What follows belongs to an exercise in optimizing a design on an open flow for small area, a short achievable clock period and few clock cycles; a production flow would make more cautious choices.
RTL that was checked went through simulation tests only; none was proved equivalent to the original.
Not every run is shown, and edits may drop behaviour that the tests do not exercise.
For runs 1, 4 to 8, 11 and 12, only the layout was checked, not whether the RTL still works.
With no activity given, the tool overestimates toggling in this design, so its power and IR-drop figures are unreliable.

Run 1, register map, names as in the netlist:
The bar under the picture is 200 µm long. Other sequential cells in the stronger gray, the rest of the logic in the fainter gray.
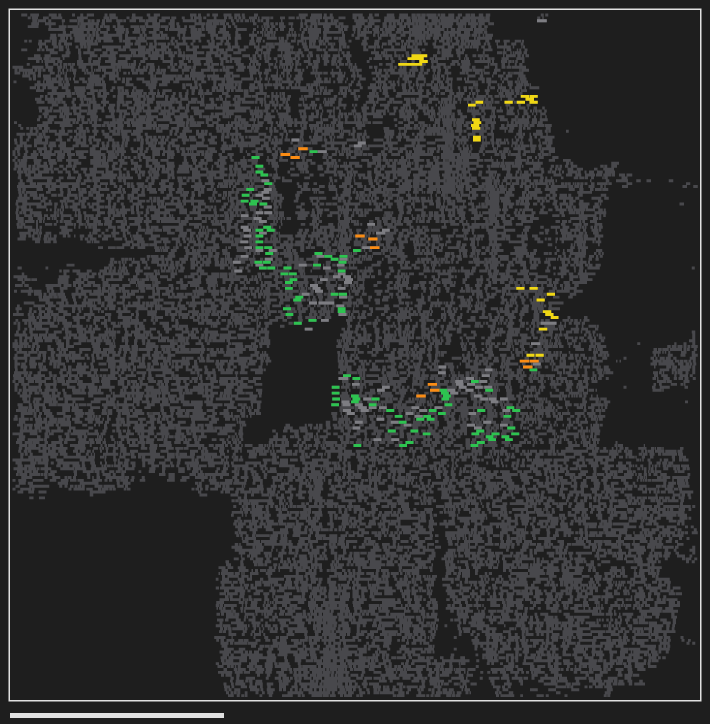
Run 1, zoomed window:
The bar under the picture is 10 µm long. Window x 310 to 335, y 181 to 206 µm. Cells in gray, sequential cells in the stronger gray; small squares are vias.
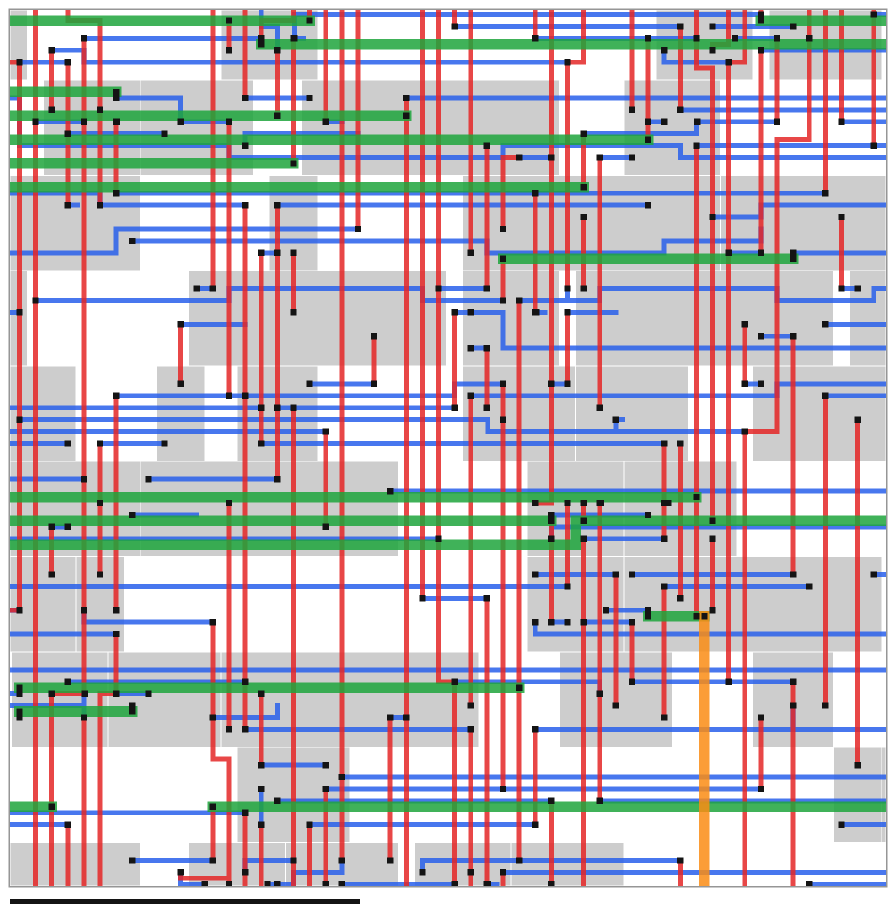
Run 1, local utilization:
The bar under the picture is 200 µm long. The die is cut into 32 by 32 equal tiles; white is low, dark blue is high, 0 to 100% covered.
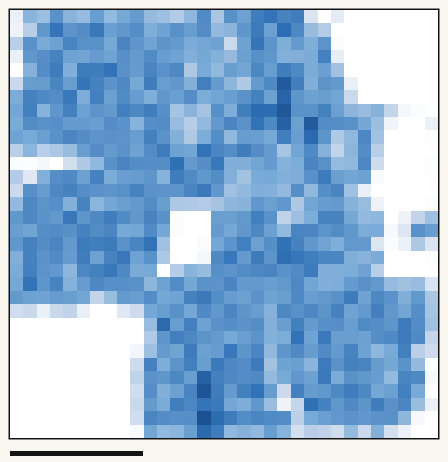
Run 1, static IR drop:
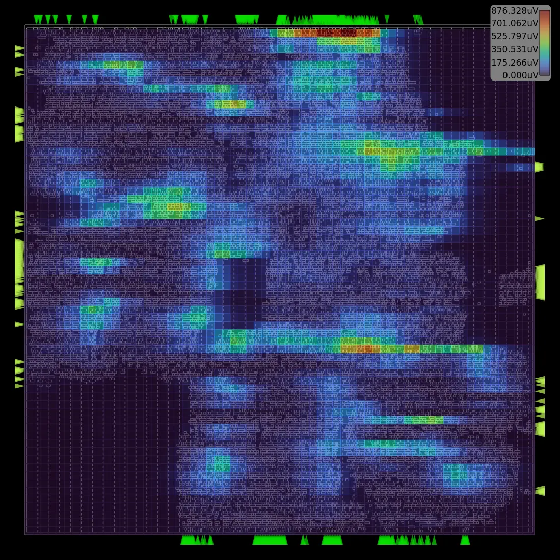
## flow/design.v in outline (module list and top-level ports)
// module fp_booth_enc: 18 lines
// module fp_cpa48: 9 lines
// module fp_mult: 22 lines
// module booth_mul: 717 lines
// module fp_fa: 4 lines
// module fp_ha: 4 lines
// module fp_add_exp: 20 lines
// module fp_add_exp_cases: 43 lines
// module fp_pick4: 12 lines
// module fp_add_exp_ser: 14 lines
// module fp_norm: 7 lines
// module fp_mcmp: 7 lines
// module fp_add_order: 32 lines
// module fp_shift_coarse: 18 lines
// module fp_shift_fill: 11 lines
// module fp_shift_fine: 10 lines
// module fp_add25: 10 lines
// module fp_add25cc: 24 lines
// module fp_add_finish: 21 lines
// module fp_add2: 32 lines
// module fp_pack: 9 lines
// module matrix_vector_mul_fp: 82 lines
module matrix_vector_mul_fp #(
    parameter int M = 2,
    parameter int N = 4
)(
    input  logic              clk,
    input  logic              rst,
    input  logic              start,
    input  logic [M*N*32-1:0] matrix,
    input  logic [N*32-1:0]   vector,
    output logic [M*32-1:0]   result,
    output logic              done
);
  // ...
==> flow/flow/run.sh <==
#!/bin/bash
# The standard layout with two changes to synthesis and to timing repair:
# synthesis runs flow/synth.tcl (the standard flow's script, with ABC mapping by
# flow/abc_map.script, which does no buffering or sizing), and timing repair
# aims for 16 ns of setup slack, with buf_4 cells as the port buffers.
# make's output goes to synth.log and layout.log, each step's tool output
# to the ORFS logs under orfs/logs.
set -e
export FLOW_ABC_SCRIPT=$PWD/flow/abc_map.script
bash standard.sh SYNTH_SCRIPT=$PWD/flow/synth.tcl synth > synth.log 2>&1
bash standard.sh SETUP_SLACK_MARGIN=16 BUFFER_PORTS_ARGS="-buffer_cell sky130_fd_sc_hd__buf_4" finish > layout.log 2>&1
==> flow/flow/abc_map.script <==
&get -n
&st
&dch
&nf
&st
&syn2
&if -g -K 6
&synch2
&nf
&st
&syn2
&if -g -K 6
&synch2
&nf
&st
&syn2
&if -g -K 6
&synch2
&nf
&st
&syn2
&if -g -K 6
&synch2
&nf
&st
&syn2
&if -g -K 6
&synch2
&nf
&put
topo
stime -c
==> flow/flow/synth.tcl <==
# The standard flow's synthesis script (synth_recipe.tcl) with one change: ABC maps with
# flow/abc_map.script, which leaves out the buffering and sizing steps of
# the standard ABC script (the resizer does those after placement).
proc synth {args} { yosys synth -nofsm -noshare {*}$args }
proc abc {args} {
  set i [lsearch -exact $args -script]
  if { $i >= 0 } {
    lset args [expr {$i + 1}] $::env(FLOW_ABC_SCRIPT)
  }
  yosys abc {*}$args
}
source $::env(SCRIPTS_DIR)/synth.tcl
# left out here: clear keep_hierarchy, flatten, clean up, hide names made inside functions, write 1_2_yosys.v
==> flow/standard.sh <==
#!/bin/bash
# synth_recipe.tcl (not shown) runs the flow's synth.tcl, then flattens the netlist and writes it again
# the make line also repeats each setting of config.mk as NAME=value (left out here)
make -C /OpenROAD-flow-scripts/flow DESIGN_CONFIG=/design/flow/config.mk WORK_HOME=/design/flow/orfs CLKGATE_MAP_FILE= SYNTH_SCRIPT=/design/flow/synth_recipe.tcl "${@:-finish}"
==> flow/config.mk <==
export PLATFORM = sky130hd
export DESIGN_NAME = matrix_vector_mul_fp
export DESIGN_NICKNAME = matrix_vector_mul_fp
export VERILOG_FILES = /design/flow/design.v
export SDC_FILE = /design/flow/constraint.sdc
export NUM_CORES = 8
export LEC_CHECK = 0
export CAP_MARGIN = 20
export CORE_MARGIN = 2
export CORE_UTILIZATION = 40
export SLEW_MARGIN = 20
export SYNTH_HIERARCHICAL = 1
==> flow/constraint.sdc <==
create_clock -name core_clock -period 30.0 [get_ports {clk}]
set_input_delay 6.0000 -clock core_clock [delete_from_list [all_inputs] [get_ports {clk}]]
set_output_delay 6.0000 -clock core_clock [all_outputs]
set_load 0.01 [all_outputs]
==> impl_metrics.toml, run 1 <==
[sta]
finalCritPeriodShare_pct = 50.73
whs_ns = 5.216
tightest_slew_ns = 1.205
clock.fmax_mhz = 65.71
finalSetupViolations = 0
rsz0062_at_grt = "yes"
tns_ns = 0
final-hold-violation-count = 0
setup_ws_ns = 14.78

[cells_and_area]
drive_above_1_share_pct = 13.60
syn2layout_area_growth_pct = 13.86
non_clock_buffer_count = 1152
dominant_cells = "multi-input gates"
inverters_excl_clock = 815
layout_commonest_cell = "xnor2_1"
comb.multi_input.count = 15850
fillers = 39220
clock_cell_area_share_pct = 0.6455
n_sequential_cell = 253
buf_share_pct = 7.145
sh_seq_area_pct = 2.755
layout.cells.most_common_list = "xnor2_1 (2850), fa_1 (2064), a22oi_1 (2058)"
multi_input_area_share_pct = 84.11
fin_util_pct = 45.71

[run_status]
status = "timing/DRC/antenna clean"

[floorplanning]
num_rows = 235
pin_count = 452
fp.dieH_um = 645.2
die_w_um = 645.2

[critical_path]
slowest_stage = "mux4_4"
critPathMaxFanout = 6
critPathMaxStageDelay_ns = 0.62
cp-end-kind = "output port"
cp.buffers_inverters = 10

[global_routing]
grt_max_degree = 68
use_met1_pct = 39.30
use_met2_pct = 47.22
use_met3_pct = 6.143
grt_pass1_wl_um = 972500
track_usage_pct = 29.91
grt_pass1_vias = 152500

[clock_tree]
clk_pin_slew_worst_paths_ns = 0.06
cts.repair.resized = 916
cts_buffers = 35
numClockSinks = 253
cts_root_buffer = "clkbuf_16"
tritoncts = "yes"
holdBufCountCts = 0

[place]
place_area_mm2 = 0.1740
dp_hpwl_um = 424600
port_buffers = 451
dp_slack_ns = 13.70

[synthesis]
syn_avg_cell_area_um2 = 9.278

[run]
drv_cap = 0

[drt]
antenna_left = 0
drt_iter0_markers = 17070
drc = 0
drt-total-wl_um = 658100
dr.pass1.iters = 9

[power_and_ir_drop]
Notes on 'register map, names as in the netlist' above:
ROW.q_big -> green  # placed flops 96, where middle
ROW.q_d -> orange  # placed flops 12
ROW.q_em -> yellow  # placed flops 32
not colored = 113

Notes on 'zoomed window' above:
met4 -> orange
met2 -> red
met1 -> blue
met3 -> green
most frequent = fa_1 (11), xnor2_1 (10), a22oi_1 (8)
sequential cells in the window = 0
cells with their middle in the window = 35

Notes on 'local utilization' above:
tiles over 75% full = 1.5%
mean over tiles = 43%
fullest tile = 87%
nearly empty tiles = 19%
emptiest ninth of the die = bottom left

Notes on 'static IR drop' above:

Run 1, wiring heat map:
The die is cut into 32 by 32 equal tiles; white is low, dark blue is high, scaled to the fullest tile. Values are wire area over tile area, all layers added.
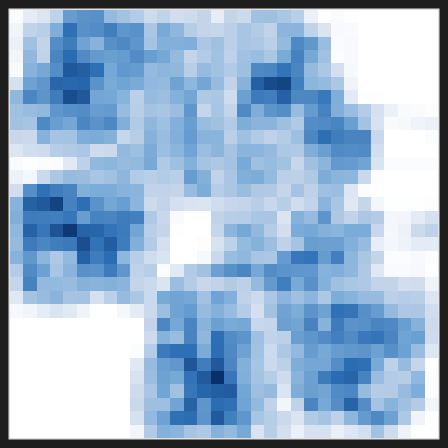

==> inputs of run 2 (changes only) <==
--- a/flow/design.v
+++ b/flow/design.v
@@ -887,9 +887,8 @@
     output logic        eqsub,
     output logic [23:0] big,
-    output logic [23:0] shc,
-    output logic [2:0]  df,
+    output logic [23:0] sh,
     output logic [7:0]  emax
 );
-    logic [23:0] ma, mb, sml;
+    logic [23:0] ma, mb, sml, shc;
     logic        gt, eq, dz;
     logic [4:0]  d;
@@ -906,5 +905,5 @@
     assign sbig  = gt ? sa : sb;
     fp_shift_coarse u_shc (.m(sml), .sub(sub), .d(d[4:3]), .dz(dz), .y(shc));
-    assign df    = d[2:0];
+    fp_shift_fine   u_shf (.m(shc), .sub(sub), .d(d[2:0]), .y(sh));
 endmodule
 module fp_shift_coarse (
@@ -983,19 +982,16 @@
 module fp_add_finish (
     input  logic [23:0] big,
-    input  logic [23:0] shc,
+    input  logic [23:0] sh,
     input  logic        sub,
     input  logic        eqsub,
     input  logic        sa,
     input  logic        sbig,
-    input  logic [2:0]  df,
     output logic        sign,
     output logic [24:0] s
 );
-    logic [23:0] sh;
     logic [24:0] s0, s1;
     logic        mgt, neg;
-    fp_shift_fine u_sh (.m(shc), .sub(sub), .d(df), .y(sh));
     fp_add25cc u_add (.a({1'b0, big}), .b({sub, sh}), .s0(s0), .s1(s1));
-    fp_mcmp u_cmp (.ma(~shc), .mb(big), .gt(mgt));
+    fp_mcmp u_cmp (.ma(~sh), .mb(big), .gt(mgt));
     assign neg  = eqsub & mgt;
     assign s    = neg ? ~s0 : (sub ? s1 : s0);
@@ -1080,10 +1076,8 @@
             end
             logic        o_sbig [2], o_sub [2], o_eqs [2];
-            logic [23:0] o_big [2], o_shc [2];
-            logic [2:0]  o_d [2];
+            logic [23:0] o_big [2], o_sh [2];
             logic [7:0]  o_em [2];
             logic        q_sbig [2], q_sub [2], q_eqs [2], q_sa [2];
-            logic [23:0] q_big [2], q_shc [2];
-            logic [2:0]  q_d [2];
+            logic [23:0] q_big [2], q_sh [2];
             logic [7:0]  q_em [2];
             for (j = 0; j < 2; j++) begin: A1
@@ -1091,6 +1085,6 @@
                     .sa(ps[2*j]), .ea(pe[2*j]), .pa(pp[2*j]),
                     .sb(ps[2*j+1]), .eb(pe[2*j+1]), .pb(pp[2*j+1]),
-                    .sbig(o_sbig[j]), .sub(o_sub[j]), .eqsub(o_eqs[j]), .big(o_big[j]), .shc(o_shc[j]),
-                    .df(o_d[j]), .emax(o_em[j])
+                    .sbig(o_sbig[j]), .sub(o_sub[j]), .eqsub(o_eqs[j]), .big(o_big[j]), .sh(o_sh[j]),
+                    .emax(o_em[j])
                 );
                 always_ff @(posedge clk) begin
@@ -1100,6 +1094,5 @@
                     q_sa[j]   <= ps[2*j];
                     q_big[j]  <= o_big[j];
-                    q_shc[j]  <= o_shc[j];
-                    q_d[j]    <= o_d[j];
+                    q_sh[j]   <= o_sh[j];
                     q_em[j]   <= o_em[j];
                 end
@@ -1109,6 +1102,6 @@
             for (j = 0; j < 2; j++) begin: F1
                 fp_add_finish u_fin (
-                    .big(q_big[j]), .shc(q_shc[j]), .sub(q_sub[j]), .eqsub(q_eqs[j]),
-                    .sa(q_sa[j]), .sbig(q_sbig[j]), .df(q_d[j]), .sign(s1s[j]), .s(s1[j])
+                    .big(q_big[j]), .sh(q_sh[j]), .sub(q_sub[j]), .eqsub(q_eqs[j]),
+                    .sa(q_sa[j]), .sbig(q_sbig[j]), .sign(s1s[j]), .s(s1[j])
                 );
             end
==> flow/flow/run.sh (replaced) <==
#!/bin/bash
# The standard layout with two changes to synthesis and to timing repair:
# synthesis runs flow/synth.tcl (the standard flow's script, with ABC mapping by
# flow/abc_map.script, which does no buffering or sizing), and timing repair
# aims for 15 ns of setup slack, with buf_4 cells as the port buffers.
# make's output goes to synth.log and layout.log, each step's tool output
# to the ORFS logs under orfs/logs.
set -e
export FLOW_ABC_SCRIPT=$PWD/flow/abc_map.script
bash standard.sh SYNTH_SCRIPT=$PWD/flow/synth.tcl synth > synth.log 2>&1
bash standard.sh SETUP_SLACK_MARGIN=15 BUFFER_PORTS_ARGS="-buffer_cell sky130_fd_sc_hd__buf_4" finish > layout.log 2>&1
Run 2, wiring heat map:
The die is cut into 32 by 32 equal tiles; white is low, dark blue is high, scaled to the fullest tile. Values are wire area over tile area, all layers added.
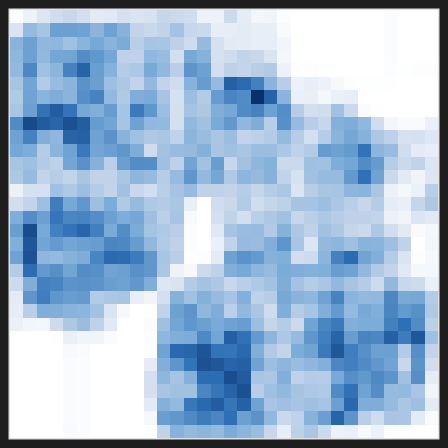
tiles over half the peak = 26%
nearly empty tiles = 16%
emptiest ninth of the die = bottom left
mean over tiles = 0.25
fullest tile = 0.75

==> run 2 against run 1 <==
  * Still clean
  * First-iteration DRC count down 7.3%
  * Global-route usage is 1.4 points lower
  * Utilization shrank 1.6 points
  * Synthesized cell count is essentially flat
  * Critical path type is now input port to flop
==> impl_metrics.toml, run 2 <==
[cells_and_area]
seq_area_mm2 = 0.004881
clock_cell_area_share_pct = 0.6438
inverters_excl_clock = 815
dominant_cells = "multi-input gates"
multi_input_area_share_pct = 86.14
non_clock_buffer_count = 860
syn2layout_area_growth_pct = 9.944
buf_share_pct = 4.986
n_sequential_cell = 241
fin_util_pct = 44.11
comb.multi_input.count = 15850
sh_seq_area_pct = 2.704
fillers = 39990
layout.cells.most_common_list = "xnor2_1 (2887), a22oi_1 (2094), fa_1 (2088)"
diodes = 14
n_clock_buffer = 37
final_nets = 21450
drive_above_1_share_pct = 9.867
layout_commonest_cell = "xnor2_1"

[clock_tree]
clk_pin_slew_worst_paths_ns = 0.08
cts_max_level = 1
cts.repair.resized = 347
cts_root_buffer = "clkbuf_16"
tritoncts = "yes"
holdBufCountCts = 0
cts_buffers = 31
numClockSinks = 241

[drt]
top_layer_used = "met5"
dr.pass1.iters = 8
drt-met1-wl_um = 249600
drc = 0
antenna_left = 0
met3_length_um = 62550
drt_iter0_markers = 15830
drt-total-wl_um = 623200

[sta]
setup_ws_ns = 15.15
tightest_slew_ns = 1.144
tns_ns = 0
finalSetupViolations = 0
slew_violations = 0
fin_crit_ns = 14.85
clock.fmax_mhz = 67.33
rsz0062_at_grt = "no"
finalCritPeriodShare_pct = 49.51
whs_ns = 5.182
final-hold-violation-count = 0

[synthesis]
syn_avg_cell_area_um2 = 9.271
syn_inst = 17710
synth_warnings = 66
syn-num-nets = 21360

[global_routing]
use_met1_pct = 37.63
grt_pass1_wl_um = 933000
grt_max_degree = 64
use_met3_pct = 5.244
use_met2_pct = 45.84
track_usage_pct = 28.49
grt_pass1_vias = 150000

[critical_path]
critPathMaxStageDelay_ns = 0.80
critPathMaxFanout = 48
cp_top_family = "compound AO/OA/AOI/OAI gates"
cp-end-kind = "flop"
cp.buffers_inverters = 3
crit_cells = 29
required_ns = 30.48
slowest_stage = "mux4_4"
cp.arrival_ns = 15.33

[floorplanning]
fp.dieH_um = 644.7
start_util_pct = 40.12
pin_count = 452
core_area_mm2 = 0.4093
die_w_um = 644.7
num_rows = 235

[place]
dp_slack_ns = 13.05
port_buffers = 451
place_area_mm2 = 0.1737
dp_hpwl_um = 417400
dp_cells = 23010

[run]
drv_cap = 0

[run_status]
status = "timing/DRC/antenna clean"
Testbench counts for the RTL of run 2, summed over its fixed seeds: cycles 32,000.
Run 2, static IR drop:
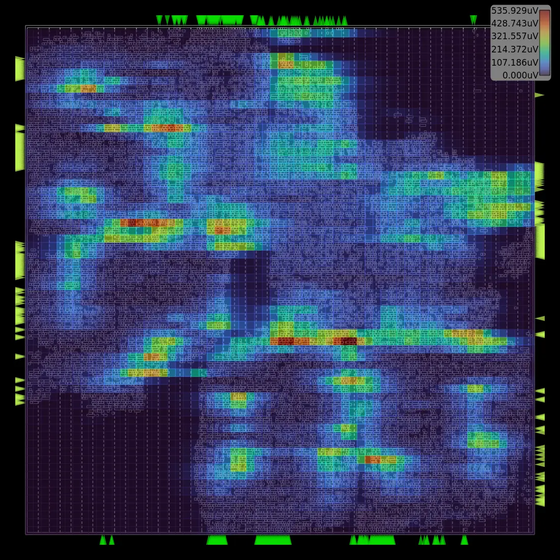

Run 2, top view of the die:
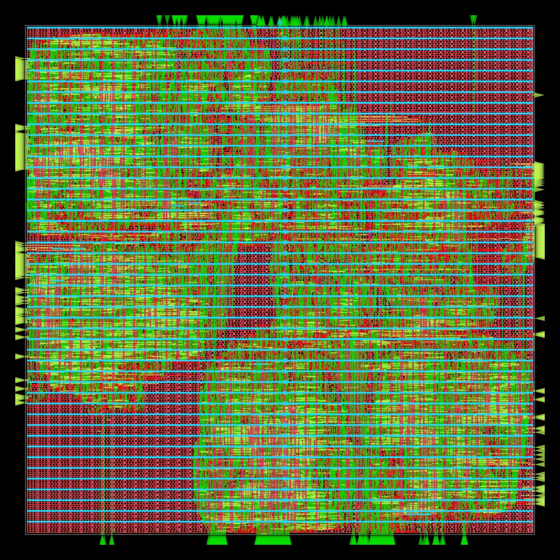

==> inputs of run 3 (changes only) <==
==> flow/flow/run.sh (replaced) <==
#!/bin/bash
# The standard layout with two changes to synthesis and to timing repair:
# synthesis runs flow/synth.tcl (the standard flow's script, with ABC mapping by
# flow/abc_map.script, which does no buffering or sizing), and timing repair
# aims for 15.5 ns of setup slack, with buf_4 cells as the port buffers.
# make's output goes to synth.log and layout.log, each step's tool output
# to the ORFS logs under orfs/logs.
set -e
export FLOW_ABC_SCRIPT=$PWD/flow/abc_map.script
bash standard.sh SYNTH_SCRIPT=$PWD/flow/synth.tcl synth > synth.log 2>&1
bash standard.sh SETUP_SLACK_MARGIN=15.5 BUFFER_PORTS_ARGS="-buffer_cell sky130_fd_sc_hd__buf_4" finish > layout.log 2>&1
Run 3, top view of the die:
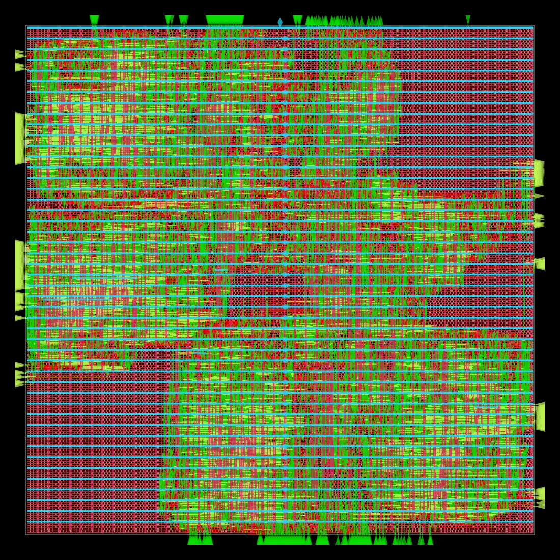
die width: 644.7 µm
die height: 644.7 µm
final wirelength: 644000 µm
Site Rows: 235

Run 3, static IR drop:
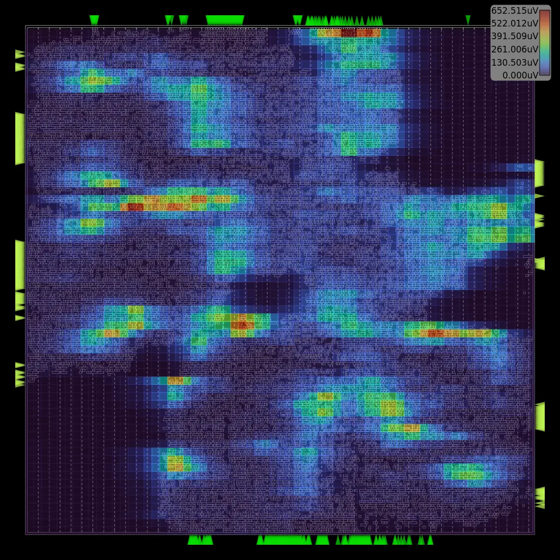

==> run 3 against run 2 <==
  * Still clean on timing, DRC and antenna
  * Utilization increased by 1.6 points
  * Critical path depth up 1
  * Global-route usage up 0.58 points
  * Routed wire length is 3.3% higher
  * Synthesized cell count unchanged
==> impl_metrics.toml, run 3 <==
[sta]
finalSetupViolations = 0
clock.fmax_mhz = 69.38
setup_ws_ns = 15.59
whs_ns = 5.193
fin_crit_ns = 14.41
tightest_slew_ns = 1.320
final-hold-violation-count = 0
slew_violations = 0
tns_ns = 0
rsz0062_at_grt = "yes"
finalCritPeriodShare_pct = 48.04

[critical_path]
cp.buffers_inverters = 5
critPathMaxFanout = 10
cp.arrival_ns = 8.41
required_ns = 24.00
critPathLaunchType = "flop"
slowest_stage = "mux2_1"
cp_common_cell = "buf_4"
critPathMaxStageDelay_ns = 0.44
crit_cells = 30
cp-end-kind = "output port"
cp_top_family = "compound AO/OA/AOI/OAI gates"

[floorplanning]
core_area_mm2 = 0.4093
n_tap_cell = 5451
die-area_mm2 = 0.4157
pin_count = 452
start_util_pct = 40.12

[synthesis]
syn_avg_cell_area_um2 = 9.271
synth_warnings = 66
syn_inst = 17710
syn-num-nets = 21360
netlist_area_mm2 = 0.1642

[clock_tree]
tritoncts = "yes"
cts.repair.resized = 630
cts_root_buffer = "clkbuf_16"
holdBufCountCts = 0
numClockSinks = 241
clockBufferDepth = 3
cts_buffers = 34
post_cts_buffers = 125
clk_pin_slew_worst_paths_ns = 0.09
cts_max_level = 2

[cells_and_area]
non_clock_buffer_count = 1161
seq_area_mm2 = 0.004942
inverters_excl_clock = 815
diodes = 22
multi_input_area_share_pct = 84.00
instances_no_fill = 23610
layout_commonest_cell = "xnor2_1"
n_clock_buffer = 43
sh_seq_area_pct = 2.640
fin_area_mm2 = 0.1872
fin_util_pct = 45.74
fillers = 39240
dominant_cells = "multi-input gates"
drive_above_1_share_pct = 13.30
layout.cells.most_common_list = "xnor2_1 (2854), a22oi_1 (2090), fa_1 (2080)"
n_sequential_cell = 241
buf_share_pct = 7.381
final_nets = 21760
clock_cell_area_share_pct = 0.6382
syn2layout_area_growth_pct = 14.01
multi_input_area_mm2 = 0.1573
comb.multi_input.count = 15860

[drt]
num_vias = 151700
drc = 0
antenna_left = 0
drt-met1-wl_um = 253100
dr.pass1.iters = 7
drt_iter0_markers = 17440
met3_length_um = 67590
top_layer_used = "met5"

[run]
drv_cap = 0

[place]
dp_cells = 23020
port_buffers = 451
dp_hpwl_um = 415600
dp_slack_ns = 12.98
place_area_mm2 = 0.1739
place.gp.congestion = 0.9383

[global_routing]
grt_pass1_vias = 151300
use_met1_pct = 38.16
use_met2_pct = 46.06
track_usage_pct = 29.07
grt_max_degree = 71
grt_pass1_wl_um = 947600
use_met3_pct = 5.698

[run_status]
status = "timing/DRC/antenna clean"
Run 3, zoomed window:
The bar under the picture is 10 µm long. Window x 310 to 335, y 181 to 206 µm. Cells in gray, sequential cells in the stronger gray; small squares are vias.
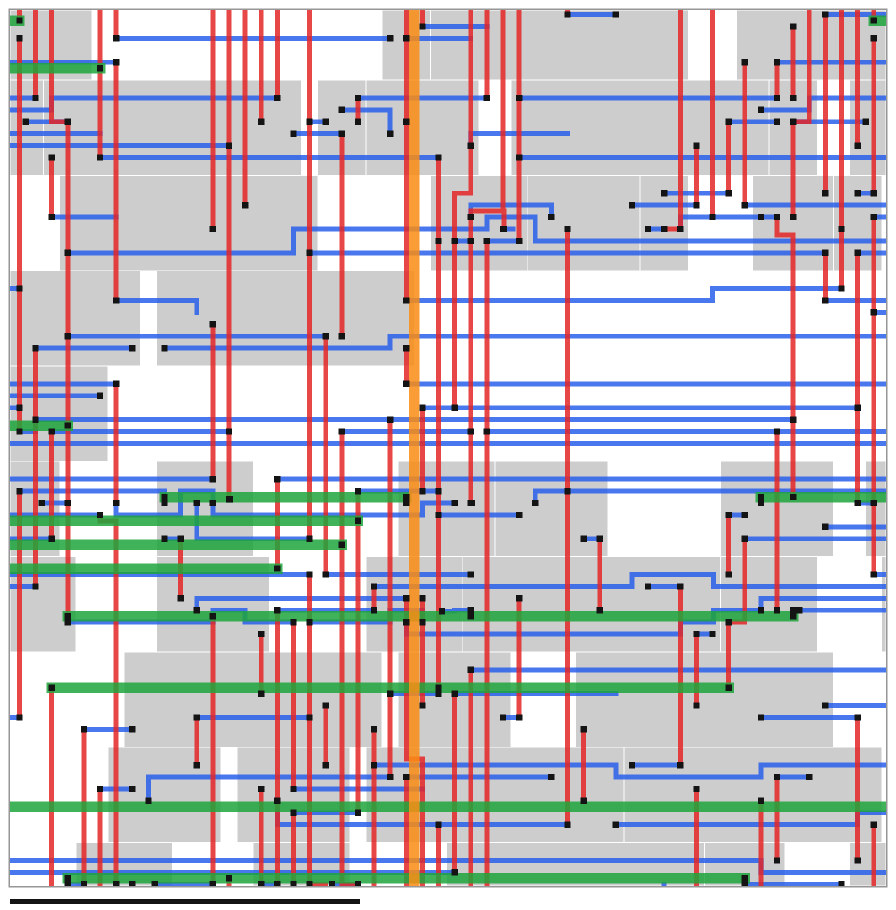

==> inputs of run 4 (changes only) <==
--- a/flow/design.v
+++ b/flow/design.v
@@ -773,5 +773,7 @@
   assign c = a & b;
 endmodule
-module fp_add_exp (
+module fp_add_exp #(
+    parameter bit FAST = 0      
+)(
     input  logic [7:0] ba,
     input  logic       ca,
@@ -785,5 +787,11 @@
 );
     logic [7:0] v [4];
-    fp_add_exp_cases u_cases (.ba(ba), .bb(bb), .v00(v[0]), .v01(v[1]), .v10(v[2]), .v11(v[3]));
+    generate
+        if (FAST) begin: F
+            fp_add_exp_cases_fast u_cases (.ba(ba), .bb(bb), .v00(v[0]), .v01(v[1]), .v10(v[2]), .v11(v[3]));
+        end else begin: S
+            fp_add_exp_cases u_cases (.ba(ba), .bb(bb), .v00(v[0]), .v01(v[1]), .v10(v[2]), .v11(v[3]));
+        end
+    endgenerate
     fp_pick4 #(.W(8)) u_pick (.v0(v[0]), .v1(v[1]), .v2(v[2]), .v3(v[3]), .s({ca, cb}),
                               .y({gt, eq, d, dz}));
@@ -836,4 +844,51 @@
                            : c0;
 endmodule
+module fp_add_exp_cases_fast (
+    input  logic [7:0] ba,
+    input  logic [7:0] bb,
+    output logic [7:0] v00,
+    output logic [7:0] v01,
+    output logic [7:0] v10,
+    output logic [7:0] v11
+);
+    logic [8:0] x, y;
+    assign x  = {1'b0, ba} - {1'b0, bb};
+    assign y  = {1'b0, bb} - {1'b0, ba};
+    logic xneg, xz, xpos, xm1, xp1;
+    assign xneg = x[8];
+    assign xz   = (x == 9'd0);
+    assign xpos = ~xneg & ~xz;
+    assign xm1  = (x == 9'h1FF);
+    assign xp1  = (x == 9'd1);
+    logic [4:0] xi, yd, xd, yi;
+    assign xi = x[4:0] + 5'd1;
+    assign xd = x[4:0] - 5'd1;
+    assign yi = y[4:0] + 5'd1;
+    assign yd = y[4:0] - 5'd1;
+    logic x23, x24, x25, y23, y24, y25;
+    assign x23 = (x[7:0] >= 8'd23);
+    assign x24 = (x[7:0] >= 8'd24);
+    assign x25 = (x[7:0] >= 8'd25);
+    assign y23 = (y[7:0] >= 8'd23);
+    assign y24 = (y[7:0] >= 8'd24);
+    assign y25 = (y[7:0] >= 8'd25);
+    logic fa, fb;
+    assign fa = (ba == 8'hFF);
+    assign fb = (bb == 8'hFF);
+    logic [4:0] bai, bbi;
+    assign bai = ba[4:0] + 5'd1;
+    assign bbi = bb[4:0] + 5'd1;
+    logic [7:0] c0, c1, c2;
+    assign c0 = {xpos, xz, xneg ? y[4:0] : x[4:0], xneg ? y24 : x24};
+    assign c1 = {~xneg, xm1, xneg ? yd : xi, xneg ? y25 : x23};
+    assign c2 = {xpos & ~xp1, xp1, xpos ? xd : yi, xpos ? x25 : y23};
+    assign v00 = c0;
+    assign v10 = fa ? {1'b0, bb == 8'd0, bb[4:0], bb >= 8'd24} : c1;
+    assign v01 = fb ? {ba != 8'd0, ba == 8'd0, ba[4:0], ba >= 8'd24} : c2;
+    assign v11 = (fa & fb) ? {1'b0, 1'b1, 5'd0, 1'b0}
+               : fa        ? {1'b0, 1'b0, bbi, bb >= 8'd23}
+               : fb        ? {1'b1, 1'b0, bai, ba >= 8'd23}
+                           : c0;
+endmodule
 module fp_pick4 #(
     parameter int W = 1
@@ -1014,5 +1069,5 @@
     fp_norm u_na (.e(ea), .p(pa), .m(ma));
     fp_norm u_nb (.e(eb), .p(pb), .m(mb));
-    fp_add_exp u_exp (
+    fp_add_exp #(.FAST(1)) u_exp (
         .ba(ea), .ca(pa[24]), .bb(eb), .cb(pb[24]),
         .gt(gt), .eq(eq), .d(d), .dz(dz), .emax(emax)
==> flow/flow/run.sh (replaced) <==
#!/bin/bash
# The standard layout with two changes to synthesis and to timing repair:
# synthesis runs flow/synth.tcl (the standard flow's script, with ABC mapping by
# flow/abc_map.script, which does no buffering or sizing), and timing repair
# aims for 15 ns of setup slack, with buf_4 cells as the port buffers.
# make's output goes to synth.log and layout.log, each step's tool output
# to the ORFS logs under orfs/logs.
set -e
export FLOW_ABC_SCRIPT=$PWD/flow/abc_map.script
bash standard.sh SYNTH_SCRIPT=$PWD/flow/synth.tcl synth > synth.log 2>&1
bash standard.sh SETUP_SLACK_MARGIN=15 BUFFER_PORTS_ARGS="-buffer_cell sky130_fd_sc_hd__buf_4" finish > layout.log 2>&1
Run 4, zoomed window:
The bar under the picture is 10 µm long. Window x 310 to 335, y 181 to 206 µm. Cells in gray, sequential cells in the stronger gray; small squares are vias.
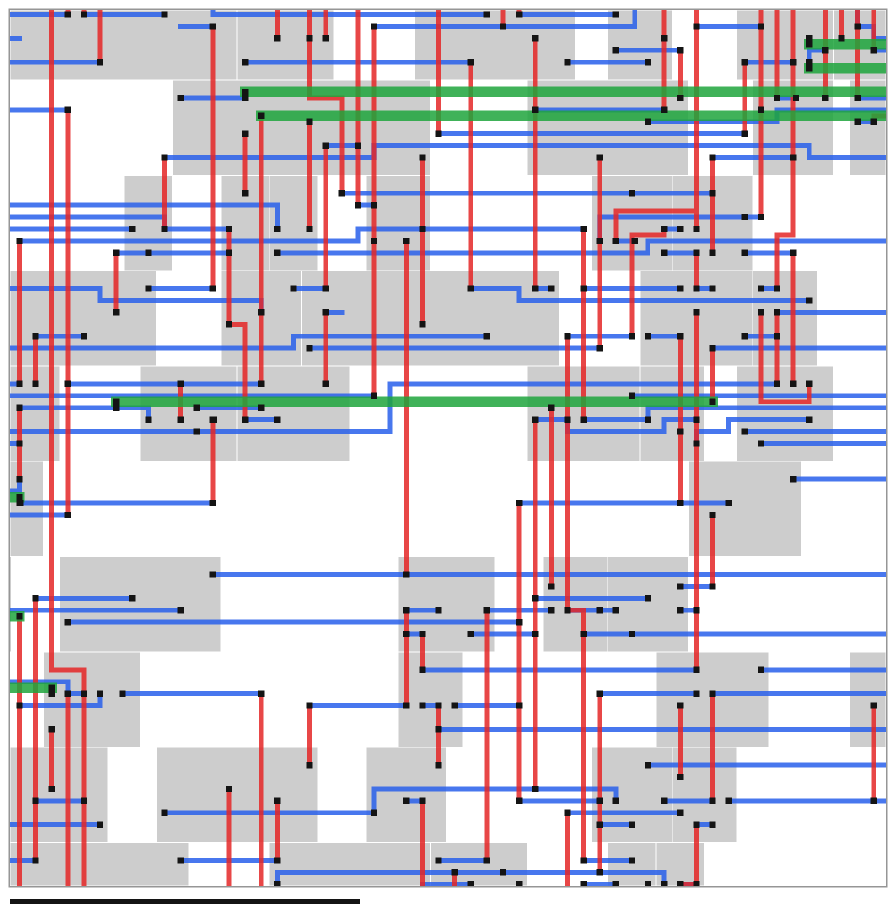
met3 -> green
met1 -> blue
met2 -> red
cells with their middle in the window = 39
sequential cells in the window = 0
most frequent = xnor2_1 (5)

Run 4, top view of the die:
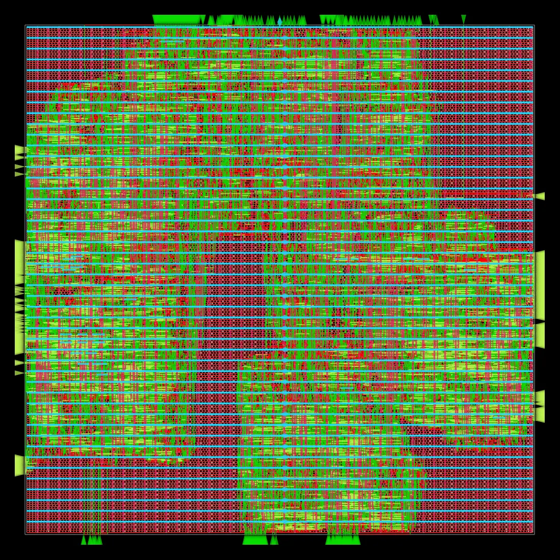
die height: 644.7 µm
Core Util, Final: 43.59%

==> run 4 against run 3 <==
  * Utilization down 2.1 points
  * Critical path depth up 1
  * Global-route usage up 0.10 points
  * Synthesized cell count down 0.35%
  * Area after synthesis about the same
  * Still clean on timing, DRC and antenna
  * First-iteration DRC count down 10%
==> impl_metrics.toml, run 4 <==
[global_routing]
overflow = 0
use_met2_pct = 47.05
grt_pass1_wl_um = 949600
grt_max_degree = 61
grt_pass1_vias = 151300
track_usage_pct = 29.17
grt.busiest_layer = "met2"
use_met3_pct = 5.012
antenna_found_initial = 43
use_met1_pct = 37.75

[floorplanning]
pin_count = 452
num_rows = 235
die-area_mm2 = 0.4156
start_util_pct = 40.12
core_area_mm2 = 0.4093
die_w_um = 644.7
n_tap_cell = 5451

[cells_and_area]
final_nets = 21370
instances_no_fill = 23200
diodes = 19
fillers = 40090
seq_area_mm2 = 0.004883
comb.multi_input.count = 15830
multi_input_area_share_pct = 86.67
syn2layout_area_growth_pct = 8.663
fin_area_mm2 = 0.1784
n_sequential_cell = 241
clock_cell_area_share_pct = 0.5989
n_clock_buffer = 36
drive_above_1_share_pct = 8.837
layout_commonest_cell = "xnor2_1"
multi_input_area_mm2 = 0.1546
non_clock_buffer_count = 834
layout.cells.most_common_list = "xnor2_1 (2946), a22oi_1 (2177), fa_1 (2120)"
inverters_excl_clock = 773
sh_seq_area_pct = 2.737
buf_share_pct = 4.492
dominant_cells = "multi-input gates"

[sta]
rsz0062_at_grt = "yes"
tightest_slew_ns = 1.139
whs_ns = 5.159
finalCritPeriodShare_pct = 49.24
tns_ns = 0
setup_ws_ns = 15.23
finalSetupViolations = 0
fin_crit_ns = 14.77
clock.fmax_mhz = 67.70
slew_violations = 0
final-hold-violation-count = 0
relSlewSlack_pct = 23.53

[critical_path]
critPathMaxStageDelay_ns = 0.78
cp.buffers_inverters = 6
critPathLaunchType = "input port"
cp-end-kind = "flop"
slowest_stage = "mux4_4"
cp.arrival_ns = 15.29
required_ns = 30.52
worstSetupPathType = "input port to flop"
cp_top_family = "adder cells"
crit_cells = 31
critPathMaxFanout = 48

[clock_tree]
tritoncts = "yes"
holdBufCountCts = 0
cts_max_level = 1
cts.repair.resized = 287
cts_buffers = 30
post_cts_buffers = 50
numClockSinks = 241
cts_root_buffer = "clkbuf_16"
clk_pin_slew_worst_paths_ns = 0.08
clockBufferDepth = 3

[synthesis]
synth_warnings = 68
netlist_area_mm2 = 0.1642
syn_inst = 17650
syn-num-nets = 21310
syn_avg_cell_area_um2 = 9.303

[drt]
post_drt_wl_per_cell_um = 27.20
met3_length_um = 60100
met2_length_um = 286300
num_vias = 148800
drc = 0
via_per_inst = 6.415
drt-total-wl_um = 631000
antenna_left = 0
top_layer_used = "met5"
drt-met1-wl_um = 249300
dr.pass1.iters = 7
drt_iter0_markers = 15710

[place]
dp_slack_ns = 12.81
dp_hpwl_um = 429000
port_buffers = 451
place.gp.congestion = 0.9519
place_area_mm2 = 0.1728
dp_cells = 22960

[hold_path]
min_path_type = "input port to async pin"

[run_status]
status = "timing/DRC/antenna clean"

[run]
drv_cap = 0
Run 4, register map, names as in the netlist:
The bar under the picture is 200 µm long. Other sequential cells in the stronger gray, the rest of the logic in the fainter gray.
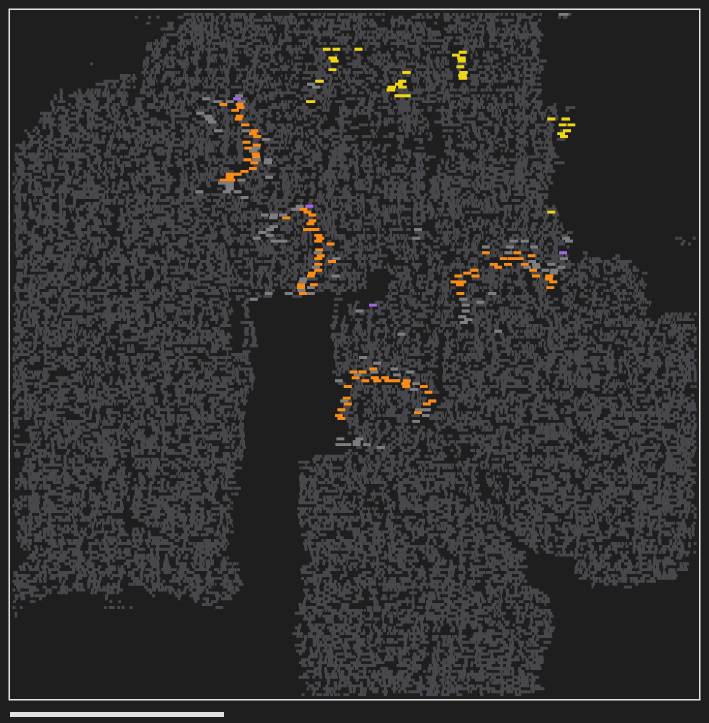

==> inputs of run 5 (changes only) <==
--- a/flow/design.v
+++ b/flow/design.v
@@ -22,7 +22,8 @@
     output logic [24:0] p
 );
-    logic [47:0] sum;
-    assign sum = s0 + s1;
-    assign p   = sum[47:23];
+    logic [47:0] pr, gg, pp;
+    assign pr = s0 ^ s1;
+    fp_skl #(.W(48)) u_skl (.g(s0 & s1), .p(pr), .G(gg), .P(pp));
+    assign p = pr[47:23] ^ gg[46:22];
 endmodule
 module fp_mult (
@@ -929,5 +930,31 @@
     output logic        gt
 );
-    assign gt = ma > mb;
+    logic [31:0] g0, p0;
+    logic [15:0] g1, p1;
+    logic [7:0]  g2, p2;
+    logic [3:0]  g3, p3;
+    logic [1:0]  g4, p4;
+    assign g0 = {8'd0, ma & ~mb};
+    assign p0 = {8'hFF, ~(ma ^ mb)};
+    genvar i;
+    generate
+        for (i = 0; i < 16; i++) begin: L1
+            assign g1[i] = g0[2*i+1] | (p0[2*i+1] & g0[2*i]);
+            assign p1[i] = p0[2*i+1] & p0[2*i];
+        end
+        for (i = 0; i < 8; i++) begin: L2
+            assign g2[i] = g1[2*i+1] | (p1[2*i+1] & g1[2*i]);
+            assign p2[i] = p1[2*i+1] & p1[2*i];
+        end
+        for (i = 0; i < 4; i++) begin: L3
+            assign g3[i] = g2[2*i+1] | (p2[2*i+1] & g2[2*i]);
+            assign p3[i] = p2[2*i+1] & p2[2*i];
+        end
+        for (i = 0; i < 2; i++) begin: L4
+            assign g4[i] = g3[2*i+1] | (p3[2*i+1] & g3[2*i]);
+            assign p4[i] = p3[2*i+1] & p3[2*i];
+        end
+    endgenerate
+    assign gt = g4[1] | (p4[1] & g4[0]);
 endmodule
 module fp_add_order (
@@ -1007,7 +1034,9 @@
     output logic [24:0] s
 );
-    logic [25:0] t;
-    assign t = {a, 1'b1} + {b, c};
-    assign s = t[25:1];
+    logic [24:0] p, g, gg, pp;
+    assign p = a ^ b;
+    assign g = {a[24:1] & b[24:1], (a[0] & b[0]) | (p[0] & c)};
+    fp_skl #(.W(25)) u_skl (.g(g), .p(p), .G(gg), .P(pp));
+    assign s = p ^ {gg[23:0], c};
 endmodule
 module fp_add25cc (
@@ -1017,21 +1046,43 @@
     output logic [24:0] s1
 );
-    logic [24:0] p, g, gg, pp;
+    logic [24:0] p, gg, pp;
     assign p = a ^ b;
-    assign g = a & b;
-    always_comb begin
-        gg = g;
-        pp = p;
-        for (int l = 0; l < 5; l++) begin
-            for (int i = 24; i >= 0; i--) begin
-                if (((i >> l) & 1) == 1) begin
-                    gg[i] = gg[i] | (pp[i] & gg[((i >> l) << l) - 1]);
-                    pp[i] = pp[i] & pp[((i >> l) << l) - 1];
+    fp_skl #(.W(25)) u_skl (.g(a & b), .p(p), .G(gg), .P(pp));
+    assign s0 = p ^ {gg[23:0], 1'b0};
+    assign s1 = p ^ {gg[23:0] | pp[23:0], 1'b1};
+endmodule
+module fp_skl #(
+    parameter int W = 8
+)(
+    input  logic [W-1:0] g,
+    input  logic [W-1:0] p,
+    output logic [W-1:0] G,
+    output logic [W-1:0] P
+);
+    localparam int L = $clog2(W);
+    wire gl [(L+1)*W];
+    wire pl [(L+1)*W];
+    genvar l, i;
+    generate
+        for (i = 0; i < W; i++) begin: IN
+            assign gl[i] = g[i];
+            assign pl[i] = p[i];
+        end
+        for (l = 0; l < L; l++) begin: LV
+            for (i = 0; i < W; i++) begin: B
+                if (((i >> l) & 1) == 1) begin: C
+                    assign gl[(l+1)*W+i] = gl[l*W+i] | (pl[l*W+i] & gl[l*W+((i >> l) << l)-1]);
+                    assign pl[(l+1)*W+i] = pl[l*W+i] & pl[l*W+((i >> l) << l)-1];
+                end else begin: T
+                    assign gl[(l+1)*W+i] = gl[l*W+i];
+                    assign pl[(l+1)*W+i] = pl[l*W+i];
                 end
             end
         end
-    end
-    assign s0 = p ^ {gg[23:0], 1'b0};
-    assign s1 = p ^ {gg[23:0] | pp[23:0], 1'b1};
+        for (i = 0; i < W; i++) begin: OUT
+            assign G[i] = gl[L*W+i];
+            assign P[i] = pl[L*W+i];
+        end
+    endgenerate
 endmodule
 module fp_add_finish (
Run 5, register map, names as in the netlist:
The bar under the picture is 200 µm long. Other sequential cells in the stronger gray, the rest of the logic in the fainter gray.
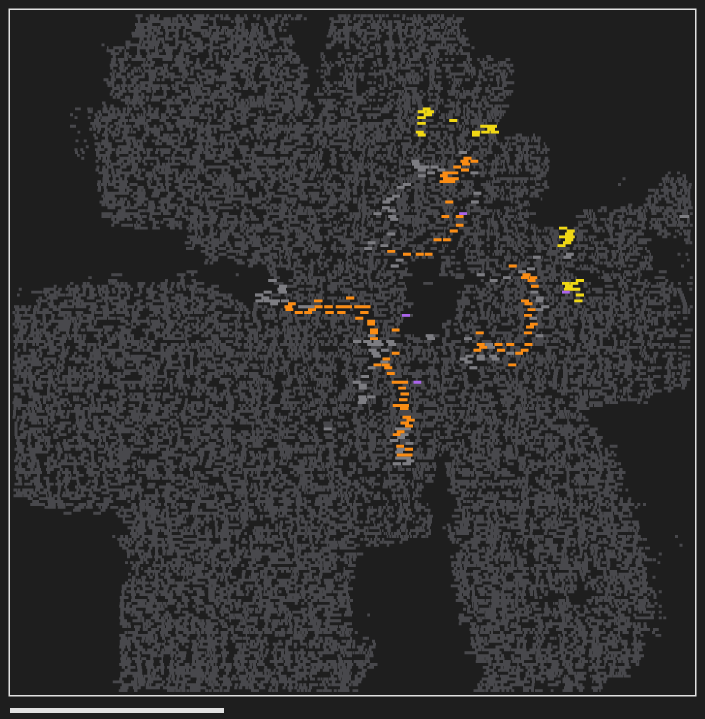
ROW.q_sh -> orange  # placed flops 96, where middle
ROW.q_sub -> purple  # placed flops 4
ROW.q_em -> yellow  # placed flops 32, where top right
not colored = 109

Run 5, wiring heat map:
The die is cut into 32 by 32 equal tiles; white is low, dark blue is high, scaled to the fullest tile. Values are wire area over tile area, all layers added.
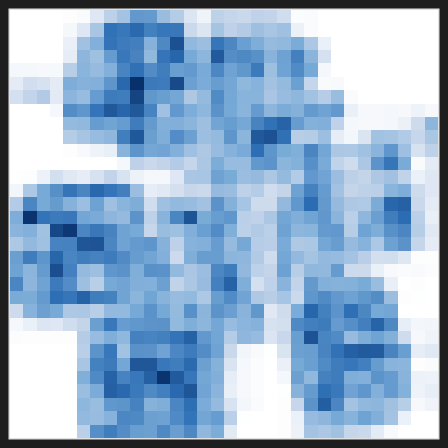
fullest tile = 0.67
mean over tiles = 0.25
densest ninth of the die = top middle
total track usage: 28.14%
final wirelength: 601600 µm
DR WL/cell: 27.08 µm

==> run 5 against run 4 <==
  * Utilization shrank 0.55 points
  * Cell count decreased by 4.3%
  * Critical path depth unchanged
  * Sequential cell count stayed put
  * Global-route usage down 1.0 points
  * Clock-buffer cell count increased by 3
  * Critical path type unchanged
  * Sequential share of layout area up 0.082 points
  * Routed wire length fell by 4.7%
  * Setup slack worse by 0.031 ns
  * Worst hold slack improved by 0.039 ns
==> impl_metrics.toml, run 5 <==
[cells_and_area]
n_clock_buffer = 39
comb.multi_input.count = 14850
clock_cell_area_share_pct = 0.6726
fin_util_pct = 43.04
layout.cells.most_common_list = "xnor2_1 (2807), a22oi_1 (2132), fa_1 (2064)"
instances_no_fill = 22220
drive_above_1_share_pct = 10.04
buf_share_pct = 4.705
layout_commonest_cell = "xnor2_1"
sh_seq_area_pct = 2.819
multi_input_area_share_pct = 86.17
final_nets = 20400
n_sequential_cell = 241
syn2layout_area_growth_pct = 7.082
fillers = 39240
inverters_excl_clock = 767
seq_area_mm2 = 0.004892
diodes = 35
fin_area_mm2 = 0.1735
non_clock_buffer_count = 855
dominant_cells = "multi-input gates"
multi_input_area_mm2 = 0.1495

[global_routing]
grt.busiest_layer = "met2"
use_met2_pct = 44.48
grt_pass1_vias = 139700
use_met3_pct = 5.172
grt_max_degree = 70
overflow = 0
antenna_found_initial = 64
use_met1_pct = 37.28
grt_pass1_wl_um = 897200

[clock_tree]
clockBufferDepth = 3
holdBufCountCts = 0
cts_buffers = 31
tritoncts = "yes"
clk_pin_slew_worst_paths_ns = 0.08
post_cts_buffers = 57
cts_root_buffer = "clkbuf_16"
numClockSinks = 241
cts_max_level = 1
cts.repair.resized = 271

[place]
place.gp.congestion = 0.9662
dp_hpwl_um = 411600
port_buffers = 451
dp_cells = 21950
dp_slack_ns = 12.67

[critical_path]
cp_common_cell = "fa_1"
critPathLaunchType = "input port"
crit_cells = 31
cp.buffers_inverters = 6
cp-end-kind = "flop"
slowest_stage = "fa_1"
worstSetupPathType = "input port to flop"
cp.arrival_ns = 15.28
required_ns = 30.48
critPathMaxStageDelay_ns = 0.53
critPathMaxFanout = 36
cp_top_family = "adder cells"

[floorplanning]
pin_count = 452
num_rows = 233
fp.dieH_um = 640.5
start_util_pct = 40.20
n_tap_cell = 5405
die_w_um = 640.5
core_area_mm2 = 0.4032

[sta]
final-hold-violation-count = 0
finalCritPeriodShare_pct = 49.34
relSlewSlack_pct = 22.88
setup_ws_ns = 15.20
finalSetupViolations = 0
whs_ns = 5.198
tns_ns = 0
fin_crit_ns = 14.80
rsz0062_at_grt = "no"
tightest_slew_ns = 1.153
clock.fmax_mhz = 67.56
slew_violations = 0

[drt]
drt_iter0_markers = 14900
top_layer_used = "met5"
drt-met1-wl_um = 241700
met3_length_um = 58470
drc = 0
met2_length_um = 270600

[synthesis]
syn_inst = 17130
syn-num-nets = 20780
synth_warnings = 69
syn_avg_cell_area_um2 = 9.463

[run_status]
status = "timing/DRC/antenna clean"

[run]
drv_cap = 0

[hold_path]
min_path_type = "input port to async pin"
Run 5, static IR drop:
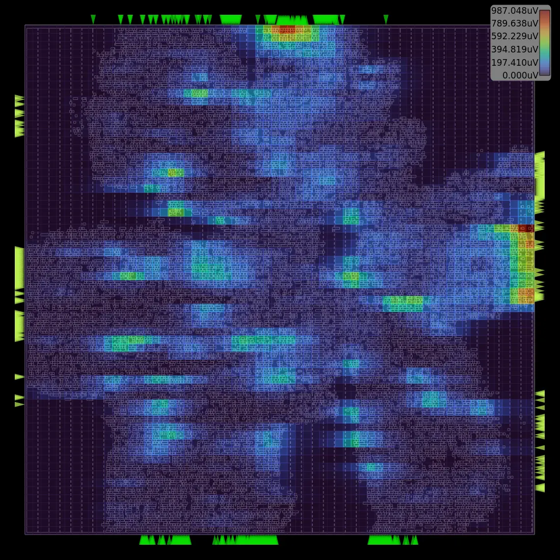

==> inputs of run 6 (changes only) <==
==> flow/flow/run.sh (replaced) <==
#!/bin/bash
# The standard layout with two changes to synthesis and to timing repair:
# synthesis runs flow/synth.tcl (the standard flow's script, with ABC mapping by
# flow/abc_map.script, which does no buffering or sizing), and timing repair
# aims for 15.5 ns of setup slack, with buf_4 cells as the port buffers.
# make's output goes to synth.log and layout.log, each step's tool output
# to the ORFS logs under orfs/logs.
set -e
export FLOW_ABC_SCRIPT=$PWD/flow/abc_map.script
bash standard.sh SYNTH_SCRIPT=$PWD/flow/synth.tcl synth > synth.log 2>&1
bash standard.sh SETUP_SLACK_MARGIN=15.5 BUFFER_PORTS_ARGS="-buffer_cell sky130_fd_sc_hd__buf_4" finish > layout.log 2>&1
Run 6, static IR drop:
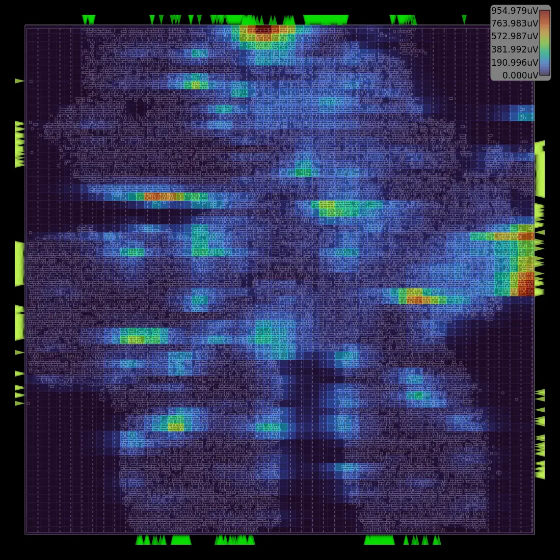

Run 6, local utilization:
The bar under the picture is 200 µm long. The die is cut into 32 by 32 equal tiles; white is low, dark blue is high, 0 to 100% covered.
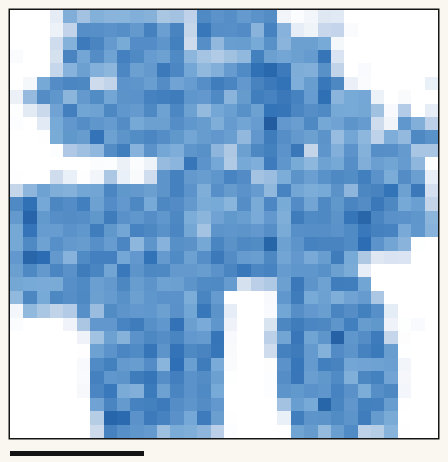
nearly empty tiles = 20%
mean over tiles = 42%
emptiest ninth of the die = top right
tiles over 75% full = 1.2%
Core Util, Final: 44.68%
Initial Util: 40.20%
core area: 0.4032 mm²

==> run 6 against run 5 <==
  * Utilization rose by 1.6 points
  * Worst hold slack worse by 0.022 ns
  * Via count rose by 1.9%
  * Routed wire length is 3.5% higher
  * Critical path depth increased by 2
  * Sequential cell count did not move
  * Critical endpoint is now result[7]
  * Highest routed layer unchanged
==> impl_metrics.toml, run 6 <==
[run_status]
status = "timing/DRC/antenna clean"

[place]
port_buffers = 451
place.gp.congestion = 0.9648
dp_hpwl_um = 410800
dp_cells = 21950
place_area_mm2 = 0.1682
dp_slack_ns = 12.86

[critical_path]
crit_cells = 33
cp_top_family = "compound AO/OA/AOI/OAI gates"
cp.buffers_inverters = 7
required_ns = 24.00
cp_common_cell = "a21o_1"
critPathMaxFanout = 8
critPathMaxStageDelay_ns = 0.67
cp.arrival_ns = 8.46
slowest_stage = "mux4_4"
critPathLaunchType = "flop"

[sta]
finalSetupViolations = 0
final-hold-violation-count = 0
rsz0062_at_grt = "yes"
whs_ns = 5.177
fin_crit_ns = 14.46
tns_ns = 0
finalCritPeriodShare_pct = 48.22
tightest_slew_ns = 1.109
relSlewSlack_pct = 25.26
slew_violations = 0

[drt]
dr.pass1.iters = 7
antenna_left = 0
top_layer_used = "met5"
drt-met1-wl_um = 252200
drc = 0
drt_iter0_markers = 16170
met3_length_um = 63580

[cells_and_area]
dominant_cells = "multi-input gates"
instances_no_fill = 22420
drive_above_1_share_pct = 14.10
comb.multi_input.count = 14860
buf_share_pct = 6.577
layout.cells.most_common_list = "xnor2_1 (2756), a22oi_1 (2126), fa_1 (2054)"
non_clock_buffer_count = 1073
multi_input_area_mm2 = 0.1524
inverters_excl_clock = 767
layout_commonest_cell = "xnor2_1"
n_sequential_cell = 241
sh_seq_area_pct = 2.754
seq_area_mm2 = 0.004961
final_nets = 20620
syn2layout_area_growth_pct = 11.14
clock_cell_area_share_pct = 0.6384

[synthesis]
synth_warnings = 69
syn_inst = 17130
netlist_area_mm2 = 0.1621

[floorplanning]
n_tap_cell = 5405
pin_count = 452
die-area_mm2 = 0.4103
die_w_um = 640.5
fp.dieH_um = 640.5

[global_routing]
overflow = 0
grt_pass1_wl_um = 915900
antenna_found_initial = 42
use_met2_pct = 44.96
use_met3_pct = 5.411
track_usage_pct = 28.76
grt_pass1_vias = 142000

[clock_tree]
post_cts_buffers = 142
clockBufferDepth = 3
holdBufCountCts = 0
cts_buffers = 31
clk_pin_slew_worst_paths_ns = 0.07
numClockSinks = 241
cts_root_buffer = "clkbuf_16"
cts.repair.resized = 587

[run]
drv_cap = 0
Run 6, zoomed window:
The bar under the picture is 10 µm long. Window x 308 to 333, y 180 to 205 µm. Cells in gray, sequential cells in the stronger gray; small squares are vias.
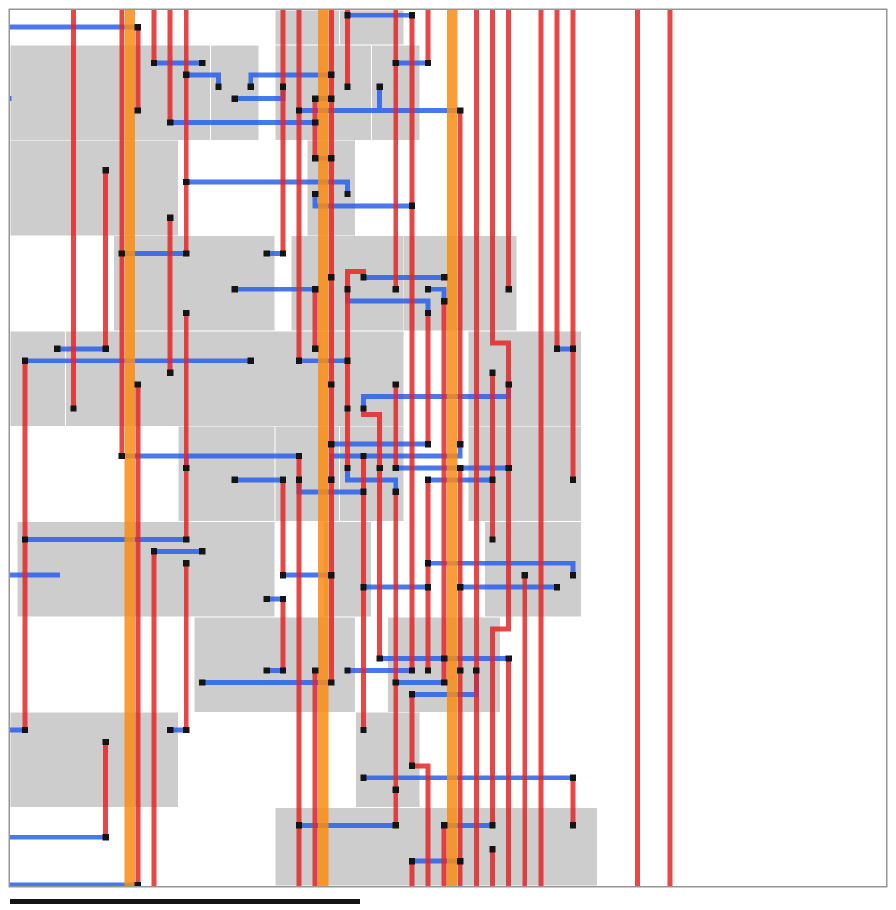

==> inputs of run 7 (changes only) <==
--- a/flow/design.v
+++ b/flow/design.v
@@ -1113,22 +1113,35 @@
     output logic [31:0] y
 );
-    logic [23:0] ma, mb, big, sha, shb, sh;
-    logic        gt, eq, dz, mgt, sub, neg, sign;
+    logic [23:0] ma, mb, big, sh;
+    logic        ca, cb, gt, eq, dz, mgt, sub, neg, sign;
     logic [4:0]  d;
     logic [7:0]  emax;
-    logic [24:0] t, s;
+    logic [24:0] s;
+    assign ca = pa[24];
+    assign cb = pb[24];
     fp_norm u_na (.e(ea), .p(pa), .m(ma));
     fp_norm u_nb (.e(eb), .p(pb), .m(mb));
     fp_add_exp #(.FAST(1)) u_exp (
-        .ba(ea), .ca(pa[24]), .bb(eb), .cb(pb[24]),
+        .ba(ea), .ca(ca), .bb(eb), .cb(cb),
         .gt(gt), .eq(eq), .d(d), .dz(dz), .emax(emax)
     );
     assign sub = sa ^ sb;
-    fp_shift_fill u_sha (.m(ma ^ {24{sub}}), .f(sub), .d(d), .dz(dz), .y(sha));
-    fp_shift_fill u_shb (.m(mb ^ {24{sub}}), .f(sub), .d(d), .dz(dz), .y(shb));
+    logic [4:0] da, db;
+    logic       za, zb;
+    fp_add2_dist u_da (.e(ea), .eo(eb), .d(da), .z(za));
+    fp_add2_dist u_db (.e(eb), .eo(ea), .d(db), .z(zb));
+    logic [24:0] ta, tb;
+    fp_shift25 u_sha (.lo(pa[22:0]), .t0(ca ? pa[23] : (ea != 8'h00)), .t1(ca & (ea != 8'hFF)),
+                      .d(da), .z(za), .y(ta));
+    fp_shift25 u_shb (.lo(pb[22:0]), .t0(cb ? pb[23] : (eb != 8'h00)), .t1(cb & (eb != 8'hFF)),
+                      .d(db), .z(zb), .y(tb));
+    logic [23:0] sha, shb;
+    assign sha = cb ? ta[24:1] : ta[23:0];
+    assign shb = ca ? tb[24:1] : tb[23:0];
+    assign sh  = (eq ? ma : (gt ? shb : sha)) ^ {24{sub}};
     assign big = gt ? ma : mb;
-    assign sh  = gt ? shb : sha;
     fp_mcmp u_cmp (.ma(ma), .mb(mb), .gt(mgt));
     assign neg  = eq & sub & mgt;
+    logic [24:0] t;
     fp_add25 u_as (.a({1'b0, big}), .b({sub, sh}), .c(sub & ~neg), .s(t));
     assign s    = t ^ {25{neg}};
@@ -1136,4 +1149,34 @@
     fp_pack u_pack (.sign(sign), .e(emax), .e1(emax + 8'd1), .s(s), .y(y));
 endmodule
+module fp_add2_dist (
+    input  logic [7:0] e,
+    input  logic [7:0] eo,
+    output logic [4:0] d,
+    output logic       z
+);
+    logic [8:0] t;
+    assign t = {1'b0, eo} - {1'b0, e};
+    assign d = (e == 8'hFF) ? eo[4:0] + 5'd1 : t[4:0];
+    assign z = (e == 8'hFF) ? (eo >= 8'd24) : (~t[8] & (t[7:0] >= 8'd25));
+endmodule
+module fp_shift25 (
+    input  logic [22:0] lo,
+    input  logic        t0,
+    input  logic        t1,
+    input  logic [4:0]  d,
+    input  logic        z,
+    output logic [24:0] y
+);
+    logic [24:0] l, h0, h1;
+    assign l = {2'b00, lo} >> d;
+    genvar k;
+    generate
+        for (k = 0; k < 25; k++) begin: P
+            assign h0[k] = (k <= 23) ? (d == 5'(23 - k)) : 1'b0;
+            assign h1[k] = (d == 5'(24 - k));
+        end
+    endgenerate
+    assign y = z ? 25'd0 : (l | ({25{t0}} & h0) | ({25{t1}} & h1));
+endmodule
 module fp_pack (
     input  logic        sign,
==> flow/flow/run.sh (replaced) <==
#!/bin/bash
# The standard layout with two changes to synthesis and to timing repair:
# synthesis runs flow/synth.tcl (the standard flow's script, with ABC mapping by
# flow/abc_map.script, which does no buffering or sizing), and timing repair
# aims for 15 ns of setup slack, with buf_4 cells as the port buffers.
# make's output goes to synth.log and layout.log, each step's tool output
# to the ORFS logs under orfs/logs.
set -e
export FLOW_ABC_SCRIPT=$PWD/flow/abc_map.script
bash standard.sh SYNTH_SCRIPT=$PWD/flow/synth.tcl synth > synth.log 2>&1
bash standard.sh SETUP_SLACK_MARGIN=15 BUFFER_PORTS_ARGS="-buffer_cell sky130_fd_sc_hd__buf_4" finish > layout.log 2>&1
Run 7, zoomed window:
The bar under the picture is 10 µm long. Window x 309 to 334, y 180 to 205 µm. Cells in gray, sequential cells in the stronger gray; small squares are vias.
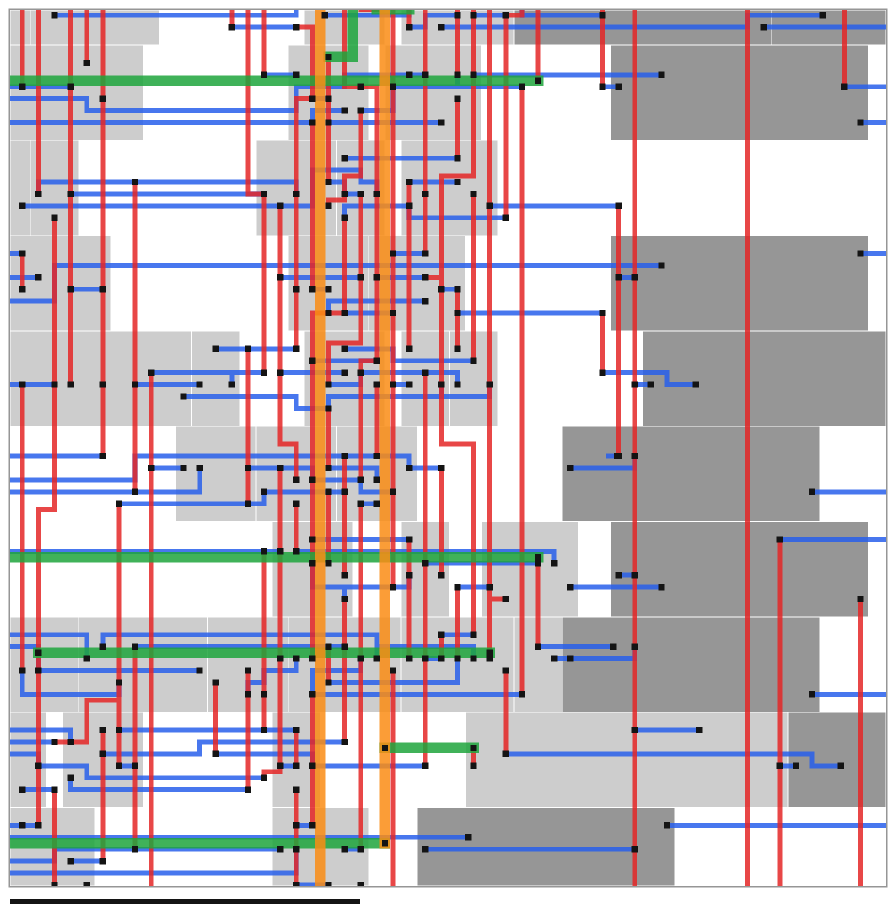
met4 -> orange
met2 -> red
met1 -> blue
met3 -> green
cells with their middle in the window = 39
most frequent = o22ai_1 (8), dfxtp_1 (7), nor2_1 (7)
sequential cells in the window = 7

Run 7, register map, names as in the netlist:
The bar under the picture is 200 µm long. Other sequential cells in the stronger gray, the rest of the logic in the fainter gray.
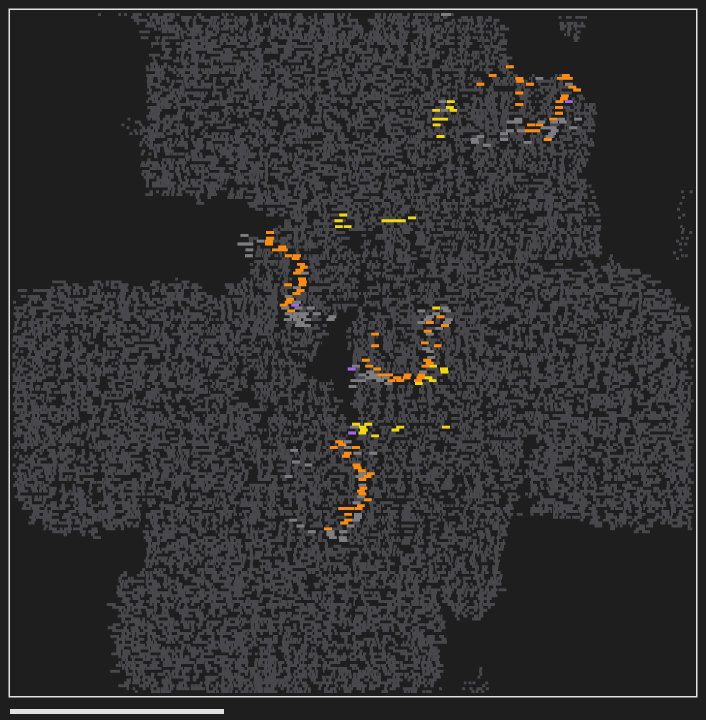
ROW.q_sh -> orange  # placed flops 96
ROW.q_em -> yellow  # placed flops 32
ROW.q_sub -> purple  # placed flops 4, where middle
not colored = 109

==> run 7 against run 6 <==
  * Critical path depth fell by 1
  * Clock-buffer cell count is 4 lower
  * Synthesized cell count increased by 0.36%
  * Via count fell by 1.5%
  * Cell area shrank 3.3%
==> impl_metrics.toml, run 7 <==
[cells_and_area]
n_clock_buffer = 31
drive_above_1_share_pct = 9.674
sh_seq_area_pct = 2.775
multi_input_area_mm2 = 0.1499
final_nets = 20510
syn2layout_area_growth_pct = 6.922
layout.cells.most_common_list = "xnor2_1 (2739), a22oi_1 (2160), fa_1 (2066)"
instances_no_fill = 22320
non_clock_buffer_count = 879
multi_input_area_share_pct = 86.10
fillers = 39670
seq_area_mm2 = 0.004832

[sta]
tightest_slew_ns = 1.166
relSlewSlack_pct = 21.91
clock.fmax_mhz = 67.76
tns_ns = 0
final-hold-violation-count = 0
rsz0062_at_grt = "no"
fin_crit_ns = 14.76
whs_ns = 5.180
finalCritPeriodShare_pct = 49.19
setup_ws_ns = 15.24
slew_violations = 0

[place]
place.gp.congestion = 0.9505
place_area_mm2 = 0.1686
dp_hpwl_um = 400200
dp_slack_ns = 12.67

[synthesis]
syn-num-nets = 20870
synth_warnings = 69
syn_inst = 17190
syn_avg_cell_area_um2 = 9.474

[critical_path]
cp.buffers_inverters = 6
required_ns = 30.49
cp-end-kind = "flop"
worstSetupPathType = "input port to flop"
crit_cells = 32

[drt]
drt_iter0_markers = 14880
post_drt_wl_per_cell_um = 26.58
drc = 0
num_vias = 140000
met2_length_um = 264600
top_layer_used = "met5"
drt-met1-wl_um = 236400
drt-total-wl_um = 593000
antenna_left = 0

[clock_tree]
cts_buffers = 28
holdBufCountCts = 0
numClockSinks = 241
cts_max_level = 1

[global_routing]
grt_pass1_vias = 140900
overflow = 0
grt.busiest_layer = "met2"
use_met2_pct = 43.04
grt_max_degree = 61
antenna_found_initial = 47
use_met1_pct = 36.43

[floorplanning]
pin_count = 452
die-area_mm2 = 0.4122

[run]
drv_cap = 0

[run_status]
status = "timing/DRC/antenna clean"
Run 7, local utilization:
The bar under the picture is 200 µm long. The die is cut into 32 by 32 equal tiles; white is low, dark blue is high, 0 to 100% covered.
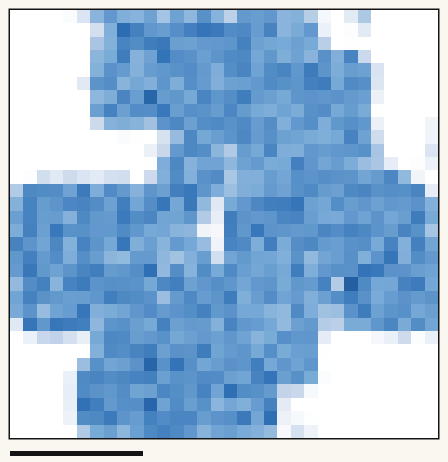

==> inputs of run 8 (changes only) <==
==> flow/flow/run.sh (replaced) <==
#!/bin/bash
# The standard layout with two changes to synthesis and to timing repair:
# synthesis runs flow/synth.tcl (the standard flow's script, with ABC mapping by
# flow/abc_map.script, which does no buffering or sizing), and timing repair
# aims for 15.25 ns of setup slack, with buf_4 cells as the port buffers.
# make's output goes to synth.log and layout.log, each step's tool output
# to the ORFS logs under orfs/logs.
set -e
export FLOW_ABC_SCRIPT=$PWD/flow/abc_map.script
bash standard.sh SYNTH_SCRIPT=$PWD/flow/synth.tcl synth > synth.log 2>&1
bash standard.sh SETUP_SLACK_MARGIN=15.25 BUFFER_PORTS_ARGS="-buffer_cell sky130_fd_sc_hd__buf_4" finish > layout.log 2>&1
Run 8, local utilization:
The bar under the picture is 200 µm long. The die is cut into 32 by 32 equal tiles; white is low, dark blue is high, 0 to 100% covered.
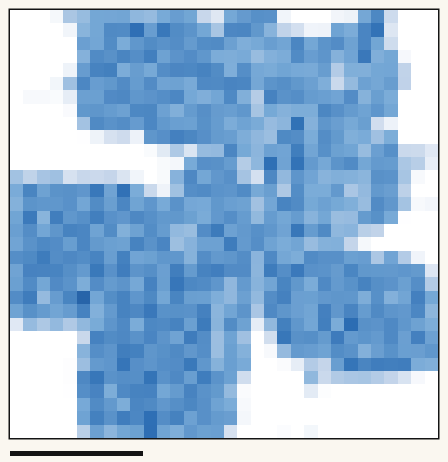
emptiest ninth of the die = top left
nearly empty tiles = 21%
mean over tiles = 41%
tiles over 75% full = 0.20%
fullest tile = 79%
core area: 0.4058 mm²
Initial Util: 40.13%
Core Util, Final: 43.36%

Run 8, static IR drop:
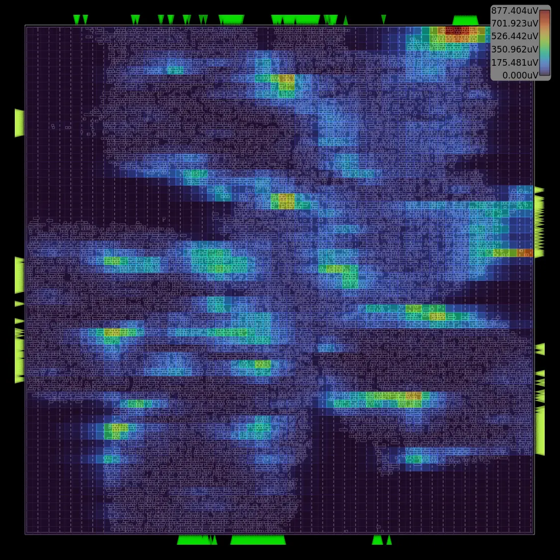

==> run 8 against run 7 <==
  * Global-route usage grew 0.70 points
  * Cell count grew 0.35%
  * Via count grew 0.60%
==> impl_metrics.toml, run 8 <==
[critical_path]
slowest_stage = "mux4_4"
worstSetupPathType = "input port to flop"
cp.buffers_inverters = 7
critPathLaunchType = "input port"
crit_cells = 33
critPathMaxFanout = 29
cp_top_family = "adder cells"
critPathMaxStageDelay_ns = 0.65
cp-end-kind = "flop"
required_ns = 30.50

[drt]
drt-met1-wl_um = 244500
via_per_inst = 6.288
dr.pass1.iters = 8
drt-total-wl_um = 609700
post_drt_wl_per_cell_um = 27.22
drc = 0
antenna_left = 0
num_vias = 140800
drt_iter0_markers = 16190
met2_length_um = 270200
met3_length_um = 64040

[cells_and_area]
sh_seq_area_pct = 2.749
seq_area_mm2 = 0.004836
clock_cell_area_share_pct = 0.5547
n_clock_buffer = 35
fin_area_mm2 = 0.1759
drive_above_1_share_pct = 10.62
final_nets = 20590
non_clock_buffer_count = 963
multi_input_area_mm2 = 0.1502
layout_commonest_cell = "xnor2_1"
n_sequential_cell = 241
multi_input_area_share_pct = 85.40
syn2layout_area_growth_pct = 8.051
layout.cells.most_common_list = "xnor2_1 (2742), a22oi_1 (2156), fa_1 (2063)"
buf_share_pct = 5.734
fillers = 39620
comb.multi_input.count = 14900

[synthesis]
syn-num-nets = 20870
syn_avg_cell_area_um2 = 9.474
netlist_area_mm2 = 0.1628
syn_inst = 17190

[floorplanning]
n_tap_cell = 5428
fp.dieH_um = 642.0
die-area_mm2 = 0.4122
die_w_um = 642.0
pin_count = 452
num_rows = 234

[clock_tree]
cts.repair.resized = 334
clk_pin_slew_worst_paths_ns = 0.08
cts_max_level = 1
post_cts_buffers = 62
cts_root_buffer = "clkbuf_16"

[sta]
fin_crit_ns = 14.58
setup_ws_ns = 15.42
finalCritPeriodShare_pct = 48.61
slew_violations = 0
finalSetupViolations = 0
final-hold-violation-count = 0
relSlewSlack_pct = 22.79
tns_ns = 0
tightest_slew_ns = 1.152

[global_routing]
grt_pass1_vias = 142000
use_met1_pct = 37.66
antenna_found_initial = 49
use_met2_pct = 44.19
overflow = 0
grt_max_degree = 58
track_usage_pct = 28.17
use_met3_pct = 5.652
grt_pass1_wl_um = 910800

[hold_path]
min_path_type = "input port to async pin"

[place]
place.gp.congestion = 0.9390
place_area_mm2 = 0.1689
dp_slack_ns = 12.71
port_buffers = 451
dp_hpwl_um = 409700

[run]
drv_cap = 0

[run_status]
status = "timing/DRC/antenna clean"
==> inputs of run 9 (changes only) <==
--- a/flow/design.v
+++ b/flow/design.v
@@ -1060,5 +1060,5 @@
     output logic [W-1:0] P
 );
-    localparam int L = $clog2(W);
+    localparam int L = (W > 32) ? 6 : (W > 16) ? 5 : (W > 8) ? 4 : (W > 4) ? 3 : (W > 2) ? 2 : 1;
     wire gl [(L+1)*W];
     wire pl [(L+1)*W];
Run 9, register map, names as in the netlist:
The bar under the picture is 200 µm long. Other sequential cells in the stronger gray, the rest of the logic in the fainter gray.
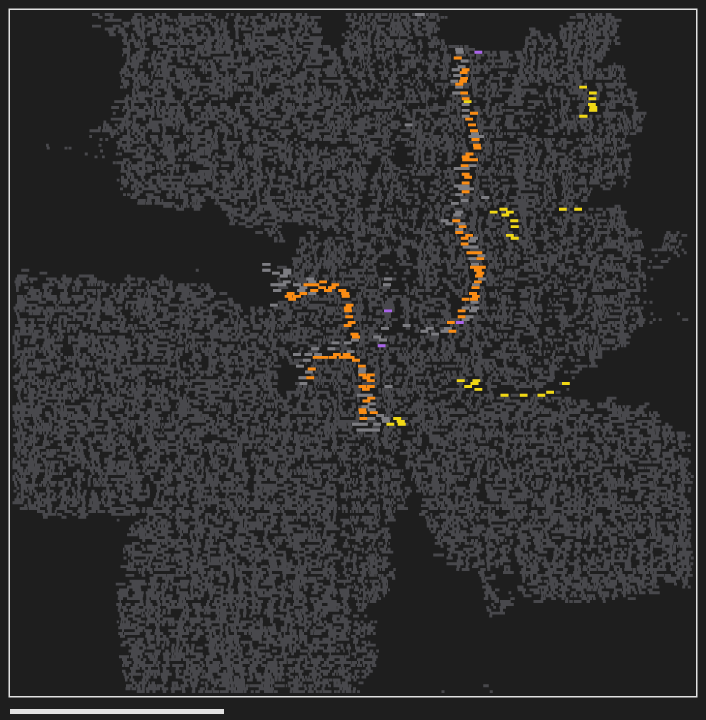
ROW.q_sh -> orange  # placed flops 96
ROW.q_sub -> purple  # placed flops 4, where middle
ROW.q_em -> yellow  # placed flops 32
not colored = 109

Run 9, wiring heat map:
The die is cut into 32 by 32 equal tiles; white is low, dark blue is high, scaled to the fullest tile. Values are wire area over tile area, all layers added.
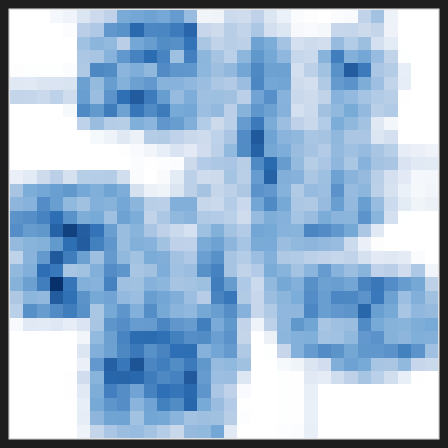
tiles over half the peak = 27%
mean over tiles = 0.25
nearly empty tiles = 21%
fullest tile = 0.76

==> run 9 against run 8 <==
  * Cell count unchanged
  * Utilization unchanged
  * Global-route usage unchanged
  * Still clean
  * Synthesized cell count unchanged
  * Setup slack unchanged
  * Worst hold slack unchanged
  * First-iteration DRC count unchanged
  * Die area unchanged
  * Fmax unchanged
==> impl_metrics.toml, run 9 <==
[place]
dp_slack_ns = 12.71
place_area_mm2 = 0.1689
dp_hpwl_um = 409700
dp_cells = 22090
port_buffers = 451

[clock_tree]
post_cts_buffers = 62
clockBufferDepth = 3
tritoncts = "yes"
cts_buffers = 29
numClockSinks = 241
clk_pin_slew_worst_paths_ns = 0.08
holdBufCountCts = 0
cts.repair.resized = 334
cts_root_buffer = "clkbuf_16"

[sta]
final-hold-violation-count = 0
slew_violations = 0
setup_ws_ns = 15.42
finalCritPeriodShare_pct = 48.61
whs_ns = 5.200
tightest_slew_ns = 1.152
clock.fmax_mhz = 68.58
rsz0062_at_grt = "no"
relSlewSlack_pct = 22.79

[critical_path]
cp.arrival_ns = 15.08
required_ns = 30.50
slowest_stage = "mux4_4"
critPathLaunchType = "input port"
worstSetupPathType = "input port to flop"
crit_cells = 33
cp.buffers_inverters = 7

[floorplanning]
num_rows = 234
pin_count = 452
die_w_um = 642.0
die-area_mm2 = 0.4122

[drt]
drt-total-wl_um = 609700
drt_iter0_markers = 16190
met2_length_um = 270200
dr.pass1.iters = 8
drt-met1-wl_um = 244500
via_per_inst = 6.288
drc = 0
num_vias = 140800
antenna_left = 0
post_drt_wl_per_cell_um = 27.22
met3_length_um = 64040

[synthesis]
syn_avg_cell_area_um2 = 9.474
netlist_area_mm2 = 0.1628
syn-num-nets = 20870
synth_warnings = 69

[cells_and_area]
sh_seq_area_pct = 2.749
instances_no_fill = 22390
non_clock_buffer_count = 963
fin_area_mm2 = 0.1759
syn2layout_area_growth_pct = 8.051
final_nets = 20590
comb.multi_input.count = 14900
seq_area_mm2 = 0.004836
clock_cell_area_share_pct = 0.5547
diodes = 30
fin_util_pct = 43.36
buf_share_pct = 5.734
n_sequential_cell = 241
layout_commonest_cell = "xnor2_1"
layout.cells.most_common_list = "xnor2_1 (2742), a22oi_1 (2156), fa_1 (2063)"
n_clock_buffer = 35

[global_routing]
use_met3_pct = 5.652
grt_pass1_vias = 142000
use_met2_pct = 44.19
track_usage_pct = 28.17
grt_max_degree = 58
use_met1_pct = 37.66
grt.busiest_layer = "met2"

[run]
drv_cap = 0

[hold_path]
min_path_type = "input port to async pin"

[run_status]
status = "timing/DRC/antenna clean"
Testbench counts for the RTL of run 9, summed over its fixed seeds: cycles 32,000.
Run 9, zoomed window:
The bar under the picture is 10 µm long. Window x 309 to 334, y 180 to 205 µm. Cells in gray, sequential cells in the stronger gray; small squares are vias.
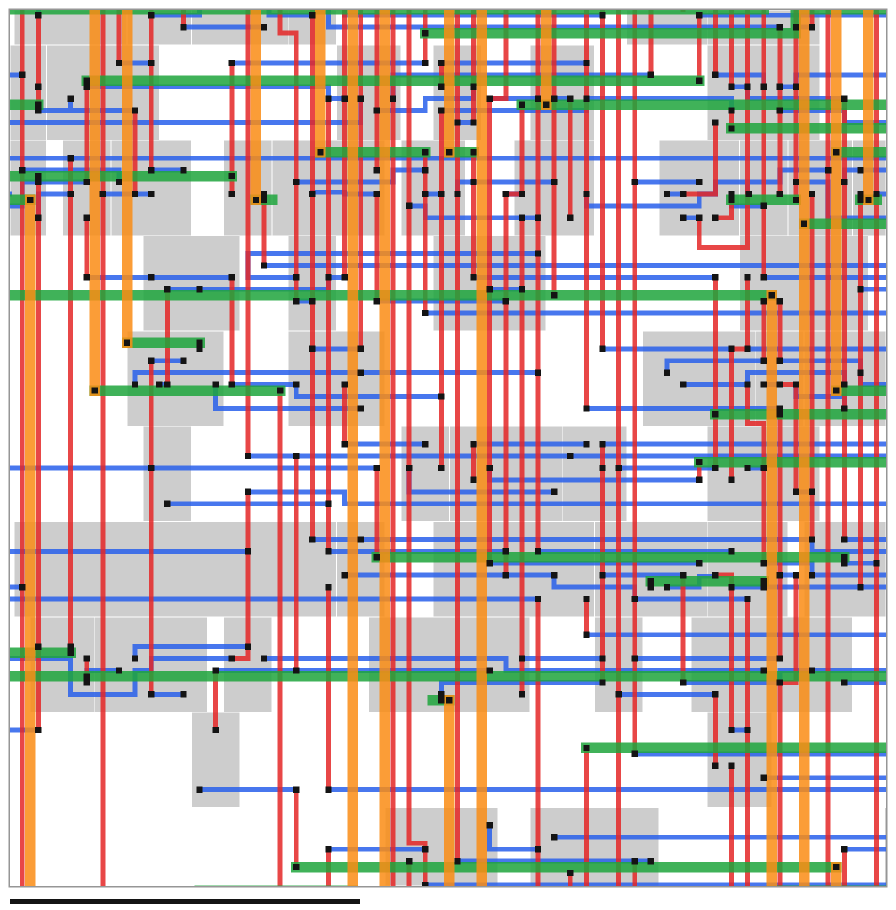

==> inputs of run 10 (changes only) <==
--- a/flow/config.mk
+++ b/flow/config.mk
@@ -8,5 +8,5 @@
 export CAP_MARGIN = 20
 export CORE_MARGIN = 2
-export CORE_UTILIZATION = 40
+export CORE_UTILIZATION = 50
 export SLEW_MARGIN = 20
 export SYNTH_HIERARCHICAL = 1
Run 10, zoomed window:
The bar under the picture is 10 µm long. Window x 275 to 300, y 160 to 185 µm. Cells in gray, sequential cells in the stronger gray; small squares are vias.
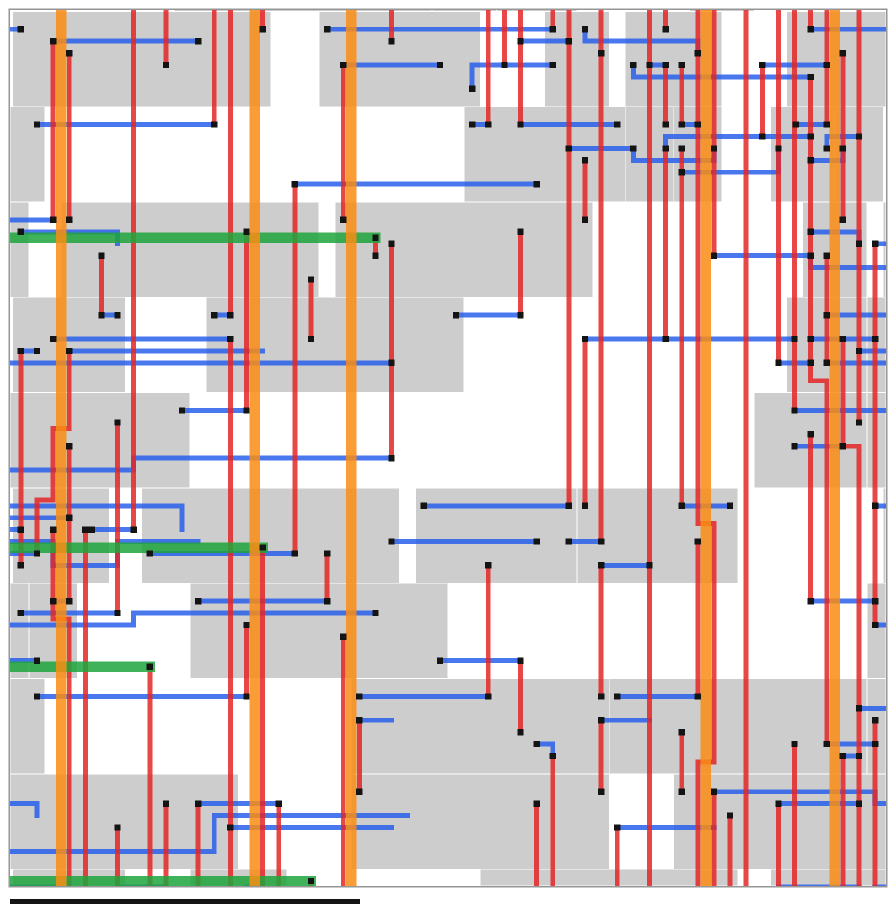
met1 -> blue
met4 -> orange
met2 -> red
met3 -> green
cells with their middle in the window = 29
sequential cells in the window = 0
most frequent = fa_1 (12), ha_1 (4)

==> run 10 against run 9 <==
  * Worst hold slack better by 0.0011 ns
  * First-iteration DRC count is 8.1% lower
  * Highest routed layer unchanged
  * Fmax is 0.18% higher
  * Utilization is 10 points higher
==> impl_metrics.toml, run 10 <==
[sta]
tns_ns = 0
tightest_slew_ns = 1.170
finalCritPeriodShare_pct = 48.52
rsz0062_at_grt = "no"
slew_violations = 0
final-hold-violation-count = 0
fin_crit_ns = 14.56
finalSetupViolations = 0
setup_ws_ns = 15.44
clock.fmax_mhz = 68.70

[place]
dp_cells = 20960
place_area_mm2 = 0.1673
port_buffers = 451
dp_slack_ns = 12.64
place.gp.congestion = 0.9781

[critical_path]
crit_cells = 31
required_ns = 30.48
cp-end-kind = "flop"
cp_top_family = "compound AO/OA/AOI/OAI gates"
critPathLaunchType = "input port"
critPathMaxStageDelay_ns = 0.82
cp.buffers_inverters = 4
slowest_stage = "mux4_4"
worstSetupPathType = "input port to flop"

[cells_and_area]
syn2layout_area_growth_pct = 7.073
clock_cell_area_share_pct = 0.5562
final_nets = 20560
non_clock_buffer_count = 932
comb.multi_input.count = 14900
sh_seq_area_pct = 2.773
fin_area_mm2 = 0.1744
buf_share_pct = 5.699
fin_util_pct = 53.81
layout.cells.most_common_list = "xnor2_1 (2745), a22oi_1 (2158), fa_1 (2064)"
inverters_excl_clock = 779
drive_above_1_share_pct = 10.48
instances_no_fill = 21260
n_sequential_cell = 241
dominant_cells = "multi-input gates"
multi_input_area_share_pct = 86.15
diodes = 26
n_clock_buffer = 33
multi_input_area_mm2 = 0.1502

[clock_tree]
clk_pin_slew_worst_paths_ns = 0.09
clockBufferDepth = 3
post_cts_buffers = 64
numClockSinks = 241
cts.repair.resized = 331
holdBufCountCts = 0
cts_root_buffer = "clkbuf_16"
cts_buffers = 29
cts_max_level = 1

[drt]
antenna_left = 0
met3_length_um = 60640
drt_iter0_markers = 14890
drc = 0
dr.pass1.iters = 7
num_vias = 139700
drt-met1-wl_um = 239500
via_per_inst = 6.569
met2_length_um = 263900
top_layer_used = "met5"
drt-total-wl_um = 592200

[floorplanning]
core_area_mm2 = 0.3240
pin_count = 452
die-area_mm2 = 0.3303
n_tap_cell = 4325
die_w_um = 574.7
start_util_pct = 50.26
num_rows = 209
fp.dieH_um = 574.7

[global_routing]
antenna_found_initial = 23
grt.busiest_layer = "met2"
overflow = 0
use_met2_pct = 53.77
grt_pass1_wl_um = 880600
use_met1_pct = 46.36
grt_max_degree = 62
grt_pass1_vias = 139100
track_usage_pct = 34.13
use_met3_pct = 6.178

[hold_path]
min_path_type = "input port to async pin"

[synthesis]
syn_avg_cell_area_um2 = 9.474
syn_inst = 17190
syn-num-nets = 20870
netlist_area_mm2 = 0.1628
synth_warnings = 69

[run]
drv_cap = 0

[run_status]
status = "timing/DRC/antenna clean"
Run 10, register map, names as in the netlist:
The bar under the picture is 200 µm long. Other sequential cells in the stronger gray, the rest of the logic in the fainter gray.
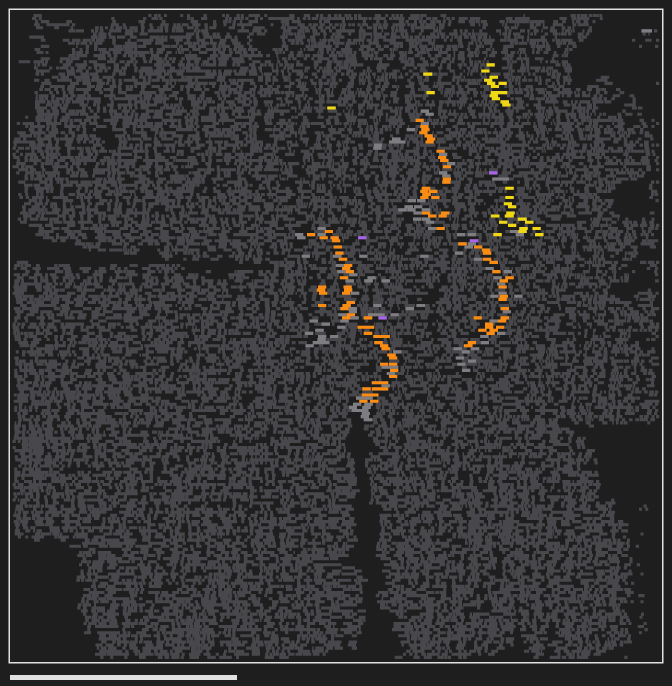
ROW.q_sh -> orange  # placed flops 96, where middle
ROW.q_em -> yellow  # placed flops 32, where top right
ROW.q_sub -> purple  # placed flops 4

Run 10, local utilization:
The bar under the picture is 200 µm long. The die is cut into 29 by 29 equal tiles; white is low, dark blue is high, 0 to 100% covered.
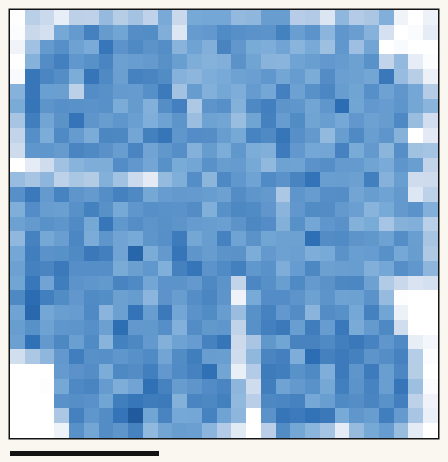

==> inputs of run 11 (changes only) <==
--- a/flow/design.v
+++ b/flow/design.v
@@ -965,7 +965,7 @@
     input  logic [7:0]  eb,
     input  logic [24:0] pb,
-    output logic        sbig,
+    output logic        sign,
     output logic        sub,
-    output logic        eqsub,
+    output logic        neg,
     output logic [23:0] big,
     output logic [23:0] sh,
@@ -981,9 +981,11 @@
         .gt(gt), .eq(eq), .d(d), .dz(dz), .emax(emax)
     );
+    logic mgt;
+    fp_mcmp u_cmp (.ma(ma), .mb(mb), .gt(mgt));
     assign sub   = sa ^ sb;
-    assign eqsub = eq & sub;
+    assign neg   = eq & sub & mgt;
     assign big   = gt ? ma : mb;
     assign sml   = gt ? mb : ma;
-    assign sbig  = gt ? sa : sb;
+    assign sign  = (gt | neg) ? sa : sb;
     fp_shift_coarse u_shc (.m(sml), .sub(sub), .d(d[4:3]), .dz(dz), .y(shc));
     fp_shift_fine   u_shf (.m(shc), .sub(sub), .d(d[2:0]), .y(sh));
@@ -1090,17 +1092,10 @@
     input  logic [23:0] sh,
     input  logic        sub,
-    input  logic        eqsub,
-    input  logic        sa,
-    input  logic        sbig,
-    output logic        sign,
+    input  logic        neg,
     output logic [24:0] s
 );
     logic [24:0] s0, s1;
-    logic        mgt, neg;
     fp_add25cc u_add (.a({1'b0, big}), .b({sub, sh}), .s0(s0), .s1(s1));
-    fp_mcmp u_cmp (.ma(~sh), .mb(big), .gt(mgt));
-    assign neg  = eqsub & mgt;
-    assign s    = neg ? ~s0 : (sub ? s1 : s0);
-    assign sign = neg ? sa : sbig;
+    assign s = neg ? ~s0 : (sub ? s1 : s0);
 endmodule
 module fp_add2 (
@@ -1224,8 +1219,8 @@
                 );
             end
-            logic        o_sbig [2], o_sub [2], o_eqs [2];
+            logic        o_sign [2], o_sub [2], o_neg [2];
             logic [23:0] o_big [2], o_sh [2];
             logic [7:0]  o_em [2];
-            logic        q_sbig [2], q_sub [2], q_eqs [2], q_sa [2];
+            logic        q_sign [2], q_sub [2], q_neg [2];
             logic [23:0] q_big [2], q_sh [2];
             logic [7:0]  q_em [2];
@@ -1234,12 +1229,11 @@
                     .sa(ps[2*j]), .ea(pe[2*j]), .pa(pp[2*j]),
                     .sb(ps[2*j+1]), .eb(pe[2*j+1]), .pb(pp[2*j+1]),
-                    .sbig(o_sbig[j]), .sub(o_sub[j]), .eqsub(o_eqs[j]), .big(o_big[j]), .sh(o_sh[j]),
+                    .sign(o_sign[j]), .sub(o_sub[j]), .neg(o_neg[j]), .big(o_big[j]), .sh(o_sh[j]),
                     .emax(o_em[j])
                 );
                 always_ff @(posedge clk) begin
-                    q_sbig[j] <= o_sbig[j];
+                    q_sign[j] <= o_sign[j];
                     q_sub[j]  <= o_sub[j];
-                    q_eqs[j]  <= o_eqs[j];
-                    q_sa[j]   <= ps[2*j];
+                    q_neg[j]  <= o_neg[j];
                     q_big[j]  <= o_big[j];
                     q_sh[j]   <= o_sh[j];
@@ -1247,15 +1241,13 @@
                 end
             end
-            logic        s1s [2];
             logic [24:0] s1 [2];
             for (j = 0; j < 2; j++) begin: F1
                 fp_add_finish u_fin (
-                    .big(q_big[j]), .sh(q_sh[j]), .sub(q_sub[j]), .eqsub(q_eqs[j]),
-                    .sa(q_sa[j]), .sbig(q_sbig[j]), .sign(s1s[j]), .s(s1[j])
+                    .big(q_big[j]), .sh(q_sh[j]), .sub(q_sub[j]), .neg(q_neg[j]), .s(s1[j])
                 );
             end
             fp_add2 u_add2 (
-                .sa(s1s[0]), .ea(q_em[0]), .pa(s1[0]),
-                .sb(s1s[1]), .eb(q_em[1]), .pb(s1[1]),
+                .sa(q_sign[0]), .ea(q_em[0]), .pa(s1[0]),
+                .sb(q_sign[1]), .eb(q_em[1]), .pb(s1[1]),
                 .y(result[i*32 +: 32])
             );
==> flow/flow/run.sh (replaced) <==
#!/bin/bash
# The standard layout with two changes to synthesis and to timing repair:
# synthesis runs flow/synth.tcl (the standard flow's script, with ABC mapping by
# flow/abc_map.script, which does no buffering or sizing), and timing repair
# aims for 15.25 ns of setup slack, with buf_2 cells as the port buffers.
# make's output goes to synth.log and layout.log, each step's tool output
# to the ORFS logs under orfs/logs.
set -e
export FLOW_ABC_SCRIPT=$PWD/flow/abc_map.script
bash standard.sh SYNTH_SCRIPT=$PWD/flow/synth.tcl synth > synth.log 2>&1
bash standard.sh SETUP_SLACK_MARGIN=15.25 BUFFER_PORTS_ARGS="-buffer_cell sky130_fd_sc_hd__buf_2" finish > layout.log 2>&1
--- a/flow/config.mk
+++ b/flow/config.mk
@@ -8,5 +8,5 @@
 export CAP_MARGIN = 20
 export CORE_MARGIN = 2
-export CORE_UTILIZATION = 50
+export CORE_UTILIZATION = 40
 export SLEW_MARGIN = 20
 export SYNTH_HIERARCHICAL = 1
Run 11, local utilization:
The bar under the picture is 200 µm long. The die is cut into 32 by 32 equal tiles; white is low, dark blue is high, 0 to 100% covered.
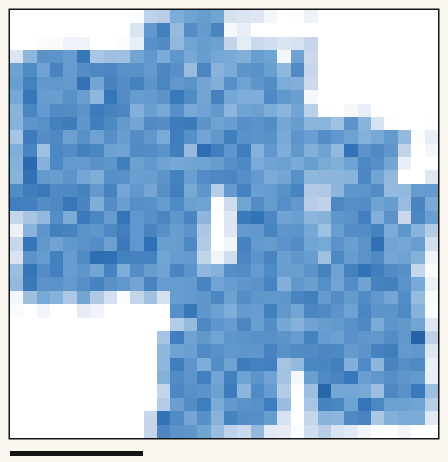
tiles over 75% full = 0.40%
fullest tile = 80%
densest ninth of the die = left middle
mean over tiles = 41%
emptiest ninth of the die = bottom left
nearly empty tiles = 22%

==> run 11 against run 10 <==
  * Critical path depth stayed put
  * Cell count is 4.2% higher
  * Global-route usage is 6.6 points lower
  * Fmax hardly changed
  * Sequential cell count is 4 lower
  * Non-clock buffer count is 10 higher
  * Area after synthesis is 0.24% lower
  * Die area is 25% higher
  * Highest routed layer unchanged
  * First-iteration DRC count is 3.2% higher
==> impl_metrics.toml, run 11 <==
[floorplanning]
start_util_pct = 40.09
n_tap_cell = 5428
die-area_mm2 = 0.4112
die_w_um = 641.3
core_area_mm2 = 0.4052
num_rows = 234

[place]
dp_hpwl_um = 388000
port_buffers = 451
place_area_mm2 = 0.1675
place.gp.congestion = 0.9584
dp_cells = 21890

[clock_tree]
cts_buffers = 29
tritoncts = "yes"
cts.repair.resized = 344
post_cts_buffers = 45
holdBufCountCts = 0
cts_root_buffer = "clkbuf_16"

[critical_path]
critPathMaxFanout = 24
critPathMaxStageDelay_ns = 0.76
critPathLaunchType = "input port"
cp-end-kind = "flop"
cp.arrival_ns = 15.06
worstSetupPathType = "input port to flop"

[global_routing]
grt_pass1_wl_um = 885700
overflow = 0
grt_max_degree = 64
antenna_found_initial = 69
use_met3_pct = 5.695
grt.busiest_layer = "met2"
use_met2_pct = 43.57
track_usage_pct = 27.50

[cells_and_area]
comb.multi_input.count = 14800
layout_commonest_cell = "xnor2_1"
inverters_excl_clock = 675
fin_area_mm2 = 0.1741
layout.cells.most_common_list = "xnor2_1 (2742), a22oi_1 (2157), fa_1 (2066)"
multi_input_area_mm2 = 0.1501
buf_share_pct = 5.072
sh_seq_area_pct = 2.728
drive_above_1_share_pct = 10.35
syn2layout_area_growth_pct = 7.169
non_clock_buffer_count = 942
clock_cell_area_share_pct = 0.5685
n_sequential_cell = 237
fillers = 39510
dominant_cells = "multi-input gates"

[drt]
drt-met1-wl_um = 236600
post_drt_wl_per_cell_um = 26.68
top_layer_used = "met5"
antenna_left = 0
met2_length_um = 264100
via_per_inst = 6.292
drc = 0
num_vias = 139500
drt_iter0_markers = 15360

[run_status]
status = "timing/DRC/antenna clean"

[sta]
tightest_slew_ns = 1.070
finalCritPeriodShare_pct = 48.55
fin_crit_ns = 14.56
final-hold-violation-count = 0
tns_ns = 0
rsz0062_at_grt = "no"
whs_ns = 5.217
clock.fmax_mhz = 68.66
finalSetupViolations = 0

[hold_path]
min_path_type = "input port to async pin"

[synthesis]
syn_avg_cell_area_um2 = 9.565
netlist_area_mm2 = 0.1624
syn-num-nets = 20660

[run]
drv_cap = 0
Run 11, top view of the die:
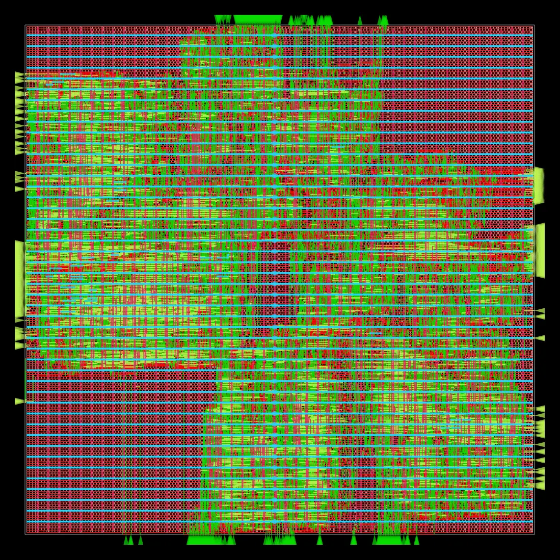
Core Util, Final: 42.96%
Post-Layout Cell Count: 22160
I/O pin cnt: 452
die height: 641.3 µm

Run 11, wiring heat map:
The die is cut into 32 by 32 equal tiles; white is low, dark blue is high, scaled to the fullest tile. Values are wire area over tile area, all layers added.
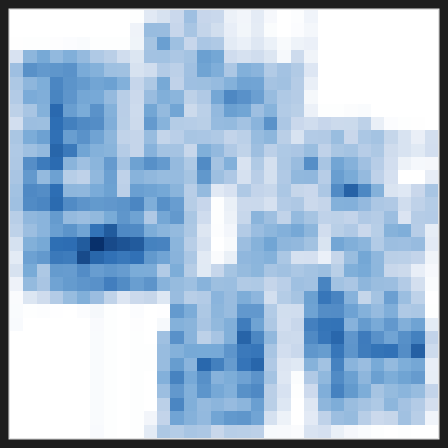

==> inputs of run 12 (changes only) <==
--- a/flow/config.mk
+++ b/flow/config.mk
@@ -8,5 +8,5 @@
 export CAP_MARGIN = 20
 export CORE_MARGIN = 2
-export CORE_UTILIZATION = 40
+export CORE_UTILIZATION = 50
 export SLEW_MARGIN = 20
 export SYNTH_HIERARCHICAL = 1
Run 12, wiring heat map:
The die is cut into 29 by 29 equal tiles; white is low, dark blue is high, scaled to the fullest tile. Values are wire area over tile area, all layers added.
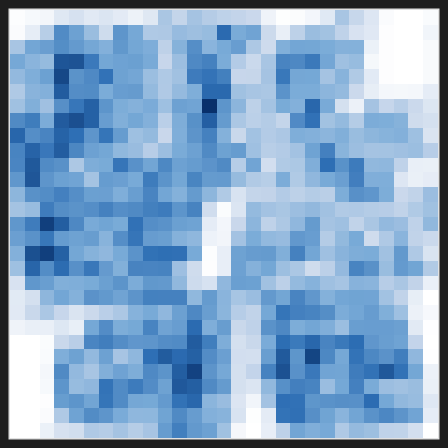
fullest tile = 0.69
nearly empty tiles = 4.8%
mean over tiles = 0.30
tiles over half the peak = 43%

==> run 12 against run 11 <==
  * First-iteration DRC count grew 0.21%
  * Global-route usage increased by 6.7 points
  * Clock-buffer cell count is 5 lower
  * Critical path depth fell by 2
  * Via count is essentially flat
  * Sequential share of layout area hardly changed
  * Critical endpoint is now ROW[0].q_sh[0][1]$_DFF_P_
  * Critical path type unchanged
  * Sequential cell count stayed put
  * Synthesized cell count stayed put
  * Still clean on timing, DRC and antenna
  * Die area shrank 20%
==> impl_metrics.toml, run 12 <==
[drt]
antenna_left = 0
drt-total-wl_um = 586700
num_vias = 139500
via_per_inst = 6.623
post_drt_wl_per_cell_um = 27.86
drt_iter0_markers = 15390
top_layer_used = "met5"
met3_length_um = 62370
dr.pass1.iters = 9
drt-met1-wl_um = 239700
drc = 0

[run]
drv_cap = 0

[clock_tree]
cts_max_level = 1
tritoncts = "yes"
numClockSinks = 237
cts_buffers = 30
clockBufferDepth = 3
holdBufCountCts = 0
cts_root_buffer = "clkbuf_16"
cts.repair.resized = 292
clk_pin_slew_worst_paths_ns = 0.09
post_cts_buffers = 61

[critical_path]
crit_cells = 29
critPathMaxStageDelay_ns = 0.78
cp.arrival_ns = 15.08
critPathLaunchType = "input port"
slowest_stage = "mux4_4"
required_ns = 30.50
worstSetupPathType = "input port to flop"
cp_common_cell = "fa_1"
cp_top_family = "adder cells"
cp.buffers_inverters = 3

[cells_and_area]
fin_util_pct = 53.15
dominant_cells = "multi-input gates"
buf_share_pct = 4.731
inverters_excl_clock = 675
sh_seq_area_pct = 2.761
layout.cells.most_common_list = "xnor2_1 (2743), a22oi_1 (2162), fa_1 (2066)"
clock_cell_area_share_pct = 0.6399
diodes = 38
instances_no_fill = 21060
drive_above_1_share_pct = 10.16
final_nets = 20350
non_clock_buffer_count = 920
fillers = 30120
multi_input_area_mm2 = 0.1500
multi_input_area_share_pct = 87.19
syn2layout_area_growth_pct = 5.921
layout_commonest_cell = "xnor2_1"

[sta]
fin_crit_ns = 14.58
slew_violations = 0
setup_ws_ns = 15.42
finalCritPeriodShare_pct = 48.60
tns_ns = 0
relSlewSlack_pct = 20.48
final-hold-violation-count = 0
finalSetupViolations = 0
whs_ns = 5.172
rsz0062_at_grt = "yes"

[synthesis]
synth_warnings = 63
netlist_area_mm2 = 0.1624
syn_avg_cell_area_um2 = 9.565
syn_inst = 16980
syn-num-nets = 20660

[place]
port_buffers = 451
place.gp.congestion = 0.9595
dp_cells = 20780
dp_slack_ns = 12.90
dp_hpwl_um = 388400
place_area_mm2 = 0.1661

[global_routing]
track_usage_pct = 34.23
overflow = 0
use_met2_pct = 53.50
use_met3_pct = 5.907
use_met1_pct = 47.48
antenna_found_initial = 61
grt_pass1_vias = 139900
grt_max_degree = 58
grt.busiest_layer = "met2"
grt_pass1_wl_um = 883500

[floorplanning]
pin_count = 452
fp.dieH_um = 574.0
start_util_pct = 50.18
die-area_mm2 = 0.3295
n_tap_cell = 4325
die_w_um = 574.0
num_rows = 209
core_area_mm2 = 0.3237

[hold_path]
min_path_type = "input port to async pin"

[run_status]
status = "timing/DRC/antenna clean"
Run 12, zoomed window:
The bar under the picture is 10 µm long. Window x 274 to 299, y 160 to 185 µm. Cells in gray, sequential cells in the stronger gray; small squares are vias.
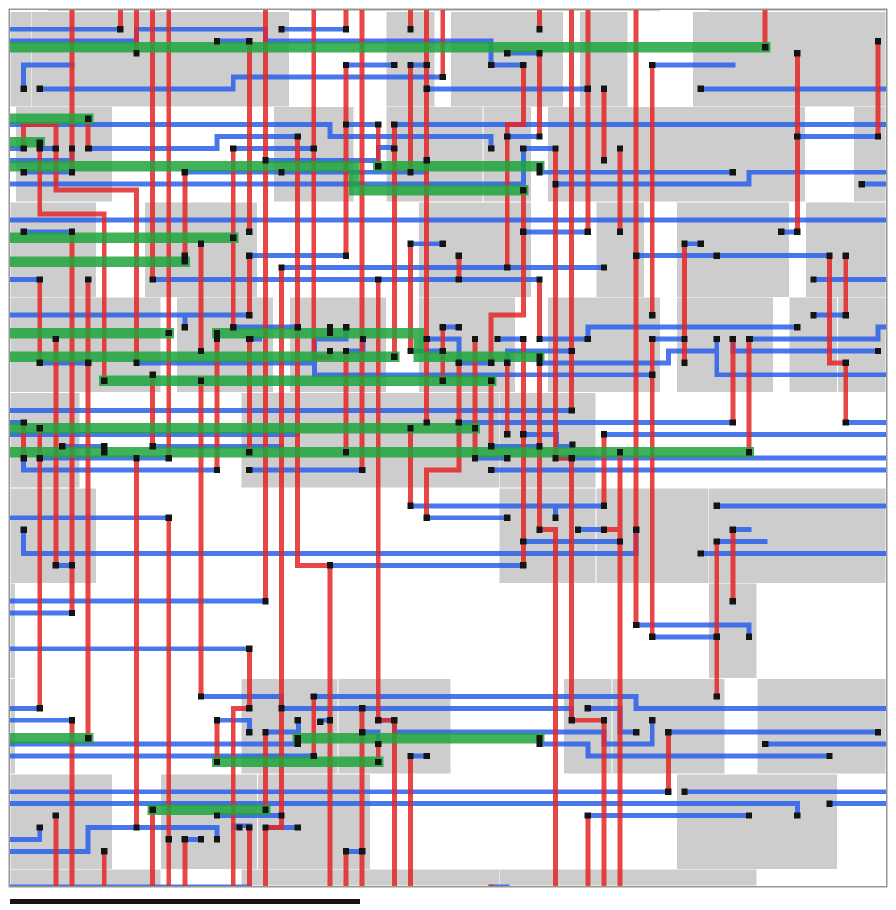
met3 -> green
met1 -> blue
met2 -> red
most frequent = xnor2_1 (11), a22oi_1 (10), fa_1 (6)
sequential cells in the window = 0
cells with their middle in the window = 39

Run 12, local utilization:
The bar under the picture is 200 µm long. The die is cut into 29 by 29 equal tiles; white is low, dark blue is high, 0 to 100% covered.
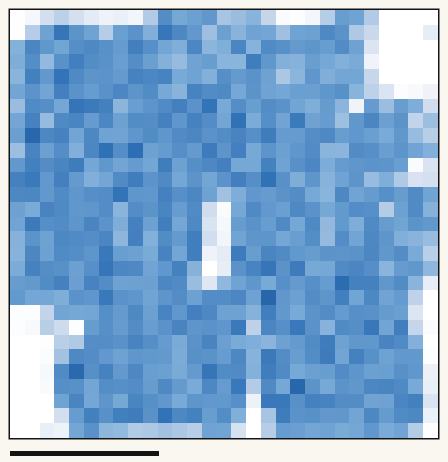

==> inputs of run 13 (changes only) <==
--- a/flow/design.v
+++ b/flow/design.v
@@ -904,18 +904,4 @@
     assign y = s[1] ? (s[0] ? v3 : v2) : (s[0] ? v1 : v0);
 endmodule
-module fp_add_exp_ser (
-    input  logic [7:0] ba, input logic ca, input logic [7:0] bb, input logic cb,
-    output logic gt, output logic eq, output logic [4:0] d, output logic dz, output logic [7:0] emax);
-    logic [7:0] ea, eb; logic [8:0] dab, dba;
-    assign ea = ba + {7'd0, ca};
-    assign eb = bb + {7'd0, cb};
-    assign dab = {1'b0, ea} - {1'b0, eb};
-    assign dba = {1'b0, eb} - {1'b0, ea};
-    assign gt = dba[8];
-    assign eq = (ea == eb);
-    assign d  = dba[8] ? dab[4:0] : dba[4:0];
-    assign dz = dba[8] ? (dab[7:0] >= 8'd24) : (dba[7:0] >= 8'd24);
-    assign emax = dba[8] ? ea : eb;
-endmodule
 module fp_norm (
     input  logic [7:0]  e,
@@ -1009,15 +995,4 @@
     end
 endmodule
-module fp_shift_fill (
-    input  logic [23:0] m,
-    input  logic        f,
-    input  logic [4:0]  d,
-    input  logic        dz,
-    output logic [23:0] y
-);
-    logic [47:0] x;
-    assign x = {{24{f}}, m} >> d;
-    assign y = dz ? {24{f}} : x[23:0];
-endmodule
 module fp_shift_fine (
     input  logic [23:0] m,
--- a/flow/config.mk
+++ b/flow/config.mk
@@ -8,5 +8,5 @@
 export CAP_MARGIN = 20
 export CORE_MARGIN = 2
-export CORE_UTILIZATION = 50
+export CORE_UTILIZATION = 55
 export SLEW_MARGIN = 20
 export SYNTH_HIERARCHICAL = 1
Run 13, local utilization:
The bar under the picture is 200 µm long. The die is cut into 27 by 27 equal tiles; white is low, dark blue is high, 0 to 100% covered.
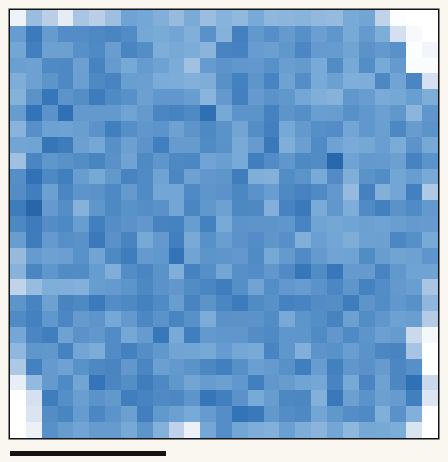
mean over tiles = 56%
tiles over 75% full = 0.30%
fullest tile = 79%

==> run 13 against run 12 <==
  * Synthesized cell count stayed put
  * Utilization grew 5.2 points
  * First-iteration DRC count is 2.6% higher
  * Global-route usage up 3.8 points
  * Highest routed layer unchanged
  * Via count decreased by 0.29%
  * Critical path depth up 1
==> impl_metrics.toml, run 13 <==
[clock_tree]
post_cts_buffers = 78
clockBufferDepth = 3
numClockSinks = 237
holdBufCountCts = 0
cts_root_buffer = "clkbuf_16"
cts_max_level = 1
cts_buffers = 28
cts.repair.resized = 267
tritoncts = "yes"
clk_pin_slew_worst_paths_ns = 0.06

[global_routing]
grt_pass1_vias = 139400
grt_max_degree = 56
grt.busiest_layer = "met2"
use_met2_pct = 58.86
use_met3_pct = 8.906
use_met1_pct = 51.61
antenna_found_initial = 71
track_usage_pct = 38.08
overflow = 0
grt_pass1_wl_um = 885400

[sta]
whs_ns = 5.212
rsz0062_at_grt = "yes"
final-hold-violation-count = 0
clock.fmax_mhz = 68.67
setup_ws_ns = 15.44
slew_violations = 0
tightest_slew_ns = 1.334
finalSetupViolations = 0
relSlewSlack_pct = 10.16
tns_ns = 0
fin_crit_ns = 14.56
finalCritPeriodShare_pct = 48.54

[cells_and_area]
layout_commonest_cell = "xnor2_1"
fin_util_pct = 58.37
fin_area_mm2 = 0.1715
multi_input_area_mm2 = 0.1500
multi_input_area_share_pct = 87.46
final_nets = 20370
clock_cell_area_share_pct = 0.5552
syn2layout_area_growth_pct = 5.574
instances_no_fill = 20660
n_sequential_cell = 237
sh_seq_area_pct = 2.772
drive_above_1_share_pct = 10.27
inverters_excl_clock = 675
diodes = 35
layout.cells.most_common_list = "xnor2_1 (2741), a22oi_1 (2160), fa_1 (2064)"
buf_share_pct = 4.827
non_clock_buffer_count = 941
dominant_cells = "multi-input gates"
seq_area_mm2 = 0.004755
comb.multi_input.count = 14810
n_clock_buffer = 32
fillers = 26410

[critical_path]
cp.arrival_ns = 15.03
cp-end-kind = "flop"
worstSetupPathType = "input port to flop"
required_ns = 30.47
slowest_stage = "mux4_2"
cp_common_cell = "fa_1"
critPathMaxStageDelay_ns = 0.76
cp_top_family = "adder cells"
critPathLaunchType = "input port"
critPathMaxFanout = 37
cp.buffers_inverters = 8
crit_cells = 30

[drt]
drt-met1-wl_um = 237800
antenna_left = 0
post_drt_wl_per_cell_um = 28.58
met2_length_um = 260100
dr.pass1.iters = 21
drt-total-wl_um = 590600
drt_iter0_markers = 15800
num_vias = 139100
via_per_inst = 6.729
top_layer_used = "met5"
drc = 0
met3_length_um = 67670

[hold_path]
min_path_type = "input port to async pin"

[floorplanning]
num_rows = 199
fp.dieH_um = 547.5
die-area_mm2 = 0.2997
pin_count = 452
start_util_pct = 55.29
die_w_um = 547.5
n_tap_cell = 3919
core_area_mm2 = 0.2938

[run_status]
status = "timing/DRC/antenna clean"

[place]
place.gp.congestion = 0.9702
dp_hpwl_um = 395900
dp_slack_ns = 12.81
dp_cells = 20360
port_buffers = 451
place_area_mm2 = 0.1654

[run]
drv_cap = 0

[synthesis]
syn_avg_cell_area_um2 = 9.565
syn_inst = 16980
synth_warnings = 63
netlist_area_mm2 = 0.1624
syn-num-nets = 20660
Testbench counts for the RTL of run 13, summed over its fixed seeds: cycles 32,000.
Run 13, static IR drop:
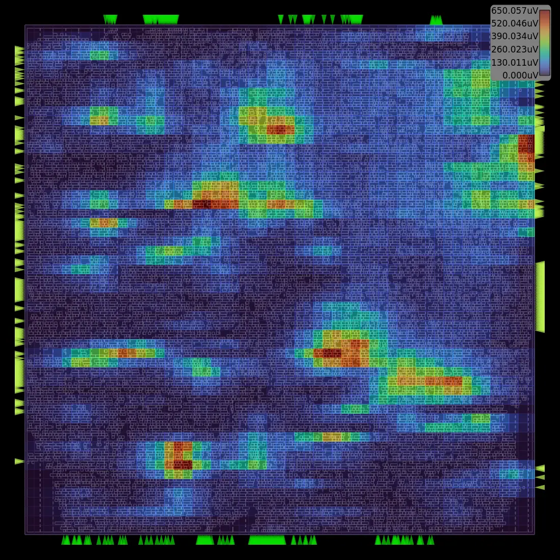

Run 13, zoomed window:
The bar under the picture is 10 µm long. Window x 261 to 286, y 152 to 177 µm. Cells in gray, sequential cells in the stronger gray; small squares are vias.
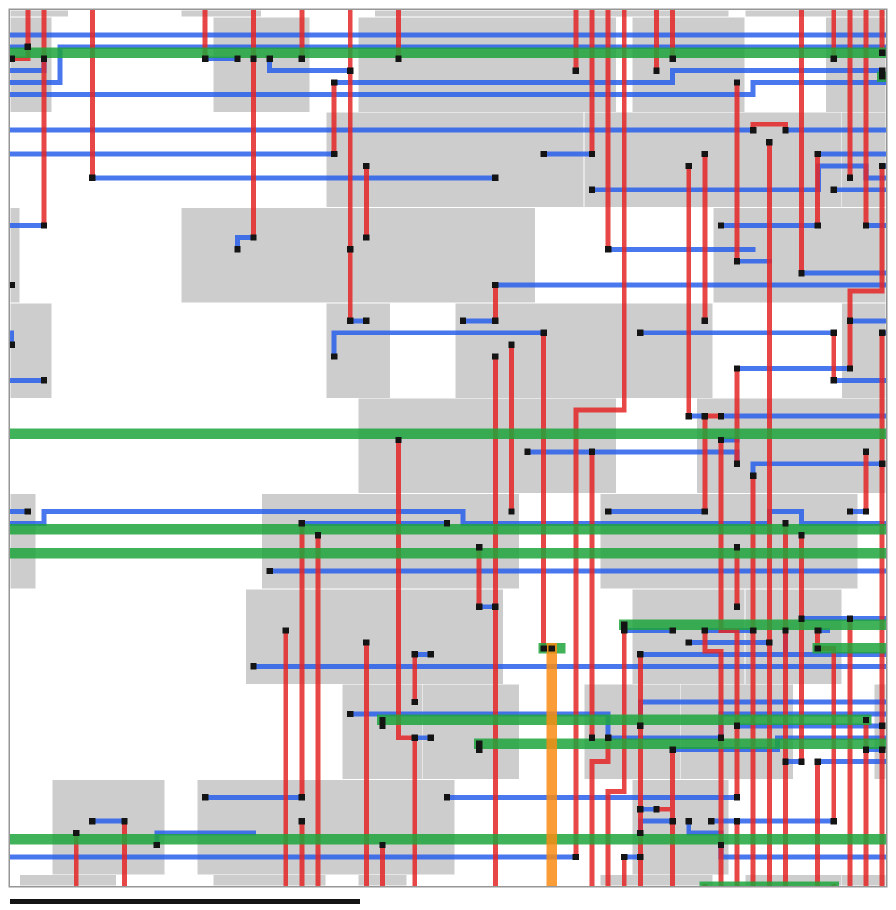

==> inputs of run 14 (changes only) <==
--- a/flow/config.mk
+++ b/flow/config.mk
@@ -8,5 +8,6 @@
 export CAP_MARGIN = 20
 export CORE_MARGIN = 2
-export CORE_UTILIZATION = 55
+export CORE_UTILIZATION = 50
+export PLACE_DENSITY = 0.7
 export SLEW_MARGIN = 20
 export SYNTH_HIERARCHICAL = 1
Run 14, zoomed window:
The bar under the picture is 10 µm long. Window x 274 to 299, y 160 to 185 µm. Cells in gray, sequential cells in the stronger gray; small squares are vias.
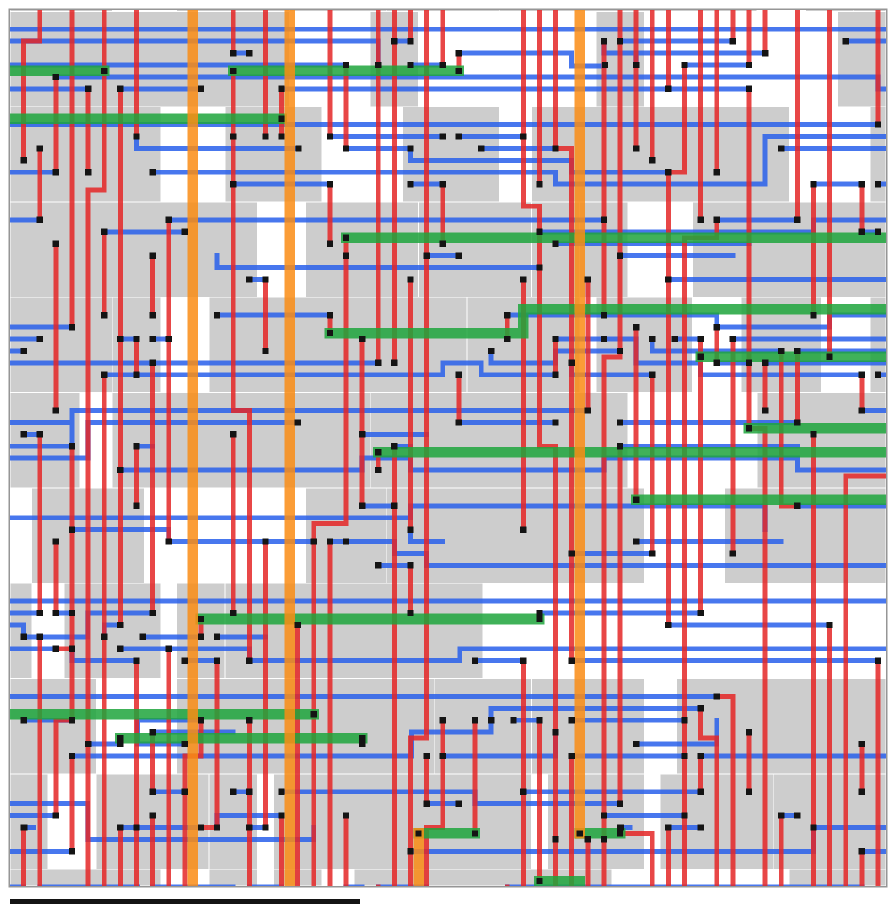
met2 -> red
met3 -> green
met4 -> orange
met1 -> blue
cells with their middle in the window = 40
most frequent = fa_1 (13), xnor2_1 (11), a22oi_1 (6)
sequential cells in the window = 0

==> run 14 against run 13 <==
  * Still clean
  * Cell area rose by 0.44%
  * First-iteration DRC count rose by 11%
  * Area after synthesis did not move
  * Utilization fell by 5.2 points
  * Critical path depth rose by 1
  * Die area rose by 9.9%
  * Setup slack got worse by 0.051 ns
  * Fmax fell by 0.35%
  * Clock-buffer cell count rose by 1
  * Critical endpoint is now ROW[1].q_sh[0][0]$_DFF_P_
==> impl_metrics.toml, run 14 <==
[critical_path]
required_ns = 30.50
cp-end-kind = "flop"
cp_top_family = "adder cells"
critPathLaunchType = "input port"
crit_cells = 31
critPathMaxStageDelay_ns = 0.58
slowest_stage = "mux4_4"

[place]
port_buffers = 451
place.gp.congestion = 0.9571
place_area_mm2 = 0.1658
dp_cells = 20750

[global_routing]
use_met2_pct = 51.41
antenna_found_initial = 53
grt_max_degree = 56
grt_pass1_wl_um = 869100
use_met1_pct = 43.45
track_usage_pct = 33.26
overflow = 0
grt_pass1_vias = 143400

[cells_and_area]
fin_area_mm2 = 0.1723
layout.cells.most_common_list = "xnor2_1 (2742), a22oi_1 (2161), fa_1 (2065)"
buf_share_pct = 4.736
non_clock_buffer_count = 924
instances_no_fill = 21070
drive_above_1_share_pct = 10.35
multi_input_area_mm2 = 0.1502
clock_cell_area_share_pct = 0.6385
seq_area_mm2 = 0.004755
fillers = 29410
n_clock_buffer = 33

[sta]
relSlewSlack_pct = 23.64
finalSetupViolations = 0
final-hold-violation-count = 0
whs_ns = 5.205
rsz0062_at_grt = "no"
clock.fmax_mhz = 68.43
tightest_slew_ns = 1.141
fin_crit_ns = 14.61

[drt]
via_per_inst = 6.738
antenna_left = 0
post_drt_wl_per_cell_um = 27.22
drt-met1-wl_um = 218100
num_vias = 141900
drt_iter0_markers = 17500
top_layer_used = "met5"
met3_length_um = 72900

[floorplanning]
n_tap_cell = 4325
die_w_um = 574.0
pin_count = 452

[clock_tree]
cts_buffers = 31
cts.repair.resized = 302
numClockSinks = 237
post_cts_buffers = 58
tritoncts = "yes"

[synthesis]
syn_inst = 16980
syn-num-nets = 20660
syn_avg_cell_area_um2 = 9.565

[run_status]
status = "timing/DRC/antenna clean"

[run]
drv_cap = 0
Run 14, static IR drop:
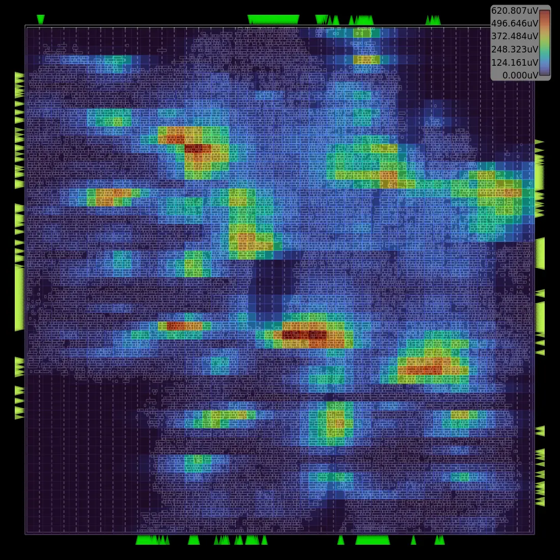

[afterwards: timing with drivers on the ports]
In the flow no input, the clock included, has a driving cell. The finished layouts below were timed again as built, in two steps. Step 1 assumes that a clkbuf_16 drives the clock port and a buf_2 every other input. Step 2, shift: input delay + t, output delay - t, t = (earliest + latest rising clock arrival at the registers) / 2. This alone moves slack from input paths to output paths. Three values: no drivers, after step 1, after step 2; two values: the first two.
| run | shift t [ns] | slack for setup (ns) | worst slew at a driven data input, ns | cell pins on the clock port's net |
|---|---|---|---|---|
| run 1 | 0.678 | 14.781 / 14.698 / 15.376 | 0.25 | 1 |
| run 2 | 0.706 | 15.148 / 15.120 / 14.414 | 0.21 | 1 |
| run 3 | 0.686 | 15.587 / 15.493 / 14.897 | 0.30 | 1 |
| run 4 | 0.706 | 15.228 / 15.204 / 14.539 | 0.25 | 1 |
| run 5 | 0.682 | 15.198 / 15.198 / 14.515 | 0.32 | 1 |
| run 6 | 0.716 | 15.535 / 15.455 / 14.947 | 0.32 | 1 |
| run 7 | 0.704 | 15.242 / 15.225 / 14.564 | 0.22 | 1 |
| run 8 | 0.680 | 15.418 / 15.415 / 14.735 | 0.21 | 1 |
| run 9 | 0.680 | 15.418 / 15.415 / 14.735 | 0.21 | 1 |
| run 10 | 0.676 | 15.443 / 15.439 / 14.763 | 0.52 | 1 |
| run 11 | 0.706 | 15.436 / 15.464 / 14.758 | 0.23 | 1 |
| run 12 | 0.696 | 15.421 / 15.411 / 14.715 | 0.24 | 1 |
| run 13 | 0.672 | 15.437 / 15.357 / 14.685 | 0.33 | 1 |
| run 14 | 0.700 | 15.386 / 15.379 / 14.680 | 0.31 | 1 |
After both steps setup and hold are still met in every run listed. The setup slack of run 13, which loses most, moves by -0.080 ns with the drivers and by -0.752 ns with both steps.
